From an optimization exercise on the open Yosys and OpenROAD flow, aimed at small area and a short achievable clock period; shortcuts taken in it are not production practice. At most, simulation tests tie the RTL to the original design; equivalence was not proved. Not every run is shown, and edits may drop behaviour that the tests do not exercise. Function not checked in runs 7 to 11: the RTL went through the layout flow alone.

### Wiring by layer, run 1

Bar = 50 um.
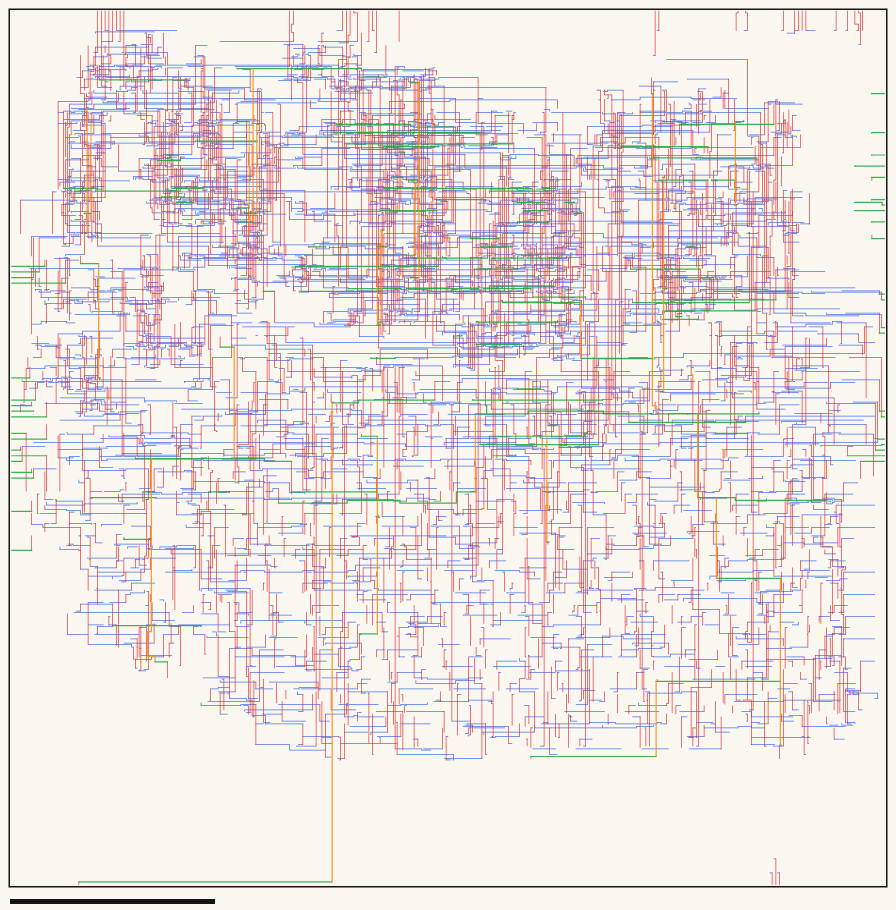
### Cell sizes after repair, run 1

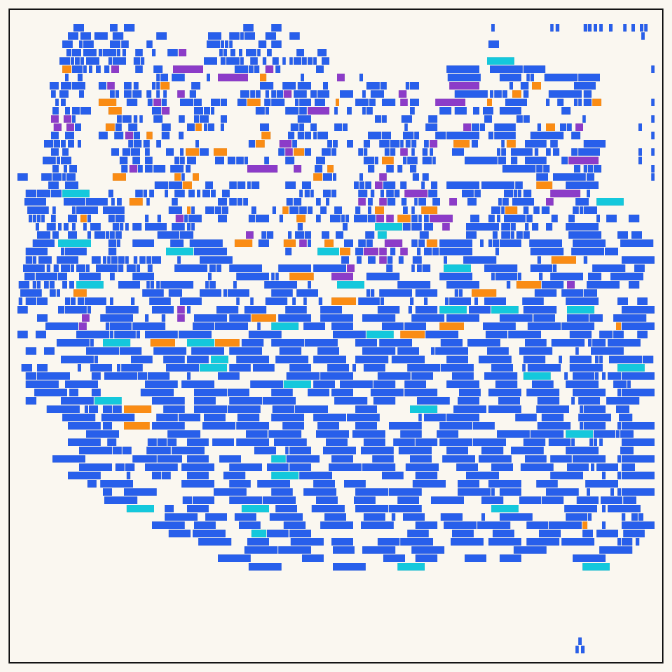
### Cell area per tile, run 1

21 x 21 tiles, from dark purple (low) to yellow (high), 0 to 100% covered.
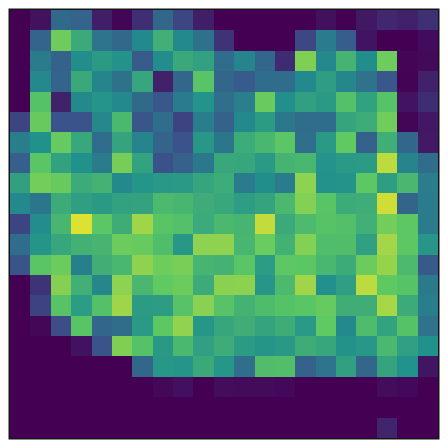
--- design.v ---
module fa(
input a,input b,input ci, output s, output co
);
reg s_out,c_out;
always @(*)
begin
s_out=a^b^ci;
c_out=a&b|a&ci|b&ci;
end
assign s=s_out;
assign co=c_out;
endmodule
module add17bit_2sComp(
   input 		     [16:0]		A,
	input 		     [16:0]		B,
	input 		         		ci,
	output		     [16:0]		calculate_out
);
wire [16:0] s;
wire [16:0] co;
fa fa0(A[0],B[0],ci,s[0],co[0]);
fa fa1(A[1],B[1],co[0],s[1],co[1]);
fa fa2(A[2],B[2],co[1],s[2],co[2]);
fa fa3(A[3],B[3],co[2],s[3],co[3]);
fa fa4(A[4],B[4],co[3],s[4],co[4]);
fa fa5(A[5],B[5],co[4],s[5],co[5]);
fa fa6(A[6],B[6],co[5],s[6],co[6]);
fa fa7(A[7],B[7],co[6],s[7],co[7]);
fa fa8(A[8],B[8],co[7],s[8],co[8]);
fa fa9(A[9],B[9],co[8],s[9],co[9]);
fa fa10(A[10],B[10],co[9],s[10],co[10]);
fa fa11(A[11],B[11],co[10],s[11],co[11]);
fa fa12(A[12],B[12],co[11],s[12],co[12]);
fa fa13(A[13],B[13],co[12],s[13],co[13]);
fa fa14(A[14],B[14],co[13],s[14],co[14]);
fa fa15(A[15],B[15],co[14],s[15],co[15]);
fa fa16(A[16],B[16],co[15],s[16],co[16]);
assign calculate_out[16:0]=s;
endmodule 
module add20bit_2sComp(
   input 		     [19:0]		A,
	input 		     [19:0]		B,
	input 		         		ci,
	output		     [19:0]		calculate_out
);
wire [19:0] s;
wire [19:0] co;
fa fa0(A[0],B[0],ci,s[0],co[0]);
fa fa1(A[1],B[1],co[0],s[1],co[1]);
fa fa2(A[2],B[2],co[1],s[2],co[2]);
fa fa3(A[3],B[3],co[2],s[3],co[3]);
fa fa4(A[4],B[4],co[3],s[4],co[4]);
fa fa5(A[5],B[5],co[4],s[5],co[5]);
fa fa6(A[6],B[6],co[5],s[6],co[6]);
fa fa7(A[7],B[7],co[6],s[7],co[7]);
fa fa8(A[8],B[8],co[7],s[8],co[8]);
fa fa9(A[9],B[9],co[8],s[9],co[9]);
fa fa10(A[10],B[10],co[9],s[10],co[10]);
fa fa11(A[11],B[11],co[10],s[11],co[11]);
fa fa12(A[12],B[12],co[11],s[12],co[12]);
fa fa13(A[13],B[13],co[12],s[13],co[13]);
fa fa14(A[14],B[14],co[13],s[14],co[14]);
fa fa15(A[15],B[15],co[14],s[15],co[15]);
fa fa16(A[16],B[16],co[15],s[16],co[16]);
fa fa17(A[17],B[17],co[16],s[17],co[17]);
fa fa18(A[18],B[18],co[17],s[18],co[18]);
fa fa19(A[19],B[19],co[18],s[19],co[19]);
assign calculate_out[19:0]=s;
endmodule 
module bin2bcd
(
	input wire [9:0] bin,
	output wire [3:0] bcd2,bcd1,bcd0,
	output reg neg
);
reg [9:0] abs_bin, rem, ones;
reg [3:0] tens, honds;
always @ (*) begin
	if (bin[9] == 1'b1) 
		begin
		abs_bin = (~bin) + 10'b00_0000_0001;
		neg = 1'b1;
		end
	else 
		begin
		abs_bin = bin;
		neg = 1'b0;
		end
	if (abs_bin >= 10'd500)
		begin
		honds = 4'h5;
		rem = abs_bin - 10'd500; 
		end 
	else if (abs_bin >= 10'd400 && abs_bin < 10'd500)
	   begin
		honds = 4'h4;
		rem = abs_bin - 10'd400;
		end
	else if (abs_bin >= 10'd300 && abs_bin < 10'd400)
	   begin
		honds = 4'h3;
		rem = abs_bin - 10'd300;
		end
	else if (abs_bin >= 10'd200 && abs_bin < 10'd300)
	   begin
		honds = 4'h2;
		rem = abs_bin - 10'd200;
		end
	else if (abs_bin >= 10'd100 && abs_bin < 10'd200)
	   begin
		honds = 4'h1;
		rem = abs_bin - 10'd100;
		end
	else 
	   begin
		honds = 4'h0;
		rem = abs_bin;
		end
	if (rem >= 10'd090)
		begin
		tens = 4'h9;
		ones = rem - 10'd090;
		end
	else if (rem >= 10'd080 && rem < 10'd090)
		begin
		tens = 4'h8;
		ones = rem - 10'd080;
		end
	else if (rem >= 10'd070 && rem < 10'd080)
		begin
		tens = 4'h7;
		ones = rem - 10'd070;
		end
	else if (rem >= 10'd060 && rem < 10'd070)
		begin
		tens = 4'h6;
		ones = rem - 10'd060;
		end
	else if (rem >= 10'd050 && rem < 10'd060)
		begin
		tens = 4'h5;
		ones = rem - 10'd050;
		end
	else if (rem >= 10'd040 && rem < 10'd050)
		begin
		tens = 4'h4;
		ones = rem - 10'd040;
		end
	else if (rem >= 10'd030 && rem < 10'd040)
		begin
		tens = 4'h3;
		ones = rem - 10'd030;
		end
	else if (rem >= 10'd020 && rem < 10'd030)
		begin
		tens = 4'h2;
		ones = rem - 10'd020;
		end
	else if (rem >= 10'd010 && rem < 10'd020)
		begin
		tens = 4'h1;
		ones = rem - 10'd010;
		end
	else 
		begin
		tens = 4'h0;
		ones = rem;
		end
end
assign bcd0 = ones [3:0];
assign bcd1 = tens;
assign bcd2 = honds;
endmodule 
module edge_detection ( 
input clock, 
input input_signal, 
output reg rising_transition
);
reg n; 
wire rising_transition_c;
assign rising_transition_c = ~n & input_signal;
always @(posedge clock) begin 
n                 <= input_signal; 
rising_transition <= rising_transition_c; 
end
endmodule
module cal(
input clk,
input [1:0] KEY,
input [6:2] SW,
input [15:0] smooth_out,
output [1:0] LEDR,
output reg nothing,
output reg [9:0] BCD_in
);
reg enable1;
reg enable2;
reg state_c, state;
reg [15:0] operand1, operand2;
wire [16:0] num1, num2, num3, num4;
wire [16:0] calculate_out1, calculate_out2;
wire load, reset;
wire reset_edge, load_edge;
assign reset = ~KEY[0];
assign load = ~KEY[1];
edge_detection my_edge1(.clock(clk),.input_signal(reset),.rising_transition(reset_edge));
edge_detection my_edge2(.clock(clk),.input_signal(load),.rising_transition(load_edge));
reg [1:0] LED;
assign LEDR[1:0] = LED[1:0];
always @ (*) begin
state_c = state;
LED = 2'b01;
enable1 = 1'b0;
enable2 = 1'b0;
case (state)
1'b0:begin LED = 2'b01; if (load_edge == 1'b1) begin state_c = 1'b1; enable1 = 1'b1; end end
1'b1:begin LED = 2'b10; if (load_edge == 1'b1) begin state_c = 1'b0; enable2 = 1'b1; end end
endcase
if (reset_edge == 1'b1) begin
state_c = 1'b0;
LED = 2'b01;
end
end
always @ (posedge clk) begin
	state <= state_c;
	if (enable1 == 1'b1) begin
		operand1 <= smooth_out;
	end
	if (enable2 == 1'b1) begin
		operand2 <= smooth_out;
   end
end
parameter smooth = 5'b00_001;
parameter operand_1 = 5'b00_010;
parameter operand_2 = 5'b00_100;
parameter add = 5'b01_000;
parameter sub = 5'b10_000;
assign num1 = {operand1[15],operand1};
assign num2 = {operand2[15],operand2};
assign num3 = {operand1[15],operand1};
assign num4 = ~({operand2[15],operand2});
always @ (*) begin
	case (SW[6:2])
	smooth: begin
		BCD_in = smooth_out[9:0];
		nothing = 1'b0;
	end
	operand_1: begin
		BCD_in = operand1[9:0];
		nothing = 1'b0;
	end
	operand_2: begin
		BCD_in = operand2[9:0];
		nothing = 1'b0;
	end
	add: begin
		BCD_in = calculate_out1[9:0];
		nothing = 1'b0;
	end
	sub: begin
		BCD_in = calculate_out2[9:0];
		nothing = 1'b0;
	end
	default: begin
		BCD_in = 10'd0;
		nothing = 1'b1;
	end
	endcase
end
add17bit_2sComp my_add(.A(num1), .B(num2), .ci(1'b0), .calculate_out(calculate_out1));
add17bit_2sComp my_sub(.A(num3), .B(num4), .ci(1'b1), .calculate_out(calculate_out2));
endmodule 
module seg7(
	output		     [7:0]		HEX0,
	output		     [7:0]		HEX1,
	output		     [7:0]		HEX2,
	output		     [7:0]		HEX3,
	output		     [7:0]		HEX4,
	output		     [7:0]		HEX5,
	input                      clk,
	input                      rst,
	input                      nothing,
   input 		     [11:0]		display,
	input                      neg
);
  reg [31:0] out; 
  reg [12:0] count, count_c;  
always @(count or rst) begin
		count_c = count + 13'd1;
		if (count == 13'd4400) begin
		count_c = 13'd0;
		end
		if (rst == 1'b1) begin
		count_c = 13'd0;
		end
end
always @ (posedge clk) begin
	count <= count_c;
end
always @(*) begin
	 case (display [3:0])  
	 4'b0000: begin 
	 out [7:0] = 8'b11000000; 
	 end 
	 4'b0001: begin 
	 out [7:0] = 8'b11111001; 
	 end 
	 4'b0010: begin 
	 out [7:0] = 8'b10100100; 
	 end 
	 4'b0011: begin 
	 out [7:0] = 8'b10110000; 
	 end 
	 4'b0100: begin 
	 out [7:0] = 8'b10011001; 
	 end 
	 4'b0101: begin 
	 out [7:0]= 8'b10010010; 
	 end 
	 4'b0110: begin 
	 out [7:0]= 8'b10000010; 
	 end 
	 4'b0111: begin 
	 out [7:0]= 8'b11111000; 
	 end
	 4'b1000: begin 
	 out [7:0]= 8'b10000000; 
	 end 
	 4'b1001: begin 
	 out [7:0]= 8'b10010000; 
	 end 
	 4'b1010: begin 
	 out [7:0]= 8'b10001000; 
	 end 
	 4'b1011: begin 
	 out [7:0]= 8'b10000011; 
	 end
	 4'b1100: begin 
	 out [7:0]= 8'b11000110; 
	 end 
	 4'b1101: begin 
	 out [7:0]= 8'b10100001; 
	 end 
	 4'b1110: begin 
	 out [7:0]= 8'b10000110; 
	 end 
	 4'b1111: begin 
	 out [7:0]= 8'b10001110; 
	 end
	 default: begin 
	 out [7:0]= 8'b11111111; 
	 end 
	 endcase 
	 case (display [7:4])  
	 4'b0000: begin 
	 out [15:8]= 8'b11000000; 
	 end 
	 4'b0001: begin 
	 out [15:8]= 8'b11111001; 
	 end 
	 4'b0010: begin 
	 out [15:8]= 8'b10100100; 
	 end 
	 4'b0011: begin 
	 out [15:8]= 8'b10110000; 
	 end 
	 4'b0100: begin 
	 out [15:8]= 8'b10011001; 
	 end 
	 4'b0101: begin 
	 out [15:8]= 8'b10010010; 
	 end 
	 4'b0110: begin 
	 out [15:8]= 8'b10000010; 
	 end 
	 4'b0111: begin 
	 out [15:8]= 8'b11111000; 
	 end
	 4'b1000: begin 
	 out [15:8]= 8'b10000000; 
	 end 
	 4'b1001: begin 
	 out [15:8]= 8'b10010000; 
	 end 
	 4'b1010: begin 
	 out [15:8]= 8'b10001000; 
	 end 
	 4'b1011: begin 
	 out [15:8]= 8'b10000011; 
	 end
	 4'b1100: begin 
	 out [15:8]= 8'b11000110; 
	 end 
	 4'b1101: begin 
	 out [15:8]= 8'b10100001; 
	 end 
	 4'b1110: begin 
	 out [15:8]= 8'b10000110; 
	 end 
	 4'b1111: begin 
	 out [15:8]= 8'b10001110; 
	 end
	 default: begin 
	 out [15:8]= 8'b11111111; 
	 end 
	 endcase 
	 case (display [11:8])  
	 4'b0000: begin 
	 out [23:16]= 8'b11000000; 
	 end 
	 4'b0001: begin 
	 out [23:16]= 8'b11111001; 
	 end 
	 4'b0010: begin 
	 out [23:16]= 8'b10100100; 
	 end 
	 4'b0011: begin 
	 out [23:16]= 8'b10110000; 
	 end 
	 4'b0100: begin 
	 out [23:16]= 8'b10011001; 
	 end 
	 4'b0101: begin 
	 out [23:16]= 8'b10010010; 
	 end 
	 4'b0110: begin 
	 out [23:16]= 8'b10000010; 
	 end 
	 4'b0111: begin 
	 out [23:16]= 8'b11111000; 
	 end
	 4'b1000: begin 
	 out [23:16]= 8'b10000000; 
	 end 
	 4'b1001: begin 
	 out [23:16]= 8'b10010000; 
	 end 
	 4'b1010: begin 
	 out [23:16]= 8'b10001000; 
	 end 
	 4'b1011: begin 
	 out [23:16]= 8'b10000011; 
	 end
	 4'b1100: begin 
	 out [23:16]= 8'b11000110; 
	 end 
	 4'b1101: begin 
	 out [23:16]= 8'b10100001; 
	 end 
	 4'b1110: begin 
	 out [23:16]= 8'b10000110; 
	 end 
	 4'b1111: begin 
	 out [23:16]= 8'b10001110; 
	 end
	 default: begin 
	 out [23:16]= 8'b11111111; 
	 end 
	 endcase 
	 case (neg)
	 1'b1: begin
	 out [31:24]= 8'b10111111;
	 end
	 default: begin 
	 out [31:24]= 8'b11111111; 
	 end 
	 endcase
    if (nothing == 1'b1) begin 
	 if (count <= 13'd2200) begin
	 out [7:0] = 8'b1011_1111;
	 out[15:8] = 8'b1011_1111;
	 out[23:16] = 8'b1011_1111; 
	 out[31:24] = 8'b1011_1111;
	 end 
	 else begin
	 out [7:0] = 8'b1111_1111;
	 out[15:8] = 8'b1111_1111;
	 out[23:16] = 8'b1111_1111; 
	 out[31:24] = 8'b1111_1111;
	 end
	 end
 end 
assign HEX0[7:0]=out[7:0];
assign HEX1[7:0]=out[15:8];
assign HEX2[7:0]=out[23:16];
assign HEX3[7:0]=out[31:24];
assign HEX4[7:0]= 8'b11111111;
assign HEX5[7:0]= 8'b11111111;
endmodule
module smooth_filter(
input clk,
input reset,
input [15:0] in,
input [1:0] SW,
output [15:0] out
);
reg [6:0] count, count_c;
wire en;
always @(reset or count) begin
	if (reset == 1'b1) begin
		count_c = 7'd0;
	end
	else begin
		count_c = count + 7'd1;
	end
end
assign en = (count == 7'd99);
reg [15:0] r1, r2, r3, r4, r5, r6, r7, r8, r9, r10, r11, r12, r13, r14, r15, r16;
always @ (posedge clk) begin
	count <= count_c;
	if (en == 1'b1) begin
		r1 <= in;
		r2 <= r1;
		r3 <= r2;
		r4 <= r3;
		r5 <= r4;
		r6 <= r5;
		r7 <= r6;
		r8 <= r7;
		r9 <= r8;
		r10 <= r9;
		r11 <= r10;
		r12 <= r11;
		r13 <= r12;
		r14 <= r13;
		r15 <= r14;
		r16 <= r15;
	end
end
reg [19:0] sum;
wire [19:0] num1, num2, num3, num4, num5, num6, num7, num8;
wire [19:0] num9, num10, num11, num12, num13, num14, num15, num16;
wire ci=1'b0;
wire [19:0] calculate_out1, calculate_out2, calculate_out3, calculate_out4,
            calculate_out5, calculate_out6, calculate_out7, calculate_out8,
				calculate_out9, calculate_out10, calculate_out11, calculate_out12,
				calculate_out13, calculate_out14, calculate_out15;
assign num1 = {{4{r1[15]}},r1};
assign num2 = {{4{r2[15]}},r2};
assign num3 = {{4{r3[15]}},r3};
assign num4 = {{4{r4[15]}},r4};
assign num5 = {{4{r5[15]}},r5};
assign num6 = {{4{r6[15]}},r6};
assign num7 = {{4{r7[15]}},r7};
assign num8 = {{4{r8[15]}},r8};
assign num9 = {{4{r9[15]}},r9};
assign num10 = {{4{r10[15]}},r10};
assign num11 = {{4{r11[15]}},r11};
assign num12 = {{4{r12[15]}},r12};
assign num13 = {{4{r13[15]}},r13};
assign num14 = {{4{r14[15]}},r14};
assign num15 = {{4{r15[15]}},r15};
assign num16 = {{4{r16[15]}},r16};
always @(*) begin
	sum = num1;
	case (SW[1:0]) 
	2'b00:begin 
		sum = num1;
	end
	2'b01:begin
		sum = calculate_out1;
		sum = sum >> 1; 
	end
	2'b10:begin
		sum = calculate_out3;
		sum = sum >> 2;  
	end
	2'b11:begin
		sum = calculate_out15;
		sum = sum >> 4;  
	end
	endcase 
end
assign out = sum[15:0];
add20bit_2sComp my_adder1 (.A(num1),.B(num2),.ci(ci),.calculate_out(calculate_out1));
add20bit_2sComp my_adder2 (.A(calculate_out1),.B(num3),.ci(ci),.calculate_out(calculate_out2));
add20bit_2sComp my_adder3(.A(calculate_out2),.B(num4),.ci(ci),.calculate_out(calculate_out3));
add20bit_2sComp my_adder4(.A(calculate_out3),.B(num5),.ci(ci),.calculate_out(calculate_out4));
add20bit_2sComp my_adder5 (.A(calculate_out4),.B(num6),.ci(ci),.calculate_out(calculate_out5));
add20bit_2sComp my_adder6(.A(calculate_out5),.B(num7),.ci(ci),.calculate_out(calculate_out6));
add20bit_2sComp my_adder7(.A(calculate_out6),.B(num8),.ci(ci),.calculate_out(calculate_out7));
add20bit_2sComp my_adder8 (.A(calculate_out7),.B(num9),.ci(ci),.calculate_out(calculate_out8));
add20bit_2sComp my_adder9(.A(calculate_out8),.B(num10),.ci(ci),.calculate_out(calculate_out9));
add20bit_2sComp my_adder10(.A(calculate_out9),.B(num11),.ci(ci),.calculate_out(calculate_out10));
add20bit_2sComp my_adder11(.A(calculate_out10),.B(num12),.ci(ci),.calculate_out(calculate_out11));
add20bit_2sComp my_adder12(.A(calculate_out11),.B(num13),.ci(ci),.calculate_out(calculate_out12));
add20bit_2sComp my_adder13(.A(calculate_out12),.B(num14),.ci(ci),.calculate_out(calculate_out13));
add20bit_2sComp my_adder14(.A(calculate_out13),.B(num15),.ci(ci),.calculate_out(calculate_out14));
add20bit_2sComp my_adder15(.A(calculate_out14),.B(num16),.ci(ci),.calculate_out(calculate_out15));
endmodule 
module calc_top (
   input              clk,
   input              rst,
   input      [15:0]  data_x,
   input      [1:0]   KEY,
   input      [6:0]   SW,
   output     [7:0]   HEX0,
   output     [7:0]   HEX1,
   output     [7:0]   HEX2,
   output     [7:0]   HEX3,
   output     [7:0]   HEX4,
   output     [7:0]   HEX5,
   output     [1:0]   LEDR
   );
wire [3:0] bcd2, bcd1, bcd0;
wire neg;
wire [15:0] smooth_out;
wire nothing;
wire [9:0] BCD_in;
smooth_filter my_filter (.clk(clk), .reset(rst), .in(data_x[15:0]), .SW(SW[1:0]), .out(smooth_out));
cal my_cal (.clk(clk), .KEY(KEY), .SW(SW[6:2]), .smooth_out(smooth_out), .LEDR(LEDR[1:0]), .nothing(nothing), .BCD_in(BCD_in));
bin2bcd my_bin2bcd (.bin(BCD_in), .bcd2(bcd2), .bcd1(bcd1), .bcd0(bcd0), .neg(neg));
seg7 my_seg7 (.HEX0(HEX0), .HEX1(HEX1), .HEX2(HEX2), .HEX3(HEX3), .HEX4(HEX4), .HEX5(HEX5), .clk(clk), .rst(rst), .nothing(nothing), .display({bcd2, bcd1, bcd0}), .neg(neg));
endmodule
--- run.sh ---
#!/bin/bash
# synth_recipe.tcl (not shown) runs the flow's synth.tcl, then flattens the netlist and writes it again
# the make line also repeats each setting of config.mk as NAME=value (left out here)
make -C /OpenROAD-flow-scripts/flow DESIGN_CONFIG=/design/flow/config.mk WORK_HOME=/design/flow/orfs CLKGATE_MAP_FILE= SYNTH_SCRIPT=/design/flow/synth_recipe.tcl finish
--- config.mk ---
export PLATFORM = sky130hd
export DESIGN_NAME = calc_top
export DESIGN_NICKNAME = calc_top
export VERILOG_FILES = /design/flow/design.v
export SDC_FILE = /design/flow/constraint.sdc
export NUM_CORES = 4
export LEC_CHECK = 0
export CAP_MARGIN = 20
export CORE_MARGIN = 2
export CORE_UTILIZATION = 40
export SLEW_MARGIN = 20
--- constraint.sdc ---
create_clock -name core_clock -period 28.0 [get_ports {clk}]
set_input_delay 5.6000 -clock core_clock [delete_from_list [all_inputs] [get_ports {clk}]]
set_output_delay 5.6000 -clock core_clock [all_outputs]
set_load 0.01 [all_outputs]
==> summary.md, run 1 <==
| Metric | Value |
|---|---|
| Yosys reg bits | `between 200 and 300` |
| Worst clock skew | `between 0.04 and 0.05 ns` |
| Nets@finish | `around 1700` |
| Largest net degree at the start of global routing | `83` |
| DP Area | `18800 um2` |
| Crit path kind | `reg -> out` |
| Die H | `214 um` |
| Worst slew pin tran | `1.03 ns` |
| Hold-fix buffers, CTS | `0` |
| Vias in the first global route | `between 10000 and 15000` |
| CP max stage cell | `fa_2` |
| Antenna diodes | `0` |
| Finished layout cell area | `just under 20000 um2` |
| Yosys top cell area share | `0.416` |
| Syn_area_per_cell | `13.6 um2` |
| Clock root buffer | `clkbuf_16` |
| Worst hold path stage count | `1` |
| Synth async-reset ratio | `0` |
| Vias | `10600` |
| RSZ-0062 raised after global routing | `false` |
| Max cap viols | `0` |
| Wire per inst | `17.9 um` |
| FP Rows | `76` |
| Post-synthesis sequential area ratio | `0.444` |
| All-Layer GR Usage | `0.160` |
| Outcome | `complete, no violations` |
| CTS sink cnt | `269` |
| Distinct cell type count after synthesis | `99` |
| TritonRoute pass-1 iters | `5` |
| GP Congestion | `between 0.9 and 1` |
| Setup violators final | `0` |
| Yosys top cell by area | `edfxtp_1` |
Notes on 'Wiring by layer' above:
legend:
  M1:
    color: blue
    wire_length: 16800 um
  M3:
    color: green
    wire_length: 1760 um
  M4:
    color: orange
    wire_length: 828 um
  M2:
    color: red
    wire_length: 16200 um

Notes on 'Cell sizes after repair' above:
legend:
  x1 and smaller:
    color: blue
    cells: 1255
    share: 89%
  x2:
    color: orange
    cells: 59
    share: 4.2%
  x6 and larger:
    color: cyan
    cells: 34
    share: 2.4%
  x3 and x4:
    color: purple
    cells: 58
    share: 4.1%

Notes on 'Cell area per tile' above:
emptiest ninth of the die: bottom left
tiles over 75% full: 11%
mean over tiles: 42%
nearly empty tiles: 20%
fullest tile: 95%

[run 1: layout make-up]
class	count	area (um2)
fillers	3905	23500
multi-input cells	867	9090
clock buffers	41	769
clock inverters	11	92.6
well taps	585	732
flip-flops and latches	269	7830
inverters	127	477
repair buffers	91	803
[run 1: metal layers]
| metal | part of all wire | wire [um] | GRT usage |
|---|---|---|---|
| met4 | 0.023 | 827 | 0.0506 |
| met1 | 0.47 | 16800 | 0.238 |
| met5 | 0 | 0 | 0 |
| met2 | 0.46 | 16200 | 0.244 |
| met3 | 0.049 | 1760 | 0.0233 |
[run 1: cell families (layout without fill, tap and decap cells)]
logic type                 count (synthesis)  after routing  share of synthesized area
AOI/OAI and AO/OA                        231            231                      0.108
xor gates and xnor gates                  47             47                     0.0273
adders and majority gates                254            254                      0.262
buffers and inverters                    187            270                     0.0484
DFF                                      269            269                      0.444
muxes                                     16             16                     0.0155
other                                      1             26                   0.000213
and+or+nand+nor                          293            293                     0.0938
[run 1: cells in the mapped netlist (all sizes together), types with 10 or more instances]
cell type / count
a2111oi: 15
a211oi: 19
a21o: 14
a21oi: 38
and3: 22
buf: 46
clkbuf: 14
dfxtp: 25
edfxtp: 244
fa: 193
ha: 58
inv: 127
nand2: 53
nand2b: 15
nand3: 28
nand3b: 11
nand4: 16
nor2: 56
nor3: 24
nor4: 16
o211ai: 11
o21ai: 28
o31ai: 11
or3: 13
xnor2: 32
xor2: 10
[run 1: final timing paths]
check,startpoint,to
setup reg to reg,my_filter.r1[0],my_cal.operand1[9]
hold reg to reg,my_cal.my_edge2.n,my_cal.my_edge2.rising_transition
setup / recovery,my_filter.r1[0],HEX0[1]
hold / removal,my_cal.my_edge2.n,my_cal.my_edge2.rising_transition
[run 1: worst max-delay path: cells and delay by family (launching register included)]
kind                       cells  cell delay [ns]
adders and majority gates     30            13.53
AOI/OAI and AO/OA             13             2.66
xor gates and xnor gates       6             1.60
buffers and inverters          8             1.48
and+or+nand+nor                4             1.07
DFF                            1             0.39
[run 1: timing repair]
action                                  4_1_cts  5_1_grt
gates cloned                                  0        0
resized for setup                             1        9
buffers inserted                              0       10
pin swaps                                     1        2
endpoints found under the setup margin        1       14
==> run 2, diff against run 1 <==
--- a/design.v
+++ b/design.v
@@ -603,12 +603,106 @@
    output     [1:0]   LEDR
    );
-wire [3:0] bcd2, bcd1, bcd0;
-wire neg;
-wire [15:0] smooth_out;
-wire nothing;
-wire [9:0] BCD_in;
-smooth_filter my_filter (.clk(clk), .reset(rst), .in(data_x[15:0]), .SW(SW[1:0]), .out(smooth_out));
-cal my_cal (.clk(clk), .KEY(KEY), .SW(SW[6:2]), .smooth_out(smooth_out), .LEDR(LEDR[1:0]), .nothing(nothing), .BCD_in(BCD_in));
-bin2bcd my_bin2bcd (.bin(BCD_in), .bcd2(bcd2), .bcd1(bcd1), .bcd0(bcd0), .neg(neg));
-seg7 my_seg7 (.HEX0(HEX0), .HEX1(HEX1), .HEX2(HEX2), .HEX3(HEX3), .HEX4(HEX4), .HEX5(HEX5), .clk(clk), .rst(rst), .nothing(nothing), .display({bcd2, bcd1, bcd0}), .neg(neg));
+reg [6:0] cnt;
+wire strobe = (cnt == 7'd99);
+always @(posedge clk) cnt <= rst ? 7'd0 : cnt + 7'd1;
+reg [13:0] n1;                  
+reg [14*15-1:0] ring;           
+reg [3:0]  q;                   
+reg        pend;                
+reg        acc;                 
+reg [13:0] sa;                  
+reg [11:0] sb;                  
+reg [9:0]  f2, f4, f16;         
+wire ins = pend & (q == 4'd0);
+wire [13:0] tail = ring[14*15-1:14*14];
+always @(posedge clk) begin
+   ring <= {ring[14*14-1:0], ins ? n1 : tail};
+   if (!ins) q <= (q == 4'd14) ? 4'd0 : q + 4'd1;
+   pend <= strobe | (pend & ~ins);
+   acc  <= ins | (acc & (q != 4'd14));
+   sa <= ins ? 14'd0 : sa + (acc ? tail : 14'd0);
+   sb <= ins ? 12'd0 : sb + ((acc && q >= 4'd12) ? tail[11:0] : 12'd0);
+   if (strobe) begin
+      n1  <= data_x[13:0];
+      f2  <= (data_x[10:0] + n1[10:0]) >> 1;
+      f4  <= (data_x[11:0] + sb) >> 2;
+      f16 <= (data_x[13:0] + sa) >> 4;
+   end
+end
+reg [9:0] f;
+always @(*) begin
+   case (SW[1:0])
+   2'b00: f = n1[9:0];
+   2'b01: f = f2;
+   2'b10: f = f4;
+   default: f = f16;
+   endcase
+end
+reg kn0, kn1, reset_edge, load_edge, state;
+reg [9:0] op1, op2;
+always @(posedge clk) begin
+   kn0 <= ~KEY[0];
+   kn1 <= ~KEY[1];
+   reset_edge <= ~KEY[0] & ~kn0;
+   load_edge  <= ~KEY[1] & ~kn1;
+   if (reset_edge) state <= 1'b0;
+   else if (load_edge) state <= ~state;
+   if (load_edge & ~state) op1 <= f;
+   if (load_edge &  state) op2 <= f;
+end
+assign LEDR = (reset_edge | ~state) ? 2'b01 : 2'b10;
+wire [9:0] sum_v = op1 + op2;
+wire [9:0] dif_v = op1 - op2;
+reg [9:0] v;
+reg nothing;
+always @(*) begin
+   nothing = 1'b0;
+   case (SW[6:2])
+   5'b00001: v = f;
+   5'b00010: v = op1;
+   5'b00100: v = op2;
+   5'b01000: v = sum_v;
+   5'b10000: v = dif_v;
+   default: begin v = 10'd0; nothing = 1'b1; end
+   endcase
+end
+wire neg = v[9];
+wire [9:0] a = neg ? -v : v;
+reg [2:0] h;
+reg [6:0] r;
+always @(*) begin
+   if (a >= 10'd500)      begin h = 3'd5; r = a - 10'd500; end
+   else if (a >= 10'd400) begin h = 3'd4; r = a - 10'd400; end
+   else if (a >= 10'd300) begin h = 3'd3; r = a - 10'd300; end
+   else if (a >= 10'd200) begin h = 3'd2; r = a - 10'd200; end
+   else if (a >= 10'd100) begin h = 3'd1; r = a - 10'd100; end
+   else                   begin h = 3'd0; r = a[6:0]; end
+end
+wire [3:0] t = r / 7'd10;
+wire [3:0] o = r % 7'd10;
+function [6:0] seg;
+   input [3:0] d;
+   case (d)
+   4'd0: seg = 7'h40;
+   4'd1: seg = 7'h79;
+   4'd2: seg = 7'h24;
+   4'd3: seg = 7'h30;
+   4'd4: seg = 7'h19;
+   4'd5: seg = 7'h12;
+   4'd6: seg = 7'h02;
+   4'd7: seg = 7'h78;
+   4'd8: seg = 7'h00;
+   default: seg = 7'h10;
+   endcase
+endfunction
+reg [12:0] bcnt;
+always @(posedge clk) bcnt <= (rst || bcnt == 13'd4400) ? 13'd0 : bcnt + 13'd1;
+wire dash = (bcnt <= 13'd2200);
+wire [6:0] blank = dash ? 7'h3f : 7'h7f;
+assign HEX0 = {1'b1, nothing ? blank : seg(o)};
+assign HEX1 = {1'b1, nothing ? blank : seg(t)};
+assign HEX2 = {1'b1, nothing ? blank : seg({1'b0, h})};
+assign HEX3 = {1'b1, nothing ? blank : (neg ? 7'h3f : 7'h7f)};
+assign HEX4 = 8'hff;
+assign HEX5 = 8'hff;
 endmodule
--- a/config.mk
+++ b/config.mk
@@ -8,4 +8,6 @@
 export CAP_MARGIN = 20
 export CORE_MARGIN = 2
-export CORE_UTILIZATION = 40
+export CORE_UTILIZATION = 65
+export CTS_BUF_LIST = sky130_fd_sc_hd__clkbuf_4
+export CTS_CLUSTER_SIZE = 20
 export SLEW_MARGIN = 20
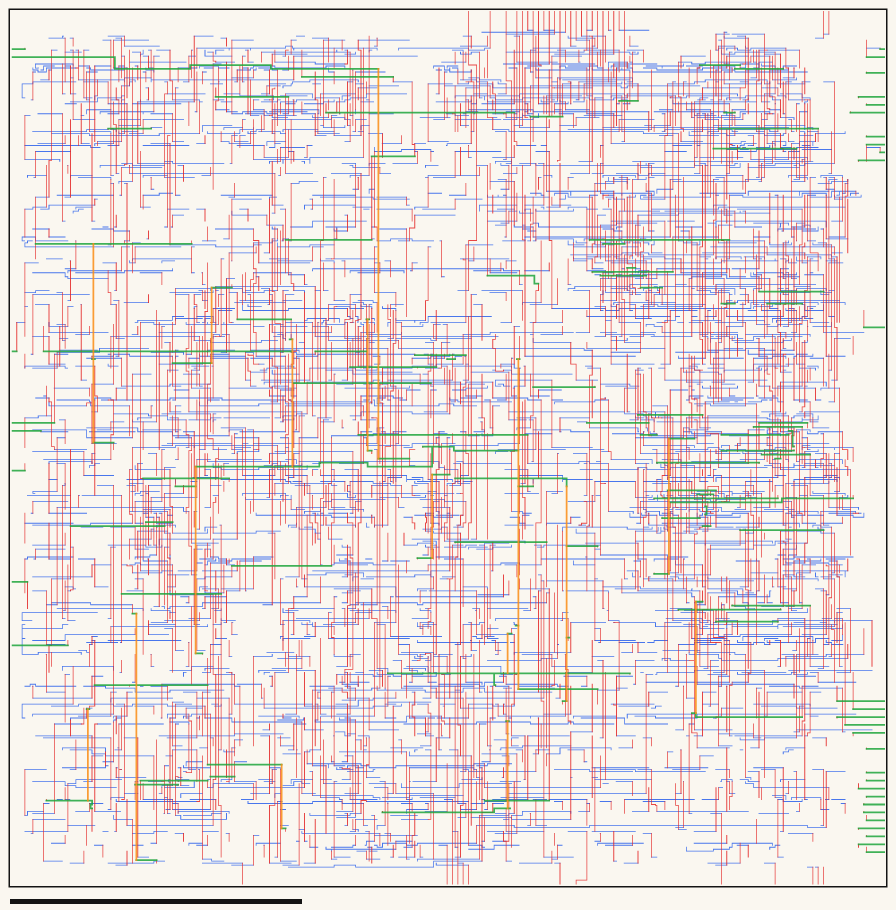
*Wiring by layer, run 2*
Bar = 50 um.
legend:
  M3:
    color: green
    wire_length: 1230 um
  M4:
    color: orange
    wire_length: 430 um
  M1:
    color: blue
    wire_length: 12000 um
  M2:
    color: red
    wire_length: 12300 um

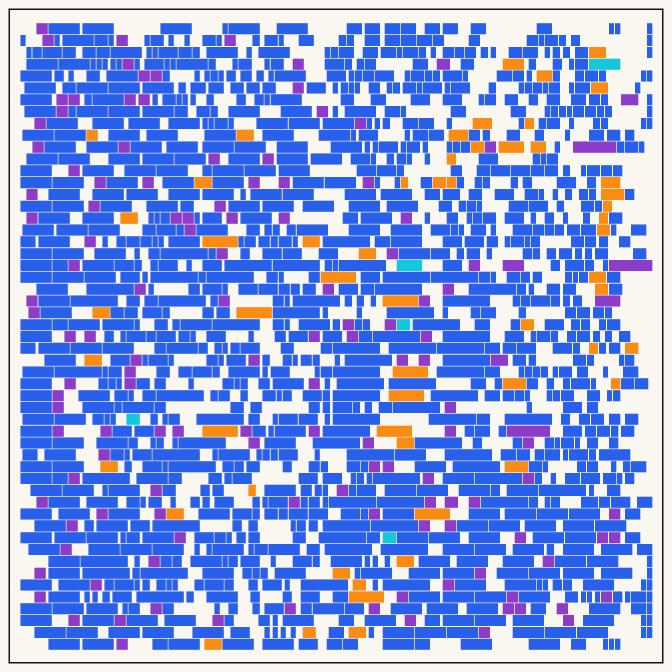
*Cell sizes after repair, run 2*
legend:
  x1 and smaller:
    color: blue
    cells: 1190
    share: 86%
  x3 and x4:
    color: purple
    cells: 134
    share: 9.7%
  x6 and larger:
    color: cyan
    cells: 5
    share: 0.36%
  x2:
    color: orange
    cells: 55
    share: 4.0%

==> run 2 against run 1 <==
  * Die area is 51% lower
  * Highest routed layer unchanged
  * Utilization is 28 points higher
  * Sequential share of layout area is 7.7 points higher
==> summary.md, run 2 <==
| Metric | Value |
|---|---|
| Yosys top cell by area | `dfxtp_1` |
| Max-slew violations | `0` |
| Multi-input gate area | `6040 um2 (-34%)` |
| CP max stage cell | `nor4_2` |
| Nets@finish | `1451 (-13%)` |
| Setup violators final | `0 (unchanged)` |
| Die H | `150 um (-30%)` |
| EDFF count, synth | `~70` |
| Vias in the first global route | `9119 (-18%)` |
| Finished layout cell area | `15500 um2 (-22%)` |
| Syn_area_per_cell | `11.3 um2 (-17%)` |
| Crit path kind | `in -> out` |
| FP Rows | `53 (-30%)` |
| Worst slew pin tran | `1.06 ns (+0.0321 ns)` |
| Fill count | `1482 (-62%)` |
| Outcome | `complete, no violations` |
| Most frequent cell after synthesis | `dfxtp_1` |
| Distinct cell type count after synthesis | `98 (-1.0%)` |
| All-Layer GR Usage | `0.244 (+0.0834)` |
| Seq. cell area | `7310 um2 (-6.6%)` |
| Post-CTS Setup Inserts | `0 (unchanged)` |
| Hold-fix buffers, CTS | `0 (unchanged)` |
| GP Congestion | `0.890 (-2.0%)` |
| Max cap viols | `0 (unchanged)` |
| Largest net degree at the start of global routing | `46 (-45%)` |
| Post-synth top cells | `dfxtp_1 (263), ha_1 (100), nor2_1 (97)` |
| Yosys top cell area share | `0.381 (-0.0348)` |
| Yosys reg bits | `331 (+23%)` |
| Top delay family on crit path | `compound AO/OA/AOI/OAI gates` |
| Post-synthesis sequential area ratio | `0.529 (+0.0845)` |
| Vias | `9189 (-13%)` |
| Synth async-reset ratio | `0 (unchanged)` |
| Crit path buf inv count | `6 (-2)` |
| Worst clock skew | `0.0719 ns (+0.0307 ns)` |
| Resized cells post-CTS | `0 (-1)` |
| Biggest register | `ring` |
| TritonRoute pass-1 iters | `5 (unchanged)` |
| Wire per inst | `15.6 um (-13%)` |
| DP Area | `14400 um2 (-23%)` |
-- run 2: metal layers --
metal | global-route usage | up-vias | routed length, um
met4 | 0.0882 | 0 | 429
li1 | - | 4544 | -
met5 | 0 | - | 0
met1 | 0.334 | 4384 | 12000
met2 | 0.392 | 222 | 12300
met3 | 0.0418 | 39 | 1230
-- run 2: cells by family (layout without fill, tap and decap cells) --
group / after synthesis / after routing / share of synthesized area
AO/OA/AOI/OAI: 224 / 224 / 0.118
XOR/XNOR: 87 / 87 / 0.0570
adder cells (fa/ha/maj): 106 / 106 / 0.0978
buffers and inverters: 115 / 253 / 0.0411
flip-flops: 331 / 331 / 0.529
multiplexers: 33 / 33 / 0.0347
other: 1 / 27 / 0.000271
AND/OR/NAND/NOR: 324 / 324 / 0.122
-- run 2: worst paths after layout --
check / endpoint / startpoint / depth (start not counted)
max: HEX0[5] / SW[4] / 28
min: ring[52] / ring[38] / 0
max reg2reg: sb[10] / acc / 17
min reg2reg: ring[52] / ring[38] / 0
-- run 2: layout make-up --
cell class	instances	share of cell area
well taps	275	0.0223
multi-input cells	800	0.391
flip-flops and latches	331	0.473
inverters	57	0.0138
clock inverters	25	0.00883
diodes	1	0.000162
repair buffers	51	0.0326
clock buffers	120	0.0583
-- run 2: worst reg2reg max path: stages, from the launching register on --
cell and delay, ns:
dfxtp_1 0.71, and3_1 0.56, and2_1 0.20, ha_1 0.16
inv_1 0.05, fa_1 0.38, nor2b_1 0.17, o21ai_0 0.10
nand2b_1 0.11, a21oi_1 0.10, o21bai_1 0.24, a21oi_1 0.11
o21bai_1 0.24, a21oi_1 0.11, nor2_1 0.09, nor2_1 0.05
xor2_1 0.14, nor2_1 0.05
-- run 2: metrics by stage --
stage,setup WS (ns),util
after floorplan,9.77,-
after global placement,7.31,0.688
after detailed placement,7.11,0.688
after CTS,7.10,0.737
after global routing,6.20,0.737
final,6.95,0.737
==> run 3, diff against run 2 <==
--- a/config.mk
+++ b/config.mk
@@ -9,5 +9,4 @@
 export CORE_MARGIN = 2
 export CORE_UTILIZATION = 65
-export CTS_BUF_LIST = sky130_fd_sc_hd__clkbuf_4
-export CTS_CLUSTER_SIZE = 20
+export CTS_BUF_LIST = sky130_fd_sc_hd__clkbuf_8
 export SLEW_MARGIN = 20
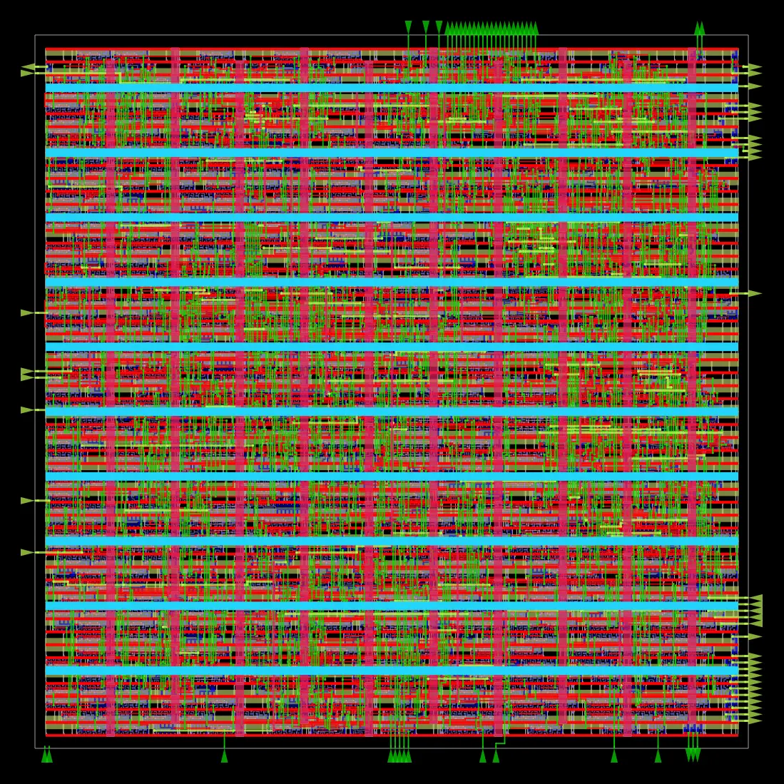
*The whole layout, all layers, run 3*
die area: 22400 um2
# IOs: 77

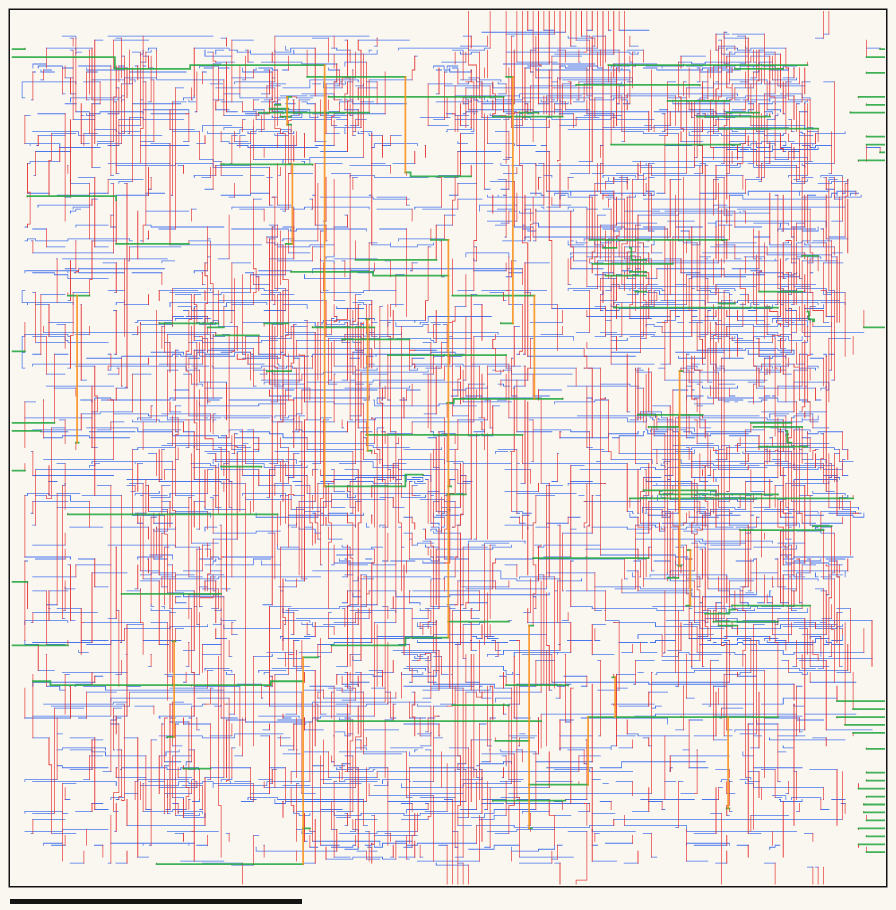
*Wiring by layer, run 3*
Bar = 50 um.
legend:
  M4:
    color: orange
    wire_length: 445 um
  M3:
    color: green
    wire_length: 1260 um
  M2:
    color: red
    wire_length: 12300 um
  M1:
    color: blue
    wire_length: 11900 um

==> run 3 against run 2 <==
  * Still clean
  * Worst hold slack better by 0.017 ns
  * Die area stayed put
  * Sequential share of layout area is 0.21 points lower
  * First-iteration DRC count is 4.0% higher
  * Synthesized cell count stayed put
  * Synthesized area stayed put
  * Worst setup slack better by 0.025 ns
  * Global-route usage is 0.13 points lower
  * Critical path type unchanged
  * Critical endpoint unchanged
  * Highest routed layer unchanged
==> summary.md, run 3 <==
| Metric | Value |
|---|---|
| WL met3 | `1260 um (+2.4%)` |
| Most frequent cell after synthesis | `dfxtp_1` |
| Worst clock skew | `0.0288 ns (-0.0430 ns)` |
| Vias | `8959 (-2.5%)` |
| Finished layout cell area | `15500 um2 (+0.45%)` |
| CTS sink cnt | `331` |
| Worst hold path stage count | `0 (unchanged)` |
| Wire per inst | `16.2 um (+3.5%)` |
| Resized cells post-CTS | `0 (unchanged)` |
| Min cycle time layout | `21.02 ns` |
| Outcome | `complete, no violations` |
| TritonRoute pass-1 iters | `5 (unchanged)` |
| GP Congestion | `0.890 (unchanged)` |
| Syn_area_per_cell | `11.3 um2 (unchanged)` |
| Synth async-reset ratio | `0 (unchanged)` |
| Post-synth top cells | `dfxtp_1 (263), ha_1 (100), nor2_1 (97)` |
| FF-to-FF End | `sb[10]` |
| Max cap viols | `0 (unchanged)` |
| Crit path buf inv count | `6 (unchanged)` |
| FP Rows | `53 (unchanged)` |
| EDFF count, synth | `68 (unchanged)` |
| Fill count | `1459 (-1.6%)` |
| Nets@finish | `1421 (-2.1%)` |
| Max-slew violations | `0 (unchanged)` |
| Hold-fix buffers, CTS | `0 (unchanged)` |
| Top delay family on crit path | `compound AO/OA/AOI/OAI gates` |
| Worst slew pin tran | `1.07 ns (+0.00468 ns)` |
| Post-CTS Setup Inserts | `0 (unchanged)` |
| Setup violators final | `0 (unchanged)` |
| Die H | `150 um (unchanged)` |
| Post-synthesis sequential area ratio | `0.529 (unchanged)` |
| Reg-to-reg startpoint | `acc` |
| YS warnings | `1` |
| Crit path kind | `in -> out` |
| Yosys top cell by area | `dfxtp_1` |
| Yosys reg bits | `331 (unchanged)` |
| All-Layer GR Usage | `0.242 (-0.00133)` |
| Worst Min Path Start | `ring[6]` |
| Distinct cell type count after synthesis | `98 (unchanged)` |
| Largest net degree at the start of global routing | `46 (unchanged)` |
| Worst hold endpoint | `ring[20]` |
| Utilization after layout | `0.741 (+0.00328)` |
| Placed insts | `1514` |
| Antenna diodes | `0 (-1)` |
| Biggest register | `ring` |
| Vias in the first global route | `8870 (-2.7%)` |
| Cells on worst reg2reg path | `17 (unchanged)` |
| Yosys top cell area share | `0.381 (unchanged)` |
## run 3: cell counts after synthesis
Identical to the previous run, type by type.
## run 3: how the worst max path moves through the flow
stage | startpoint | cells after the start | endpoint
after floorplan | SW[4] | 31 | HEX0[5]
after global placement | SW[3] | 31 | HEX0[5]
after detailed placement | SW[4] | 28 | HEX0[5]
after CTS | SW[4] | 28 | HEX0[5]
after global routing | SW[3] | 28 | HEX0[5]
final | SW[4] | 28 | HEX0[5]
## run 3: cells by family (layout without fill, tap and decap cells)
family | after synthesis | after routing | share of synthesized area
adder cells (fa/ha/maj) | 106 | 106 | 0.0978
flip-flops | 331 | 331 | 0.529
multiplexers | 33 | 33 | 0.0347
buffers and inverters | 115 | 200 | 0.0411
AND/OR/NAND/NOR | 324 | 324 | 0.122
XOR/XNOR | 87 | 87 | 0.0570
AO/OA/AOI/OAI | 224 | 224 | 0.118
other | 1 | 26 | 0.000271
## run 3: per-stage QoR
step	hold slack, ns	setup slack [ns]
after global placement	0.310	7.31
after CTS	0.312	7.10
final	0.313	6.98
after floorplan	0.310	9.77
after global routing	0.320	6.19
after detailed placement	0.312	7.11
## run 3: area by class of cell
class / instances / area, um2 / area share
Sequential cell: 331 / 7310 / 0.471
Multi-Input combinational cell: 800 / 6040 / 0.389
Clock buffer: 66 / 908 / 0.0585
Timing Repair Buffer: 51 / 503 / 0.0324
Tap cell: 275 / 344 / 0.0222
Inverter: 57 / 214 / 0.0138
Clock inverter: 26 / 200 / 0.0129
## run 3: metal layers
| metal | track usage | vias up |
|---|---|---|
| li1 | - | 4433 |
| met1 | 0.339 | 4260 |
| met2 | 0.394 | 225 |
| met3 | 0.0335 | 41 |
| met4 | 0.0764 | 0 |
| met5 | 0 | - |
==> run 4, diff against run 3 <==
--- a/config.mk
+++ b/config.mk
@@ -8,5 +8,4 @@
 export CAP_MARGIN = 20
 export CORE_MARGIN = 2
-export CORE_UTILIZATION = 65
-export CTS_BUF_LIST = sky130_fd_sc_hd__clkbuf_8
+export CORE_UTILIZATION = 40
 export SLEW_MARGIN = 20
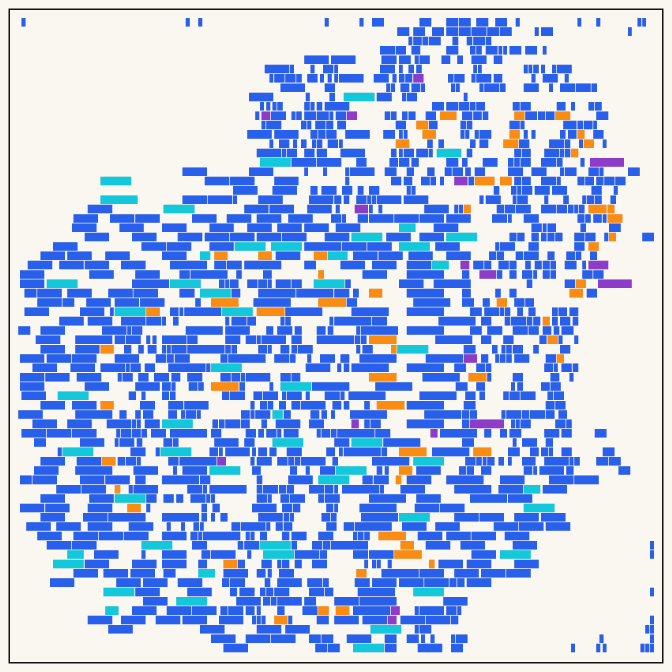
*Cell sizes after repair, run 4*
legend:
  x3 and x4:
    color: purple
    cells: 17
    share: 1.3%
  x1 and smaller:
    color: blue
    cells: 1177
    share: 90%
  x6 and larger:
    color: cyan
    cells: 52
    share: 4.0%
  x2:
    color: orange
    cells: 58
    share: 4.4%

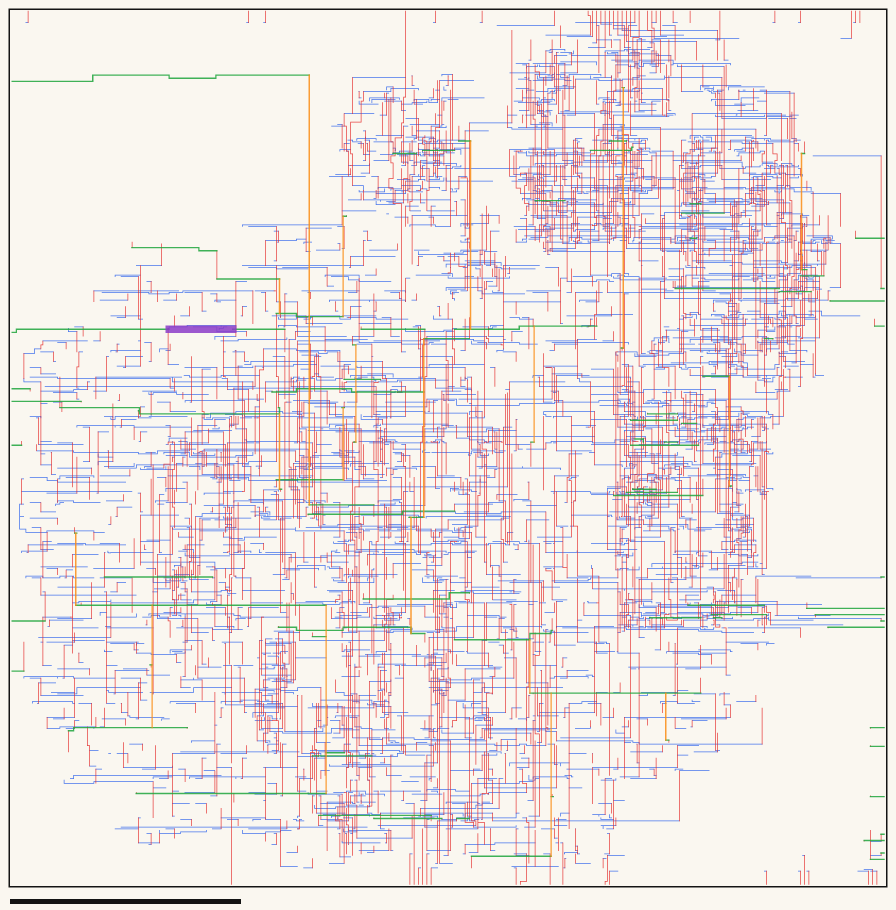
*Wiring by layer, run 4*
Bar = 50 um.
legend:
  M1:
    color: blue
    wire_length: 12400 um
  M3:
    color: green
    wire_length: 1040 um
  M4:
    color: orange
    wire_length: 551 um
  M2:
    color: red
    wire_length: 11900 um
  M5:
    color: purple
    wire_length: 13.8 um

==> run 4 against run 3 <==
  * Highest routed layer is now met5
  * Utilization decreased by 28 points
  * Critical path type unchanged
  * Global-route usage is 9.6 points lower
  * Still clean on timing, DRC and antenna
  * Worst setup slack gained 0.064 ns
  * Critical endpoint unchanged
==> summary.md, run 4 <==
| Metric | Value |
|---|---|
| Outcome | `complete, no violations` |
| Largest net degree at the start of global routing | `46 (unchanged)` |
| All-Layer GR Usage | `0.146 (-0.0962)` |
| Finished layout cell area | `15900 um2 (+2.4%)` |
| Multi-input gate area | `6050 um2 (+0.12%)` |
| Fraction of layout cells with a size suffix above 1 | `0.0974` |
| Post-synth top cells | `dfxtp_1 (263), ha_1 (100), nor2_1 (97)` |
| WL met3 | `1040 um (-17%)` |
| Min cycle time layout | `20.96 ns (-0.0639 ns)` |
| Worst slew pin tran | `0.950 ns (-0.119 ns)` |
| Pre-CTS WS | `7.17 ns (+0.0545 ns)` |
| Seq. cell area | `7310 um2 (unchanged)` |
| Yosys reg bits | `331 (unchanged)` |
| Worst clock skew | `0.0190 ns (-0.00984 ns)` |
| Synth async-reset ratio | `0 (unchanged)` |
| Die area | `36100 um2 (+61%)` |
| Die H | `190 um (+27%)` |
| TritonRoute pass-1 iters | `6 (+1)` |
| Max-slew violations | `0 (unchanged)` |
| GP Congestion | `0.849 (-4.7%)` |
| Most frequent cell after synthesis | `dfxtp_1` |
| Yosys top cell by area | `dfxtp_1` |
| Vias in the first global route | `8720 (-1.7%)` |
| FP Rows | `68 (+28%)` |
| Hold-fix buffers, CTS | `0 (unchanged)` |
| Fill count | `3125 (+110%)` |
| Max cap viols | `0 (unchanged)` |
| Nets@finish | `1408 (-0.91%)` |
| # IOs | `77 (unchanged)` |
| Resized cells post-CTS | `0 (unchanged)` |
| Vias | `8801 (-1.8%)` |
| Yosys top cell area share | `0.381 (unchanged)` |
| YS warnings | `1 (unchanged)` |
| Syn_area_per_cell | `11.3 um2 (unchanged)` |
| Post-synthesis sequential area ratio | `0.529 (unchanged)` |
| Final worst slack | `7.04 ns (+0.0639 ns)` |
| Setup violators final | `0 (unchanged)` |
| CTS sink cnt | `331 (unchanged)` |
| First-pass GRT wire length | `43100 um` |
| Crit path kind | `in -> out` |
| Biggest register | `ring` |
| Post-CTS Setup Inserts | `0 (unchanged)` |
| Wire per inst | `14.8 um (-8.7%)` |
| Antenna diodes | `0 (unchanged)` |
[run 4: routing by layer]
layer  up-vias  global-route usage
met3        45              0.0264
li1       4411                   -
met4         2              0.0456
met1      4199               0.195
met5         -                   0
met2       144               0.242
[run 4: metrics by stage]
step / instances / hold slack (ns)
floorplan: 1246 / 0.310
global placement: 1695 / 0.310
detailed placement: 1695 / 0.312
CTS: 1759 / 0.323
global route: 1759 / 0.326
finish: 1759 / 0.320
[run 4: logic make-up after synthesis]
group,after synthesis,synth area share
other,1,0.000271
buffers and inverters,115,0.0411
muxes,33,0.0347
AOI/OAI and AO/OA,224,0.118
xor gates and xnor gates,87,0.0570
adders and majority gates,106,0.0978
DFF,331,0.529
and+or+nand+nor,324,0.122
[run 4: final cells by class]
cell class	count	share of cell area
tap	455	0.0358
clock buffer	50	0.0698
timing repair buffer	52	0.0321
clock inverter	14	0.00811
sequential	331	0.460
multi-input combinational	800	0.381
inverter	57	0.0135
[run 4: path summary, 6_finish.rpt]
kind | endpoint | cells after the start | from | slack, ns
worst min register to register | ring[24] | 0 | ring[10] | 0.32
worst max register to register | sb[11] | 17 | acc | 24.36
worst min-delay path | ring[24] | 0 | ring[10] | 0.32
worst max-delay path | HEX0[5] | 29 | SW[3] | 7.04
[run 4: critical path: cells and delay by family]
family                   cells  cell delay [ns]
XOR/XNOR                     1             0.62
buffers and inverters        6             1.64
adder cells (fa/ha/maj)      3             0.79
AO/OA/AOI/OAI               10             2.96
AND/OR/NAND/NOR              7             3.16
multiplexers                 2             0.57
==> run 5, diff against run 4 <==
==> flow/run.sh (new file) <==
#!/bin/bash
# Own layout flow: the standard synthesis, then the combinational logic
# between the registers is mapped again by ABC for area (the registers,
# their names and cell types stay as the standard synthesis made them),
# then the standard layout steps from floorplan to finish.
set -euo pipefail
W=$(pwd)
R=$W/orfs/results/$FLOW_PLATFORM/calc_top/base
YOSYS=yosys
[[ -x $FLOW_HOME/../tools/install/yosys/bin/yosys ]] && YOSYS=$FLOW_HOME/../tools/install/yosys/bin/yosys

bash standard.sh synth > $W/std_synth.log 2>&1
cp $R/1_2_yosys.v $W/std_netlist.v

DONT_USE=$(make -s -C $FLOW_HOME DESIGN_CONFIG=$W/config.mk WORK_HOME=$W/orfs print-DONT_USE_CELLS | sed -n 's/^DONT_USE_CELLS: *//p' | tail -1)
LIB=$(make -s -C $FLOW_HOME DESIGN_CONFIG=$W/config.mk WORK_HOME=$W/orfs print-LIB_FILES | sed -n 's/^LIB_FILES: *//p' | tail -1)
export REMAP_IN=$W/std_netlist.v REMAP_OUT=$W/remap_netlist.v REMAP_LIB="$LIB" REMAP_DONT_USE="$DONT_USE" REMAP_TOP=$FLOW_TOP
$YOSYS -c $W/flow/remap.tcl > $W/remap.log 2>&1
cp $W/remap_netlist.v $R/1_2_yosys.v
rm -f $R/1_synth.odb $R/1_synth.sdc

bash standard.sh BUFFER_PORTS_ARGS="-buffer_cell sky130_fd_sc_hd__buf_2" finish > $W/layout.log 2>&1
==> flow/remap.tcl (new file) <==
# Map the standard synthesis's combinational logic again, for area.
# Registers are kept as black boxes, so their instances, names and cell
# types are untouched.
yosys -import
set lib [lindex $::env(REMAP_LIB) 0]
read_liberty -ignore_miss_func -ignore_miss_dir $lib
read_verilog $::env(REMAP_IN)
hierarchy -top $::env(REMAP_TOP)
setattr -mod -set blackbox 1 sky130_fd_sc_hd__*df*
flatten
opt_clean -purge
tee -o remap_before.txt stat
set du {}
foreach c $::env(REMAP_DONT_USE) { lappend du -dont_use $c }
abc -liberty $lib {*}$du -script "+strash;ifraig;dc2;irw;dc2;dch,-f;amap;topo;dnsize"
opt_clean -purge
hilomap -singleton -hicell sky130_fd_sc_hd__conb_1 HI -locell sky130_fd_sc_hd__conb_1 LO
setundef -zero
splitnets
opt_clean -purge
insbuf -buf sky130_fd_sc_hd__buf_4 A X
read_liberty -lib -ignore_miss_func -ignore_miss_dir $lib
hierarchy -top $::env(REMAP_TOP)
tee -o remap_stat.txt stat -liberty $lib
check -assert
write_verilog -noattr -nohex -nodec $::env(REMAP_OUT)
==> standard.sh (new file) <==
#!/bin/bash
# synth_recipe.tcl (not shown) runs the flow's synth.tcl, then flattens the netlist and writes it again
# the make line also repeats each setting of config.mk as NAME=value (left out here)
make -C /OpenROAD-flow-scripts/flow DESIGN_CONFIG=/design/flow/config.mk WORK_HOME=/design/flow/orfs CLKGATE_MAP_FILE= SYNTH_SCRIPT=/design/flow/synth_recipe.tcl "${@:-finish}"
--- a/config.mk
+++ b/config.mk
@@ -8,4 +8,7 @@
 export CAP_MARGIN = 20
 export CORE_MARGIN = 2
-export CORE_UTILIZATION = 40
+export CORE_UTILIZATION = 65
+export CTS_BUF_LIST = sky130_fd_sc_hd__clkbuf_16
+export CTS_CLUSTER_DIAMETER = 60
+export CTS_CLUSTER_SIZE = 30
 export SLEW_MARGIN = 20
removed: run.sh
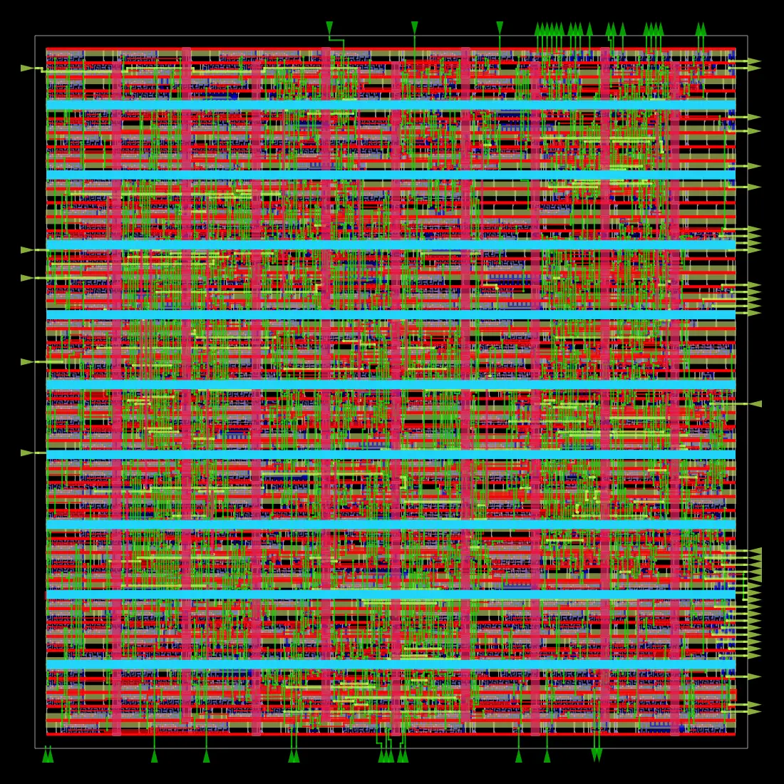
*The whole layout, all layers, run 5*
fin cells: 1526
Die H: 139 um
die width: 139 um
die area: 19200 um2
finished layout cell area: 13000 um2

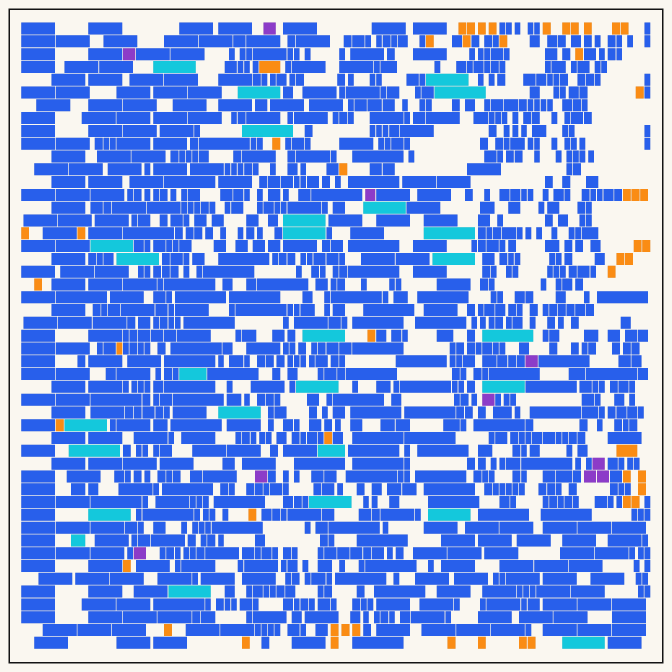
*Cell sizes after repair, run 5*
legend:
  x1 and smaller:
    color: blue
    cells: 1209
    share: 93%
  x3 and x4:
    color: purple
    cells: 10
    share: 0.77%
  x6 and larger:
    color: cyan
    cells: 27
    share: 2.1%
  x2:
    color: orange
    cells: 51
    share: 3.9%

==> run 5 against run 4 <==
  * Final cell count down 13%
  * Wire length decreased by 9.8%
  * Critical path depth rose by 13
  * Global-route usage rose by 9.8 points
  * Clock skew increased by 0.012 ns
  * Utilization is 26 points higher
  * Register-to-register slack got worse by 1.2 ns
  * Non-clock buffer count grew 4
  * Largest cell class unchanged
==> summary.md, run 5 <==
| Metric | Value |
|---|---|
| Crit-path most repeated cell | `clkinv_1` |
| Crit path kind | `in -> out` |
| Worst hold margin | `0.328 ns (+0.00794 ns)` |
| CP Depth | `42 (+45%)` |
| Vias | `8549 (-2.9%)` |
| Cells on worst reg2reg path | `23 (+6)` |
| Max stage delay on crit path | `0.60 ns` |
| Reg-to-reg startpoint | `acc` |
| Setup violators final | `0 (unchanged)` |
| Vias in the first global route | `8054 (-7.6%)` |
| Drc violations | `0` |
| Wire per inst | `15.3 um (+3.9%)` |
| Max cap viols | `0 (unchanged)` |
| Worst skew pair latency | `0.51 ns` |
| Top delay family on crit path | `simple AND/OR/NAND/NOR gates` |
| Cells after Synth | `roughly 1200` |
| R2r setup slk | `23.12 ns (-1.24 ns)` |
| Post-CTS Setup Inserts | `0 (unchanged)` |
| Max-slew violations | `0 (unchanged)` |
| Min cycle time layout | `20.11 ns (-0.856 ns)` |
| Worst slew pin tran | `1.04 ns (+0.0934 ns)` |
| Worst clock skew | `0.0306 ns (+0.0116 ns)` |
| Antenna diodes | `0 (unchanged)` |
| Hold-fix buffers, CTS | `0 (unchanged)` |
| Routed Wire Length | `around 23000 um` |
| Crit path buf inv count | `10 (+4)` |
| Grt total ovfl | `0` |
| CTS buffer count | `18` |
| Clock root buffer | `clkbuf_16` |
| CTS sink cnt | `331 (unchanged)` |
| First-pass GRT wire length | `38800 um (-10%)` |
| TritonRoute pass-1 iters | `7 (+1)` |
| Fraction of layout cells with a size suffix above 1 | `0.0678 (-0.0295)` |
| # IOs | `77 (unchanged)` |
| GP Congestion | `0.900 (+6.1%)` |
| Clk slew on worst S/H paths | `0.10 ns` |
| YS warnings | `1 (unchanged)` |
| Worst setup path start | `SW[2]` |
| FP Rows | `49 (-28%)` |
| FF-to-FF End | `sa[13]` |
| Nets@finish | `1312 (-6.8%)` |
| Setup TNS | `0 ns` |
| All-Layer GR Usage | `0.244 (+0.0978)` |
| Crit end category | `primary output` |
| Worst Setup EP | `HEX0[3]` |
| Routed vias/inst | `5.60` |
| Resized cells post-CTS | `0 (unchanged)` |
| Biggest register | `ring` |
| Outcome | `complete, no violations` |
| Syn_area_per_cell | `9.73 um2 (-14%)` |
| Largest net degree at the start of global routing | `46 (unchanged)` |
[run 5: area by class of cell]
type                            count  area, um2
Sequential cell                   331       7310
Fill cell                        1249       4870
Multi-Input combinational cell    759       3930
Clock buffer                       19        475
Inverter                          119        447
Timing Repair Buffer               56        300
Tap cell                          229        287
Clock inverter                     13        216
[run 5: worst min path at each step]
stage                          from        end  cells past startpoint
after floorplan            ring[86]  ring[100]                      0
after global placement     ring[98]  ring[112]                      0
after detailed placement   ring[51]   ring[65]                      0
after CTS                 ring[186]  ring[200]                      0
after global routing       ring[55]   ring[69]                      0
final                      ring[89]  ring[103]                      0
[run 5: through the flow]
stage / worst slack [ns] / cell area, um2 / std cells / utilization
after floorplan: 9.14 / 11900 / 1235 / -
after global placement: 8.00 / 12300 / 1494 / 0.688
after detailed placement: 8.11 / 12300 / 1494 / 0.688
after CTS: 8.07 / 13000 / 1526 / 0.727
after global routing: 6.88 / 13000 / 1526 / 0.727
final: 7.89 / 13000 / 1526 / 0.727
[run 5: metal layers]
layer | track usage | up-vias | wire length (um)
met5 | 0 | - | 0
met4 | 0.0736 | 0 | 546
met3 | 0.0287 | 41 | 1280
met2 | 0.423 | 252 | 11400
met1 | 0.325 | 3908 | 10200
li1 | - | 4348 | -
==> run 6, diff against run 5 <==
--- a/config.mk
+++ b/config.mk
@@ -9,6 +9,5 @@
 export CORE_MARGIN = 2
 export CORE_UTILIZATION = 65
-export CTS_BUF_LIST = sky130_fd_sc_hd__clkbuf_16
-export CTS_CLUSTER_DIAMETER = 60
-export CTS_CLUSTER_SIZE = 30
+export CTS_BUF_LIST = sky130_fd_sc_hd__clkbuf_8
+export CTS_CLUSTER_SIZE = 25
 export SLEW_MARGIN = 20
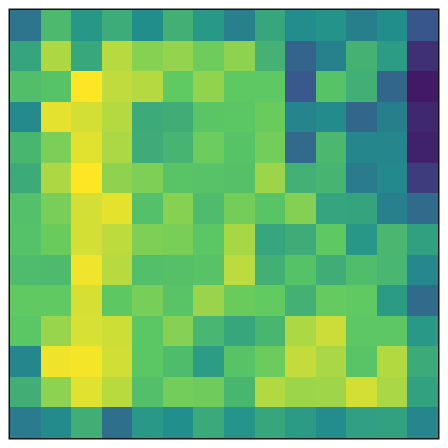
*Cell area per tile, run 6*
14 x 14 tiles, from dark purple (low) to yellow (high), 0 to 100% covered.
densest ninth of the die: left middle
tiles over 75% full: 37%
mean over tiles: 68%
emptiest ninth of the die: top right
fullest tile: 100%

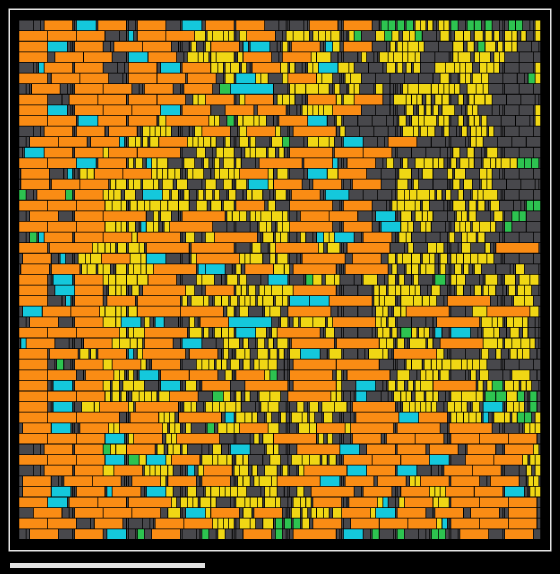
*Cell classes on the final placement, run 6*
Bar = 50 um. Fill, decap, tap and diode cells in gray.
legend:
  remaining buffers and delay cells:
    color: green
    cells: 56
  registers:
    color: orange
    cells: 331
  clock drivers and dummy loads:
    color: cyan
    cells: 87
  remaining logic cells:
    color: yellow
    cells: 878

==> run 6 against run 5 <==
  * Via count increased by 2.0%
  * First-iteration DRC count decreased by 19%
  * Sequential cell count unchanged
  * Die area unchanged
  * Global-route usage shrank 0.15 points
  * Critical path depth unchanged
==> summary.md, run 6 <==
| Metric | Value |
|---|---|
| CP Depth | `42 (unchanged)` |
| Crit path kind | `in -> out` |
| Die width | `139 um (unchanged)` |
| Grt total ovfl | `0 (unchanged)` |
| Wire per inst | `14.6 um (-5.1%)` |
| TritonRoute pass-1 iters | `5 (-2)` |
| # IOs | `77 (unchanged)` |
| Min cycle time layout | `20.08 ns (-0.0230 ns)` |
| Top delay family on crit path | `simple AND/OR/NAND/NOR gates` |
| Routed vias/inst | `5.51 (-1.6%)` |
| Crit path buf inv count | `10 (unchanged)` |
| Crit end category | `primary output` |
| Max cap viols | `0 (unchanged)` |
| Worst skew pair latency | `0.57 ns (+0.06 ns)` |
| Worst setup path start | `SW[2]` |
| Crit-path most repeated cell | `clkinv_1` |
| Cells after Synth | `1210 (unchanged)` |
| Max-slew violations | `0 (unchanged)` |
| Worst hold path stage count | `0 (unchanged)` |
| Largest net degree at the start of global routing | `46 (unchanged)` |
| Worst clock skew | `0.0432 ns (+0.0126 ns)` |
| Routed Wire Length | `23000 um (-1.7%)` |
| Fraction of layout cells with a size suffix above 1 | `0.0947 (+0.0268)` |
| Pre-CTS WS | `8.11 ns (unchanged)` |
| Hold-fix buffers, CTS | `0 (unchanged)` |
| First-pass GRT wire length | `38500 um (-0.73%)` |
| Vias | `8717 (+2.0%)` |
| All-Layer GR Usage | `0.242 (-0.00154)` |
| Vias in the first global route | `8273 (+2.7%)` |
| Die H | `139 um (unchanged)` |
| YS warnings | `1 (unchanged)` |
| Antenna diodes | `0 (unchanged)` |
| Outcome | `complete, no violations` |
==> run 6: cell type report <==
class / instances / area (um2)
fill: 1231 / 4570
clock buffer: 59 / 812
timing repair buffer: 56 / 300
inverter: 119 / 447
tap: 229 / 287
sequential: 331 / 7310
multi-input combinational: 759 / 3930
clock inverter: 28 / 185
==> run 6: how the worst min path moves through the flow <==
stage	slack, ns	to	start
finish	0.31	ring[89]	ring[75]
global route	0.31	ring[200]	ring[186]
CTS	0.31	ring[200]	ring[186]
detailed placement	0.31	ring[65]	ring[51]
global placement	0.31	ring[112]	ring[98]
floorplan	0.31	ring[100]	ring[86]
==> run 6: metal layers <==
layer | vias up | wire length, um | part of all wire | track usage
met2 | 261 | 10700 | 0.47 | 0.404
li1 | 4446 | - | - | -
met4 | 0 | 653 | 0.028 | 0.0983
met3 | 58 | 1340 | 0.058 | 0.0456
met1 | 3952 | 10300 | 0.45 | 0.315
met5 | - | 0 | 0 | 0
==> run 6: through the flow <==
| step | instance area, um2 | hold WS (ns) | instances |
|---|---|---|---|
| finish | 13300 | 0.313 | 1581 |
| global route | 13300 | 0.313 | 1581 |
| CTS | 13300 | 0.313 | 1581 |
| detailed placement | 12300 | 0.312 | 1494 |
| global placement | 12300 | 0.310 | 1494 |
| floorplan | 11900 | 0.310 | 1235 |
==> run 6: worst register-to-register path, cell delays in order, from the launching register on <==
cell	delay (ns)
dfxtp_1	0.53
nand2_1	0.15
nor2_1	0.13
a21oi_1	0.06
and2_0	0.15
or2_0	0.23
and2_0	0.16
or2_0	0.23
and2_0	0.16
or2_0	0.22
and2_0	0.18
nor2_1	0.24
o22ai_1	0.14
and2_0	0.19
nor2_1	0.20
o22ai_1	0.15
and2_0	0.20
nor2_1	0.19
o22ai_1	0.13
and2_0	0.19
or2_0	0.27
nor2_1	0.14
a21oi_1	0.07
a211oi_1	0.25
==> run 7, diff against run 6 <==
--- a/design.v
+++ b/design.v
@@ -614,18 +614,23 @@
 reg [11:0] sb;                  
 reg [9:0]  f2, f4, f16;         
-wire ins = pend & (q == 4'd0);
+wire q_first = (q == 4'b0001);
+wire q_last  = (q == 4'b1000);  
+wire q_b     = (q == 4'b1110) | (q == 4'b1100) | q_last;    
+wire ins = pend & q_first;
 wire [13:0] tail = ring[14*15-1:14*14];
+wire [13:0] sa_sum = sa + (strobe ? data_x[13:0] : acc ? tail : 14'd0);
+wire [11:0] sb_sum = sb + (strobe ? data_x[11:0] : (acc & q_b) ? tail[11:0] : 12'd0);
 always @(posedge clk) begin
    ring <= {ring[14*14-1:0], ins ? n1 : tail};
-   if (!ins) q <= (q == 4'd14) ? 4'd0 : q + 4'd1;
+   if (!ins) q <= {q[2:0], q[3] ^ q[2] | q == 4'd0};
    pend <= strobe | (pend & ~ins);
-   acc  <= ins | (acc & (q != 4'd14));
-   sa <= ins ? 14'd0 : sa + (acc ? tail : 14'd0);
-   sb <= ins ? 12'd0 : sb + ((acc && q >= 4'd12) ? tail[11:0] : 12'd0);
+   acc  <= ins | (acc & ~q_last);
+   sa <= ins ? 14'd0 : sa_sum;
+   sb <= ins ? 12'd0 : sb_sum;
    if (strobe) begin
       n1  <= data_x[13:0];
       f2  <= (data_x[10:0] + n1[10:0]) >> 1;
-      f4  <= (data_x[11:0] + sb) >> 2;
-      f16 <= (data_x[13:0] + sa) >> 4;
+      f4  <= sb_sum[11:2];
+      f16 <= sa_sum[13:4];
    end
 end
--- a/config.mk
+++ b/config.mk
@@ -9,5 +9,6 @@
 export CORE_MARGIN = 2
 export CORE_UTILIZATION = 65
-export CTS_BUF_LIST = sky130_fd_sc_hd__clkbuf_8
-export CTS_CLUSTER_SIZE = 25
+export CTS_BUF_LIST = sky130_fd_sc_hd__clkbuf_16
+export CTS_CLUSTER_DIAMETER = 60
+export CTS_CLUSTER_SIZE = 30
 export SLEW_MARGIN = 20
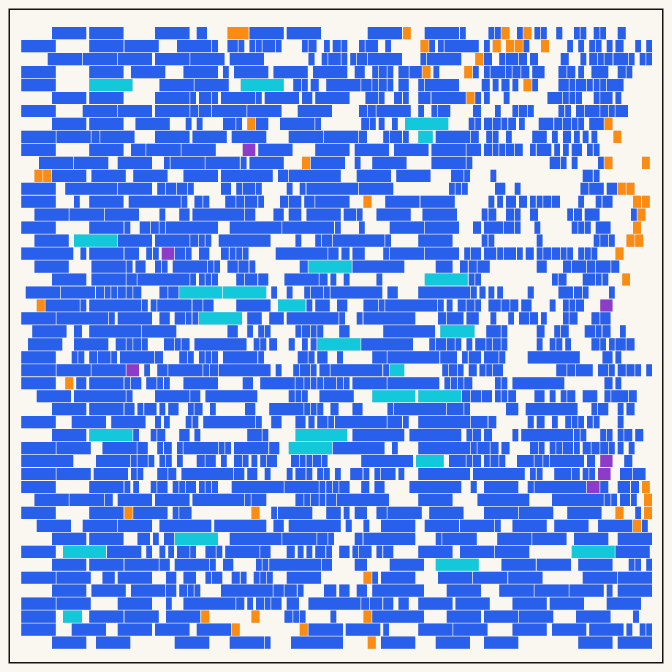
*Cell sizes after repair, run 7*
legend:
  x2:
    color: orange
    cells: 49
    share: 3.9%
  x6 and larger:
    color: cyan
    cells: 25
    share: 2.0%
  x1 and smaller:
    color: blue
    cells: 1167
    share: 94%
  x3 and x4:
    color: purple
    cells: 7
    share: 0.56%

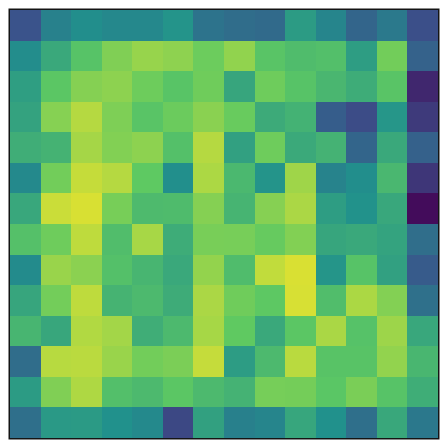
*Cell area per tile, run 7*
14 x 14 tiles, from dark purple (low) to yellow (high), 0 to 100% covered.
tiles over 75% full: 37%
mean over tiles: 65%
emptiest ninth of the die: top right
fullest tile: 94%

==> run 7 against run 6 <==
  * Die area decreased by 2.6%
  * Critical path depth decreased by 3
  * Via count decreased by 6.7%
  * Synthesized area decreased by 2.6%
  * Final cell count decreased by 6.8%
  * Global-route usage increased by 0.25 points
  * Cell area decreased by 5.6%
  * Count of clock-buffer cells in the layout decreased by 41
  * Critical endpoint unchanged
==> summary.md, run 7 <==
| Metric | Value |
|---|---|
| Hold-fix buffers, CTS | `0 (unchanged)` |
| Biggest register | `ring` |
| Setup TNS | `0 ns` |
| Crit path kind | `in -> out` |
| Outcome | `complete, no violations` |
| Wire per inst | `15.4 um (+5.6%)` |
| Worst skew pair latency | `0.52 ns (-0.05 ns)` |
| Die H | `137 um (-1.3%)` |
| CTS tree | `yes` |
| Drc violations | `0` |
| Die width | `137 um (-1.3%)` |
| Max-slew violations | `0 (unchanged)` |
| Antenna violations before repair | `2` |
| Routed Wire Length | `22600 um (-1.5%)` |
| Crit-path most repeated cell | `clkinv_1` |
| Worst clock skew | `0.0439 ns (+0.000667 ns)` |
| Fmax achieved | `49.2 MHz` |
| I/O Buffers | `48` |
| Grt total ovfl | `0 (unchanged)` |
| Largest net degree at the start of global routing | `50 (+8.7%)` |
| Cells after Synth | `1165 (-3.7%)` |
| Seq. cell area | `7310 um2 (unchanged)` |
| Initial DRC Count | `627` |
| H-tree depth | `1` |
| CP max stage cell | `a222oi_1` |
| Starting Density | `0.663` |
| Worst EP arrival | `around 15 ns` |
| Worst hold margin | `0.313 ns (-0.000514 ns)` |
| GP Congestion | `0.899` |
| All-Layer GR Usage | `0.245 (+0.00246)` |
| Worst slew margin | `0.285` |
| CTS buffer count | `17` |
| Mapped cell area | `roughly 11000 um2` |
| Max cap viols | `0 (unchanged)` |
| Routed vias/inst | `5.52 (about the same)` |
| Fraction of layout cells with a size suffix above 1 | `0.0649 (-0.0298)` |
| Min cycle time layout | `20.32 ns (+0.239 ns)` |
| Multi-input gate area | `3570 um2 (-9.3%)` |
| Vias | `8133 (-6.7%)` |
| First-pass GRT wire length | `36300 um (-5.7%)` |
| TritonRoute pass-1 iters | `5 (unchanged)` |
| Max stage delay on crit path | `0.73 ns` |
| Vias in the first global route | `7662 (-7.4%)` |
| Startpoint types | `input port` |
| YS warnings | `1 (unchanged)` |
| Fill count | `1264 (+2.7%)` |
| Most frequent cells in the layout | `dfxtp_1 (263), nor2_1 (239), clkinv_1 (132), o21ai_0 (80), edfxtp_1 (68)` |
| Crit end category | `primary output` |
| # IOs | `77 (unchanged)` |
run 7: cell type report:
class	instances	area share
flip-flops and latches	331	0.583
multi-input cells	701	0.285
inverters	132	0.0396
clock buffers	18	0.0360
repair buffers	55	0.0234
well taps	225	0.0225
clock inverters	11	0.0101
diodes	1	0.000200
run 7: worst paths after layout:
kind	endpoint	slack (ns)	cells after the start	from
max reg2reg	sa[13]	21.94	29	cnt[0]
min reg2reg	ring[190]	0.31	0	ring[176]
max	HEX0[3]	7.68	39	SW[0]
min	ring[190]	0.31	0	ring[176]
run 7: metrics by stage:
step	utilization	instance area, um2	instances	setup slack (ns)
floorplan	-	11600	1190	9.86
global placement	0.691	11900	1444	7.99
detailed placement	0.691	11900	1444	7.94
CTS	0.724	12500	1473	7.87
global route	0.724	12500	1473	6.54
finish	0.724	12500	1474	7.68
run 7: worst max-delay path, delay by kind of cell:
family / cells / cell delay [ns]
compound gates: 15 / 3.69
buf+inv: 11 / 2.99
simple gates: 13 / 2.38
run 7: per-layer routing:
metal,GRT usage,wire length [um],share of wire
met5,0,0,0
met3,0.0315,1200,0.053
met1,0.330,10100,0.45
met2,0.422,10900,0.48
met4,0.0624,410,0.018
==> run 8, diff against run 7 <==
--- a/flow/run.sh
+++ b/flow/run.sh
@@ -20,3 +20,3 @@
 rm -f $R/1_synth.odb $R/1_synth.sdc
 
-bash standard.sh BUFFER_PORTS_ARGS="-buffer_cell sky130_fd_sc_hd__buf_2" finish > $W/layout.log 2>&1
+bash standard.sh SETUP_SLACK_MARGIN=10 BUFFER_PORTS_ARGS="-buffer_cell sky130_fd_sc_hd__buf_2" finish > $W/layout.log 2>&1
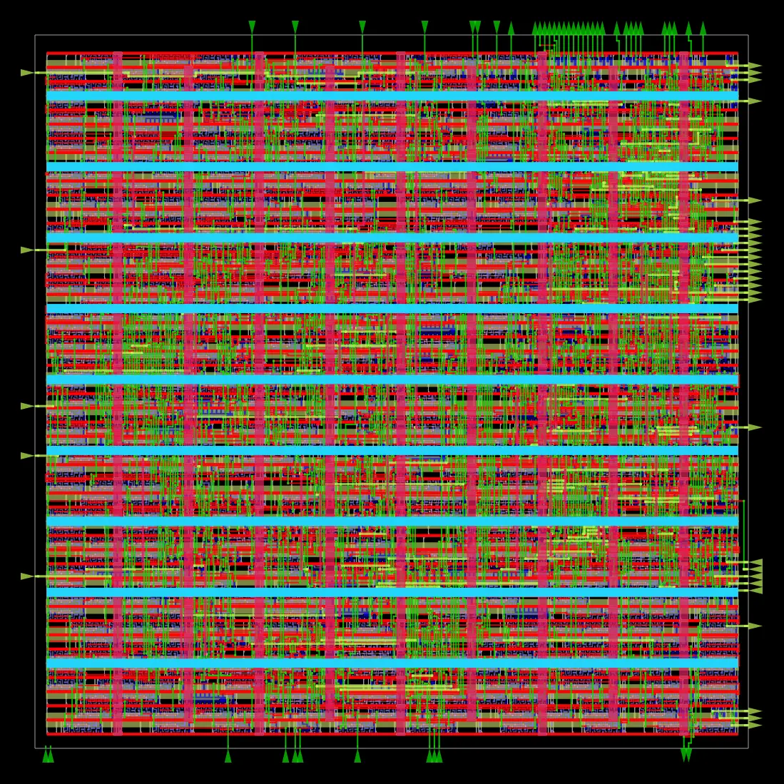
*The whole layout, all layers, run 8*
FP Rows: 48
Routed Wire Length: 23600 um
fin cells: 1522
finished layout cell area: 13300 um2
Die H: 137 um

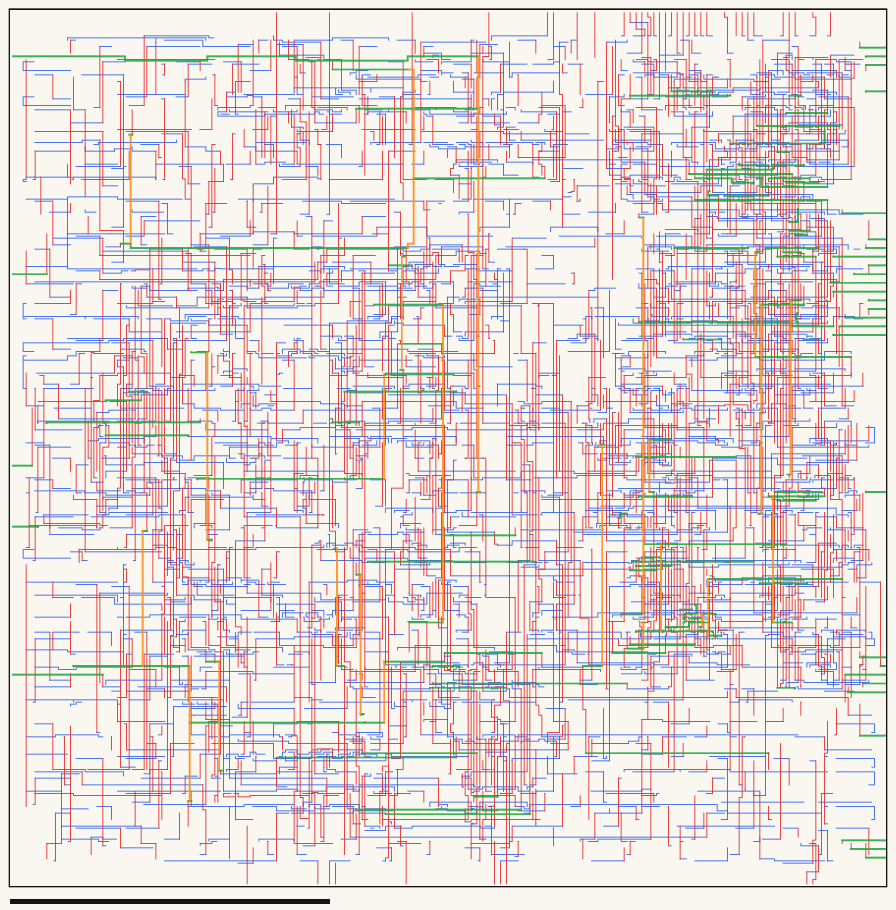
*Wiring by layer, run 8*
Bar = 50 um.
legend:
  M4:
    color: orange
    wire_length: 566 um
  M1:
    color: blue
    wire_length: 10600 um
  M3:
    color: green
    wire_length: 1210 um
  M2:
    color: red
    wire_length: 11200 um

==> run 8 against run 7 <==
  * Highest routed layer unchanged
  * Critical path type unchanged
  * Still clean
  * Via count increased by 3.1%
  * Sequential cell count unchanged
  * Critical path depth increased by 7
  * Sequential share of layout area decreased by 3.3 points
  * Synthesized area unchanged
  * Worst hold slack improved by 0.015 ns
==> summary.md, run 8 <==
| Metric | Value |
|---|---|
| # IOs | `77 (unchanged)` |
| Vias in the first global route | `7729 (+0.87%)` |
| Min cycle time layout | `17.71 ns (-2.61 ns)` |
| All-Layer GR Usage | `0.247 (+0.00212)` |
| Wire per inst | `15.5 um (+0.87%)` |
| Initial DRC Count | `609 (-2.9%)` |
| TritonRoute pass-1 iters | `5 (unchanged)` |
| YS warnings | `1 (unchanged)` |
| Routed vias/inst | `5.51 (-0.16%)` |
| Antenna violations before repair | `0 (-2)` |
| H-tree depth | `1 (unchanged)` |
| Antenna diodes | `0 (-1)` |
| Worst skew pair latency | `0.51 ns (about the same)` |
| Worst hold endpoint | `ring[45]` |
| Most frequent cells in the layout | `dfxtp_1 (263), nor2_1 (216), clkinv_1 (110), edfxtp_1 (68)` |
| GP Congestion | `0.923 (+2.6%)` |
| Hold-fix buffers, CTS | `0 (unchanged)` |
| Worst setup path start | `SW[4]` |
| First-pass GRT wire length | `36700 um (+1.2%)` |
| Biggest register | `ring` |
| CP max stage cell | `o41ai_2` |
| Crit path kind | `in -> out` |
| Setup TNS | `0 ns (unchanged)` |
| Crit-path most repeated cell | `nor2_2` |
| Final period util | `0.633` |
| Outcome | `complete, no violations` |
| Fraction of layout cells with a size suffix above 1 | `0.164 (+0.0993)` |
| Grt total ovfl | `0 (unchanged)` |
| Mapped cell area | `11500 um2 (unchanged)` |
| Startpoint types | `input port` |
| R2r setup slk | `21.91 ns (-0.03 ns)` |
| Max-slew violations | `0 (unchanged)` |
| Worst hold margin | `0.327 ns (+0.0146 ns)` |
| Worst slew margin | `0.216 (-0.0688)` |
| Drc violations | `0 (unchanged)` |
| I/O Buffers | `48 (unchanged)` |
| Cells after Synth | `1165 (unchanged)` |
| Crit end category | `primary output` |
| Top flop regs | `ring (210), n1 (14), sa (14)` |
| Worst hold path stage count | `0 (unchanged)` |
| Die width | `137 um (unchanged)` |
| Starting Density | `0.663 (unchanged)` |
| Largest net degree at the start of global routing | `50 (unchanged)` |
| Vias | `8384 (+3.1%)` |
| Fmax achieved | `56.5 MHz (+15%)` |
| Worst EP arrival | `12.11 ns (-2.61 ns)` |
| Placed insts | `1444 (unchanged)` |
run 8: metal layers:
metal  track usage  up-vias  wire (um)
li1              -     4212          -
met1         0.333     3894      10600
met2         0.418      226      11200
met3        0.0333       52       1210
met4        0.0762        0        565
met5             0        -          0
run 8: stage by stage:
stage	instance area [um2]	worst slack, ns	utilization
after global placement	11900	8.16	0.691
after CTS	12800	9.98	0.740
after global routing	13300	9.84	0.768
final	13300	10.29	0.768
after floorplan	11600	10.04	-
after detailed placement	11900	8.23	0.691
run 8: worst max-delay path, delay by kind of cell:
kind	cells	cell delay, ns
AO/OA/AOI/OAI	22	3.47
buffers and inverters	11	1.45
AND/OR/NAND/NOR	13	1.60
run 8: worst max-delay path by stage:
stage | to | cells after the start
after global placement | HEX0[3] | 32
after floorplan | HEX0[0] | 42
after global routing | HEX0[6] | 46
after CTS | HEX0[3] | 47
after detailed placement | HEX0[0] | 41
final | HEX0[6] | 46
run 8: cell type report:
cell class | count | area [um2]
clock buffers | 17 | 425
clock inverters | 13 | 133
fillers | 1137 | 4020
inverters | 132 | 523
multi-input cells | 702 | 3960
flip-flops and latches | 331 | 7310
well taps | 225 | 282
repair buffers | 102 | 648
run 8: repair_timing:
| action | CTS | global route |
|---|---|---|
| buffers inserted | 12 | 35 |
| pin swaps | 8 | 28 |
| gates resized for setup | 58 | 77 |
| cloned | 1 | 0 |
| setup endpoints to repair | 14 | 14 |
==> run 9, diff against run 8 <==
--- a/flow/run.sh
+++ b/flow/run.sh
@@ -20,3 +20,3 @@
 rm -f $R/1_synth.odb $R/1_synth.sdc
 
-bash standard.sh SETUP_SLACK_MARGIN=10 BUFFER_PORTS_ARGS="-buffer_cell sky130_fd_sc_hd__buf_2" finish > $W/layout.log 2>&1
+bash standard.sh SETUP_SLACK_MARGIN=16 BUFFER_PORTS_ARGS="-buffer_cell sky130_fd_sc_hd__buf_2" finish > $W/layout.log 2>&1
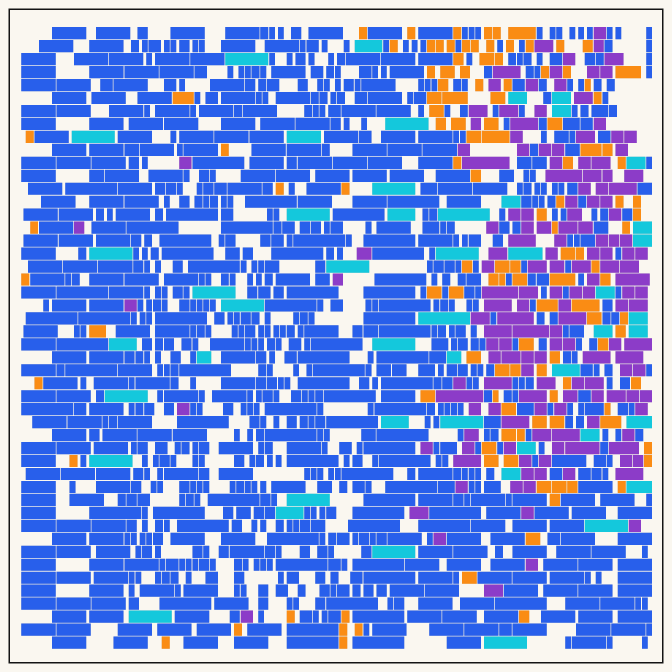
*Cell sizes after repair, run 9*
legend:
  x1 and smaller:
    color: blue
    cells: 1023
    share: 76%
  x2:
    color: orange
    cells: 121
    share: 9.0%
  x6 and larger:
    color: cyan
    cells: 47
    share: 3.5%
  x3 and x4:
    color: purple
    cells: 157
    share: 12%

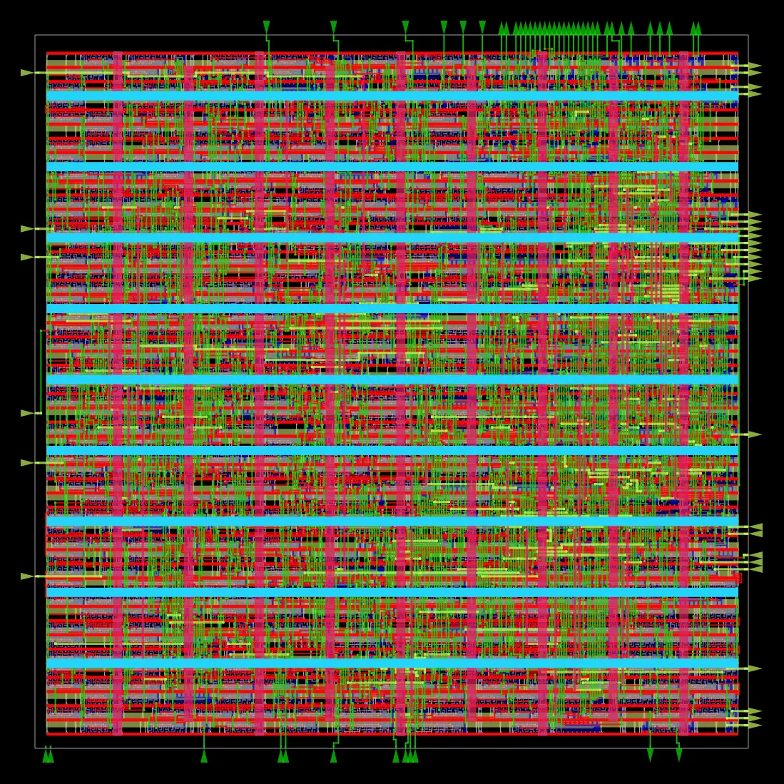
*The whole layout, all layers, run 9*
Routed Wire Length: 27000 um
die area: 18700 um2
fin cells: 1573
utilization after layout: 0.823

==> run 9 against run 8 <==
  * Die area unchanged
  * Wire length increased by 14%
  * Via count rose by 6.2%
  * Count of clock-buffer cells in the layout is 2 higher
  * Critical path type unchanged
==> summary.md, run 9 <==
| Metric | Value |
|---|---|
| Outcome | `complete, no violations` |
| Antenna violations before repair | `0 (unchanged)` |
| Top flop regs | `ring (210), n1 (14), sa (14)` |
| Grt total ovfl | `0 (unchanged)` |
| All-Layer GR Usage | `0.266 (+0.0187)` |
| Setup TNS | `0 ns (unchanged)` |
| Vias | `8907 (+6.2%)` |
| Antenna diodes | `0 (unchanged)` |
| Worst skew pair latency | `0.53 ns (+0.02 ns)` |
| Fmax achieved | `56.6 MHz (+0.18%)` |
| I/O Buffers | `48 (unchanged)` |
| Fraction of layout cells with a size suffix above 1 | `0.241 (+0.0769)` |
| Worst EP arrival | `12.08 ns (-0.03 ns)` |
| First-pass GRT wire length | `39400 um (+7.3%)` |
| M1 GR Usage | `0.325 (-0.00786)` |
| Crit-path most repeated cell | `nor2_4` |
| Crit path kind | `in -> out` |
| H-tree depth | `1 (unchanged)` |
| Drc violations | `0 (unchanged)` |
| CP max stage cell | `a222oi_1` |
| Vias in the first global route | `8411 (+8.8%)` |
| Startpoint types | `input port` |
| # IOs | `77 (unchanged)` |
| Crit end category | `primary output` |
run 9: worst paths after layout:
path            start        to  slack, ns  cells after the start
max             SW[3]   HEX1[3]      10.32                     50
min          ring[22]  ring[36]       0.32                      0
max reg2reg    cnt[0]    sa[13]      21.90                     29
min reg2reg  ring[22]  ring[36]       0.32                      0
run 9: cell type report:
type	count	area [um2]	area share
clock buffers	19	475	0.0334
repair buffers	150	1100	0.0775
well taps	225	282	0.0198
flip-flops and latches	331	7310	0.513
multi-input cells	701	4300	0.302
clock inverters	15	200	0.0141
inverters	132	572	0.0402
run 9: stage by stage:
step	area (um2)	hold WS [ns]	setup WS [ns]	std cells
floorplan	11800	0.310	11.14	1190
global placement	12200	0.311	9.21	1445
detailed placement	12200	0.312	9.18	1445
CTS	13800	0.318	10.83	1547
global route	14200	0.326	9.96	1573
finish	14200	0.324	10.32	1573
run 9: per-layer routing:
layer,part of all wire,routed length (um),up-vias
li1,-,-,4323
met1,0.40,10900,4161
met2,0.50,13600,326
met3,0.050,1340,97
met4,0.041,1100,0
met5,0,0,-
run 9: timing repair:
| action | 4_1_cts | 5_1_grt |
|---|---|---|
| hold buffers | 0 | 0 |
| endpoints found under the hold margin | 0 | 0 |
| resized for setup | 105 | 78 |
| buffers inserted | 68 | 26 |
| gates cloned | 0 | 0 |
| endpoints found under the setup margin | 22 | 22 |
| pin swaps | 46 | 38 |
==> run 10, diff against run 9 <==
--- a/flow/run.sh
+++ b/flow/run.sh
@@ -20,3 +20,3 @@
 rm -f $R/1_synth.odb $R/1_synth.sdc
 
-bash standard.sh SETUP_SLACK_MARGIN=16 BUFFER_PORTS_ARGS="-buffer_cell sky130_fd_sc_hd__buf_2" finish > $W/layout.log 2>&1
+bash standard.sh SETUP_SLACK_MARGIN=13 BUFFER_PORTS_ARGS="-buffer_cell sky130_fd_sc_hd__buf_2" finish > $W/layout.log 2>&1
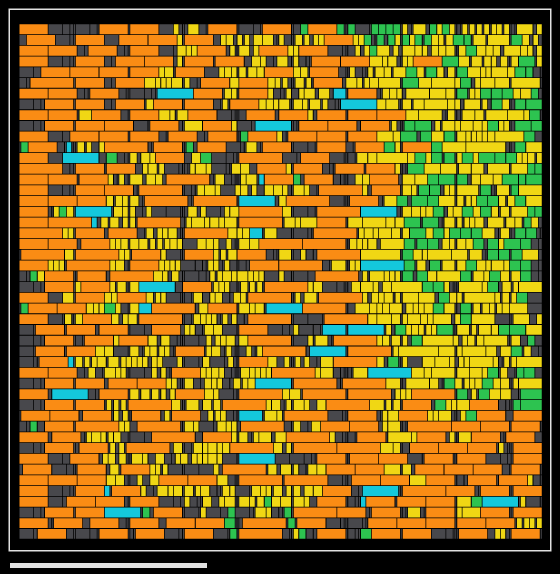
*Cell classes on the final placement, run 10*
Bar = 50 um. Fill, decap, tap and diode cells in gray.
legend:
  registers:
    color: orange
    cells: 331
  remaining buffers and delay cells:
    color: green
    cells: 161
  remaining logic cells:
    color: yellow
    cells: 834
  clock drivers and dummy loads:
    color: cyan
    cells: 30

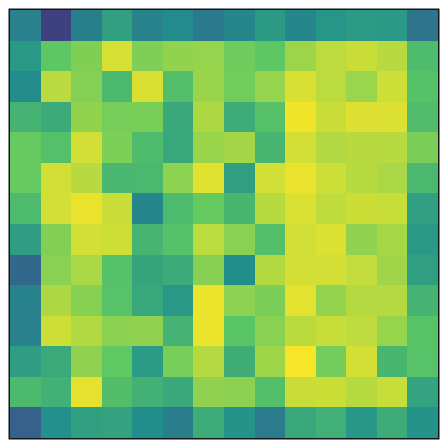
*Cell area per tile, run 10*
14 x 14 tiles, from dark purple (low) to yellow (high), 0 to 100% covered.
mean over tiles: 75%
fullest tile: 99%
tiles over 75% full: 55%

==> run 10 against run 9 <==
  * Sequential share of layout area is essentially flat
  * Utilization shrank 0.072 points
  * Synthesized cell count is the same
  * Synthesized area is the same
  * Largest cell class unchanged
==> summary.md, run 10 <==
| Metric | Value |
|---|---|
| Outcome | `complete, no violations` |
| Reg-to-reg startpoint | `cnt[6]` |
| Vias in the first global route | `8308 (-1.2%)` |
| Setup TNS | `0 ns (unchanged)` |
| Crit-path most repeated cell | `nor2_4` |
| Crit path kind | `in -> out` |
| Crit end category | `primary output` |
| Worst skew pair latency | `0.52 ns (about the same)` |
| All-Layer GR Usage | `0.262 (-0.00362)` |
| Worst EP arrival | `12.01 ns (-0.07 ns)` |
| Hold-fix buffers, CTS | `0 (unchanged)` |
| Hold Crit Class | `reg -> reg` |
| Routed Wire Length | `27800 um (+3.0%)` |
| H-tree depth | `1 (unchanged)` |
| Worst Min Path Start | `ring[175]` |
| I/O Buffers | `48 (unchanged)` |
| Worst setup path start | `SW[3]` |
| Fraction of layout cells with a size suffix above 1 | `0.246 (+0.00521)` |
| Seq. cell area | `7310 um2 (unchanged)` |
| Core box area | `17300 um2` |
| Fmax achieved | `56.8 MHz (+0.41%)` |
| Die width | `approximately 140 um` |
| Vias | `9131 (+2.5%)` |
| Utilization after layout | `0.822 (about the same)` |
| CP max stage cell | `o211ai_1` |
| Grt total ovfl | `0 (unchanged)` |
| Multi-input gate area | `4320 um2 (+0.44%)` |
| Startpoint types | `input port` |
| Top flop regs | `ring (210), n1 (14), sa (14)` |
| Die area | `18700 um2 (unchanged)` |
run 10: final cells by class:
cell class / instances / share of cell area
inverters: 132 / 0.0398
flip-flops and latches: 331 / 0.514
multi-input cells: 702 / 0.304
clock inverters: 13 / 0.00994
repair buffers: 161 / 0.0833
well taps: 225 / 0.0198
diodes: 1 / 0.000176
clock buffers: 17 / 0.0299
run 10: worst paths after layout:
check | slack (ns) | depth (start not counted) | end
worst max-delay path | 10.39 | 45 | HEX0[6]
worst min-delay path | 0.33 | 0 | ring[189]
worst max register to register | 21.89 | 29 | sa[13]
worst min register to register | 0.33 | 0 | ring[189]
run 10: metrics by stage:
stage          hold slack (ns)  std cells  cell area [um2]  worst slack (ns)
6_report                 0.331       1582            14200             10.39
5_1_grt                  0.326       1581            14200              9.90
4_1_cts                  0.330       1548            13700             10.74
3_5_place_dp             0.312       1445            12200              9.36
3_3_place_gp             0.310       1445            12200              9.34
2_1_floorplan            0.310       1190            11800             11.14
run 10: worst max-delay path: cells and delay by family:
kind                   cells  cell delay [ns]
and+or+nand+nor           14             1.66
buffers and inverters     11             1.58
AOI/OAI and AO/OA         20             3.15
run 10: what timing repair did:
item                                    4_1_cts  5_1_grt
pin swaps                                    46       46
endpoints found under the setup margin       21       22
resized for setup                           113       76
cloned                                        1        0
setup buffers                                72       33
run 10: metal layers:
| metal | wire (um) | vias up | global-route usage |
|---|---|---|---|
| met5 | 0 | - | 0 |
| met4 | 1170 | 0 | 0.120 |
| met3 | 1960 | 117 | 0.0389 |
| met2 | 13600 | 426 | 0.456 |
| met1 | 11000 | 4237 | 0.323 |
| li1 | - | 4351 | - |
==> run 11, diff against run 10 <==
--- a/design.v
+++ b/design.v
@@ -604,6 +604,7 @@
    );
 reg [6:0] cnt;
-wire strobe = (cnt == 7'd99);
-always @(posedge clk) cnt <= rst ? 7'd0 : cnt + 7'd1;
+wire strobe = (cnt == 7'd46);
+always @(posedge clk)
+   cnt <= rst ? 7'd0 : {cnt[5:0], cnt[6] ^ cnt[5] ^ (cnt[5:0] == 6'd0)};
 reg [13:0] n1;                  
 reg [14*15-1:0] ring;           
@@ -673,17 +674,19 @@
 end
 wire neg = v[9];
-wire [9:0] a = neg ? -v : v;
-reg [2:0] h;
-reg [6:0] r;
-always @(*) begin
-   if (a >= 10'd500)      begin h = 3'd5; r = a - 10'd500; end
-   else if (a >= 10'd400) begin h = 3'd4; r = a - 10'd400; end
-   else if (a >= 10'd300) begin h = 3'd3; r = a - 10'd300; end
-   else if (a >= 10'd200) begin h = 3'd2; r = a - 10'd200; end
-   else if (a >= 10'd100) begin h = 3'd1; r = a - 10'd100; end
-   else                   begin h = 3'd0; r = a[6:0]; end
-end
-wire [3:0] t = r / 7'd10;
-wire [3:0] o = r % 7'd10;
+wire [8:0] m = v[8:0];
+wire g1 = neg ? (m <= 9'd412) : (m >= 9'd100);
+wire g2 = neg ? (m <= 9'd312) : (m >= 9'd200);
+wire g3 = neg ? (m <= 9'd212) : (m >= 9'd300);
+wire g4 = neg ? (m <= 9'd112) : (m >= 9'd400);
+wire g5 = neg ? (m <= 9'd12)  : (m >= 9'd500);
+wire [2:0] h = g5 ? 3'd5 : g4 ? 3'd4 : g3 ? 3'd3 : g2 ? 3'd2 : g1 ? 3'd1 : 3'd0;
+wire [6:0] u = m[6:0] ^ {7{neg}};
+wire [6:0] k = (neg ? 7'd1 : 7'd0) - (g5 ? 7'd116 : g4 ? 7'd16 : g3 ? 7'd44 : g2 ? 7'd72 : g1 ? 7'd100 : 7'd0);
+wire [6:0] r = u + k;
+wire t1 = r >= 7'd10, t2 = r >= 7'd20, t3 = r >= 7'd30, t4 = r >= 7'd40, t5 = r >= 7'd50,
+     t6 = r >= 7'd60, t7 = r >= 7'd70, t8 = r >= 7'd80, t9 = r >= 7'd90;
+wire [3:0] t = t9 ? 4'd9 : t8 ? 4'd8 : t7 ? 4'd7 : t6 ? 4'd6 : t5 ? 4'd5 :
+               t4 ? 4'd4 : t3 ? 4'd3 : t2 ? 4'd2 : t1 ? 4'd1 : 4'd0;
+wire [3:0] o = r[3:0] - {t[2:0], 1'b0} - {t[0], 3'b0};    
 function [6:0] seg;
    input [3:0] d;
@@ -701,7 +704,12 @@
    endcase
 endfunction
-reg [12:0] bcnt;
-always @(posedge clk) bcnt <= (rst || bcnt == 13'd4400) ? 13'd0 : bcnt + 13'd1;
-wire dash = (bcnt <= 13'd2200);
+reg        dash;
+reg [11:0] bk;
+wire bk_end = dash ? (bk == 12'd2371) : (bk == 12'd3233);
+always @(posedge clk) begin
+   if (rst) dash <= 1'b1;
+   else if (bk_end) dash <= ~dash;
+   bk <= (rst | bk_end) ? 12'd0 : {bk[10:0], ~(bk[11] ^ bk[10] ^ bk[9] ^ bk[3])};
+end
 wire [6:0] blank = dash ? 7'h3f : 7'h7f;
 assign HEX0 = {1'b1, nothing ? blank : seg(o)};
--- a/flow/run.sh
+++ b/flow/run.sh
@@ -20,3 +20,3 @@
 rm -f $R/1_synth.odb $R/1_synth.sdc
 
-bash standard.sh SETUP_SLACK_MARGIN=13 BUFFER_PORTS_ARGS="-buffer_cell sky130_fd_sc_hd__buf_2" finish > $W/layout.log 2>&1
+bash standard.sh SETUP_SLACK_MARGIN=10 BUFFER_PORTS_ARGS="-buffer_cell sky130_fd_sc_hd__buf_2" finish > $W/layout.log 2>&1
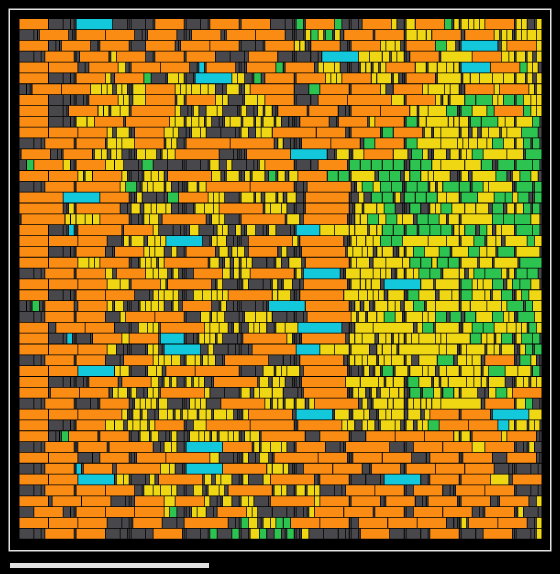
*Cell classes on the final placement, run 11*
Bar = 50 um. Fill, decap, tap and diode cells in gray.
legend:
  registers:
    color: orange
    cells: 331
  remaining logic cells:
    color: yellow
    cells: 788
  remaining buffers and delay cells:
    color: green
    cells: 168
  clock drivers and dummy loads:
    color: cyan
    cells: 28

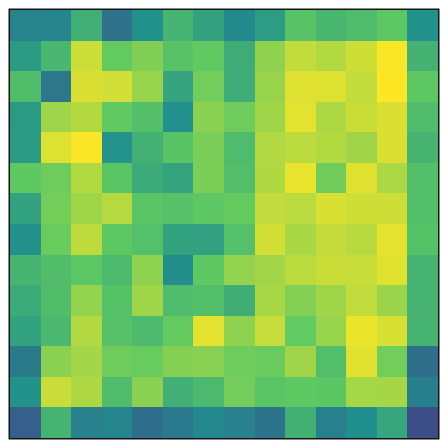
*Cell area per tile, run 11*
14 x 14 tiles, from dark purple (low) to yellow (high), 0 to 100% covered.
fullest tile: 100%
tiles over 75% full: 51%
mean over tiles: 74%

==> run 11 against run 10 <==
  * Still clean
  * Synthesized cell count down 3.9%
  * Worst setup slack worse by 1.1 ns
  * Sequential share of layout area grew 1.4 points
  * Worst hold slack got worse by 0.0026 ns
  * Synthesized area shrank 2.0%
  * Final cell count fell by 2.7%
  * Cell area fell by 2.6%
  * Critical path depth is 5 higher
  * Count of clock-buffer cells in the layout is 1 higher
  * Critical endpoint is now HEX0[5]
==> summary.md, run 11 <==
| Metric | Value |
|---|---|
| Outcome | `complete, no violations` |
| Die width | `135 um (-0.97%)` |
| Setup TNS | `0 ns (unchanged)` |
| Worst hold margin | `0.329 ns (-0.00260 ns)` |
| Syn-to-layout area delta | `23.3%` |
| Clk slew on worst S/H paths | `0.10 ns` |
| WL met3 | `2310 um (+18%)` |
| Routed Wire Length | `28500 um (+2.8%)` |
| Mapped cell area | `roughly 11000 um2` |
| H-tree depth | `1 (unchanged)` |
| I/O Buffers | `48 (unchanged)` |
| Hold Crit Class | `reg -> reg` |
| Finished layout cell area | `13900 um2 (-2.6%)` |
| Die area | `18300 um2 (-1.9%)` |
| Antenna diodes | `0 (-1)` |
| Post-Route M1 WL | `11100 um (+0.72%)` |
| Crit-path most repeated cell | `buf_4` |
| Crit end category | `primary output` |
| Routed wl met2 | `13600 um (-0.46%)` |
| Core box area | `17100 um2 (-1.0%)` |
| Crit path kind | `in -> out` |
| CP max stage cell | `o31ai_1` |
| Grt total ovfl | `0 (unchanged)` |
| Worst skew pair latency | `0.51 ns (about the same)` |
| Routed Antenna Nets | `0` |
| Utilization after layout | `0.809 (-0.0131)` |
| First-pass GRT wire length | `37300 um` |
| Seq. cell area | `7310 um2 (unchanged)` |
| Fmax achieved | `53.3 MHz (-6.1%)` |
| All-Layer GR Usage | `0.255 (-0.00724)` |
| Vias | `9006 (-1.4%)` |
| Top flop regs | `ring (210), n1 (14), sa (14)` |
| # IOs | `between 70 and 80` |
| DP Area | `11800 um2 (-3.2%)` |
| Top Metal Used | `met4` |
## run 11: through the flow
| step | instances | worst slack, ns |
|---|---|---|
| after floorplan | 1145 | 10.01 |
| after global placement | 1400 | 8.75 |
| after detailed placement | 1400 | 8.59 |
| after CTS | 1509 | 9.97 |
| after global routing | 1540 | 8.91 |
| final | 1540 | 9.25 |
## run 11: path summary, 6_finish.rpt
path	startpoint	endpoint	slack, ns	cells past startpoint
worst max-delay path	SW[3]	HEX0[5]	9.25	50
worst min-delay path	ring[138]	ring[152]	0.33	0
worst max register to register	cnt[2]	sa[13]	22.53	33
worst min register to register	ring[138]	ring[152]	0.33	0
## run 11: layout make-up
class	instances	share of cell area
clock inverters	10	0.00876
clock buffers	18	0.0325
multi-input cells	666	0.287
inverters	122	0.0359
well taps	225	0.0203
repair buffers	168	0.0879
flip-flops and latches	331	0.527
## run 11: routing by layer
metal | vias to the layer above | track usage
li1 | 4169 | -
met3 | 160 | 0.0397
met1 | 4183 | 0.325
met4 | 0 | 0.0868
met2 | 494 | 0.446
met5 | - | 0
## run 11: worst max-delay path, delay by kind of cell
| kind | cells | cell delay [ns] |
|---|---|---|
| buffers and inverters | 23 | 2.55 |
| and+or+nand+nor | 15 | 2.37 |
| AOI/OAI and AO/OA | 12 | 2.57 |
## run 11: timing repair
item / 4_1_cts / 5_1_grt
setup endpoints to repair: 14 / 14
gates cloned: 0 / 0
buffers inserted: 81 / 31
endpoints found under the hold margin: 0 / 0
pin swaps: 31 / 52
hold buffers: 0 / 0
gates resized for setup: 89 / 101

==> screenshots <==
Cell area per tile.
image #1
19 x 19 tiles, from dark purple (low) to yellow (high), 0 to 100% covered.
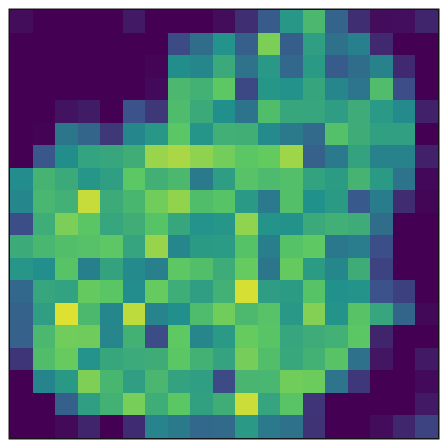
image #2
14 x 14 tiles, from dark purple (low) to yellow (high), 0 to 100% covered.
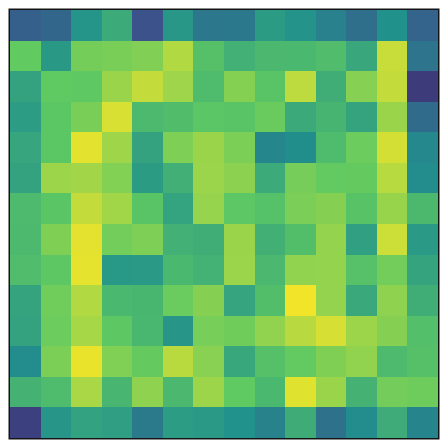
image #3
15 x 15 tiles, from dark purple (low) to yellow (high), 0 to 100% covered.
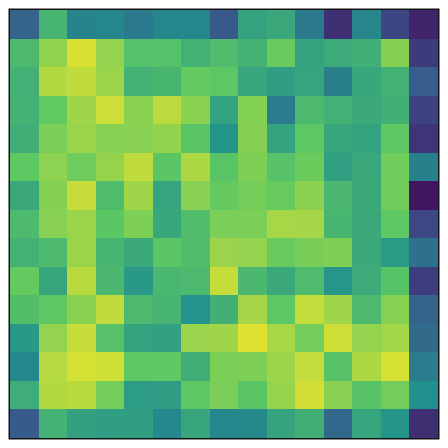
image #4
14 x 14 tiles, from dark purple (low) to yellow (high), 0 to 100% covered.
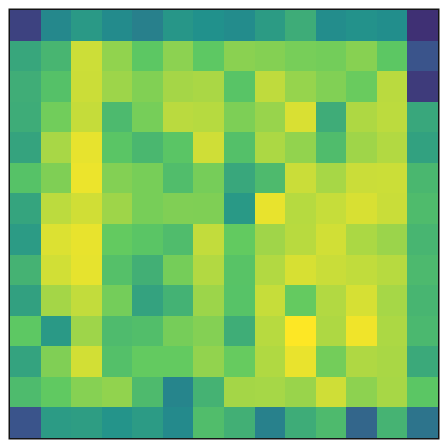
image #5
14 x 14 tiles, from dark purple (low) to yellow (high), 0 to 100% covered.
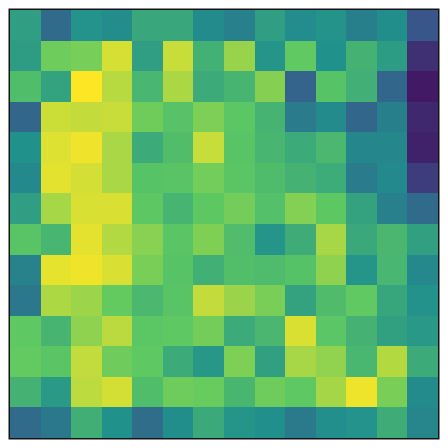
run 4: image #1
run 9: image #4
run 5: image #5
run 2: image #3
run 8: image #2
Of these, lowest utilization: image #1


==> gallery <==
Cell sizes after repair.
shot_01.png
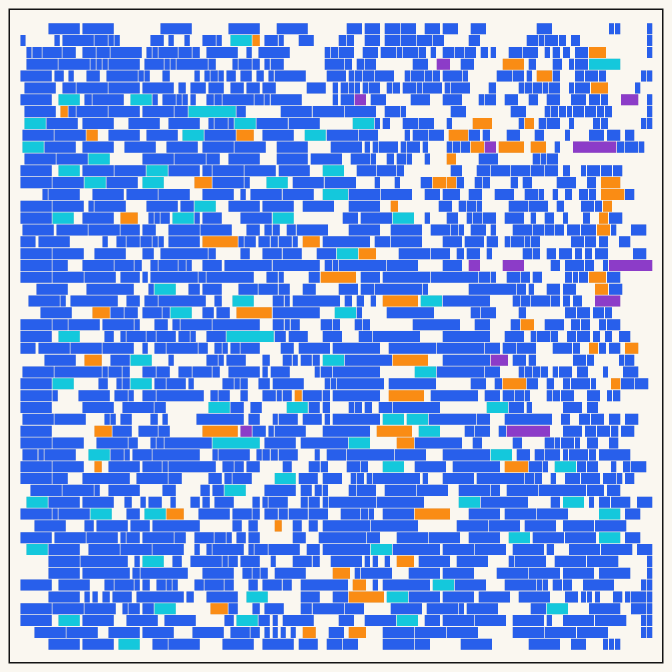
shot_02.png
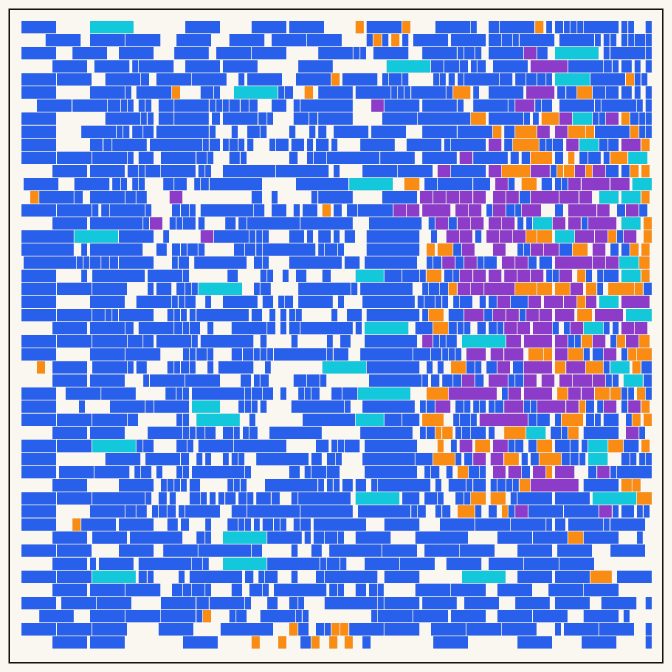
shot_03.png
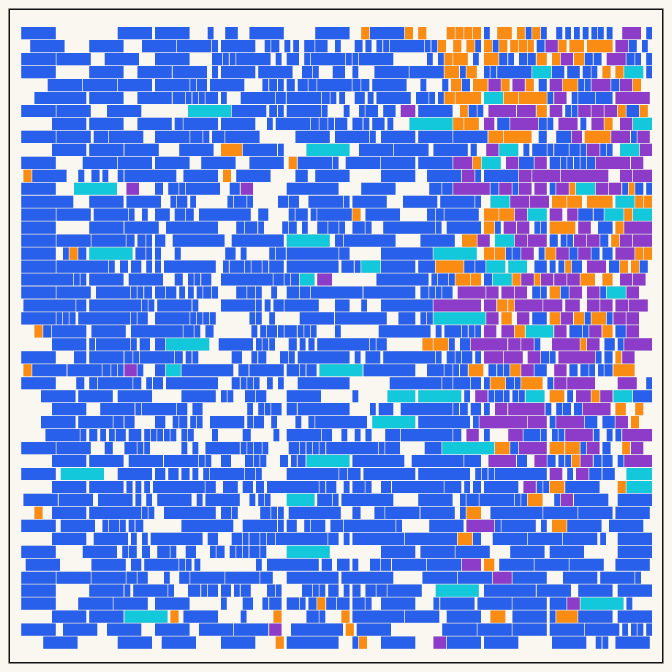
- run 10 = shot_03.png
- run 3 = shot_01.png
- run 11 = shot_02.png

Key to shot_02.png:
legend:
  x6 and larger:
    color: cyan
    cells: 42
    share: 3.2%
  x1 and smaller:
    color: blue
    cells: 1006
    share: 77%
  x3 and x4:
    color: purple
    cells: 149
    share: 11%
  x2:
    color: orange
    cells: 118
    share: 9.0%

-- port drivers added, routing unchanged --
The results above use ideal ports. As a check the final layouts listed here were re-extracted and re-timed, cells and wires unchanged. Step 1 (the two cells are an assumption about what drives the block):
set clk [get_ports {clk}]
set_driving_cell -lib_cell sky130_fd_sc_hd__clkbuf_16 $clk
set_driving_cell -lib_cell sky130_fd_sc_hd__buf_2 [delete_from_list [all_inputs] $clk]
Step 2 adds t to the input delays and takes it off the output delays; t is the mean of the earliest and latest rising clock arrival at the registers after step 1. Input paths then give back, and output paths get back, about the clock's delay inside the block. Three values: ideal ports, drivers, drivers and shift; two values: the first two.
run | t (ns) | slack for setup (ns) | hold WS [ns]
run 1 | 0.603 | 1.056 / 1.005 / 1.608 | 0.389 / 0.389 / 0.389
run 2 | 0.720 | 6.950 / 6.926 / 6.926 | 0.295 / 0.295 / 0.295
run 3 | 0.589 | 6.975 / 6.951 / 6.951 | 0.313 / 0.313 / 0.313
run 4 | 0.553 | 7.039 / 7.013 / 7.013 | 0.320 / 0.320 / 0.320
run 5 | 0.540 | 7.894 / 7.873 / 7.873 | 0.328 / 0.328 / 0.328
run 6 | 0.590 | 7.917 / 7.896 / 7.896 | 0.313 / 0.313 / 0.313
run 7 | 0.545 | 7.678 / 7.654 / 7.654 | 0.313 / 0.313 / 0.313
run 8 | 0.554 | 10.286 / 10.262 / 10.262 | 0.327 / 0.327 / 0.327
run 9 | 0.552 | 10.318 / 10.279 / 10.279 | 0.324 / 0.324 / 0.324
run 10 | 0.546 | 10.390 / 10.350 / 10.350 | 0.331 / 0.331 / 0.331
run 11 | 0.542 | 9.255 / 9.215 / 9.215 | 0.329 / 0.329 / 0.329
After both steps setup and hold are still met in every run listed.
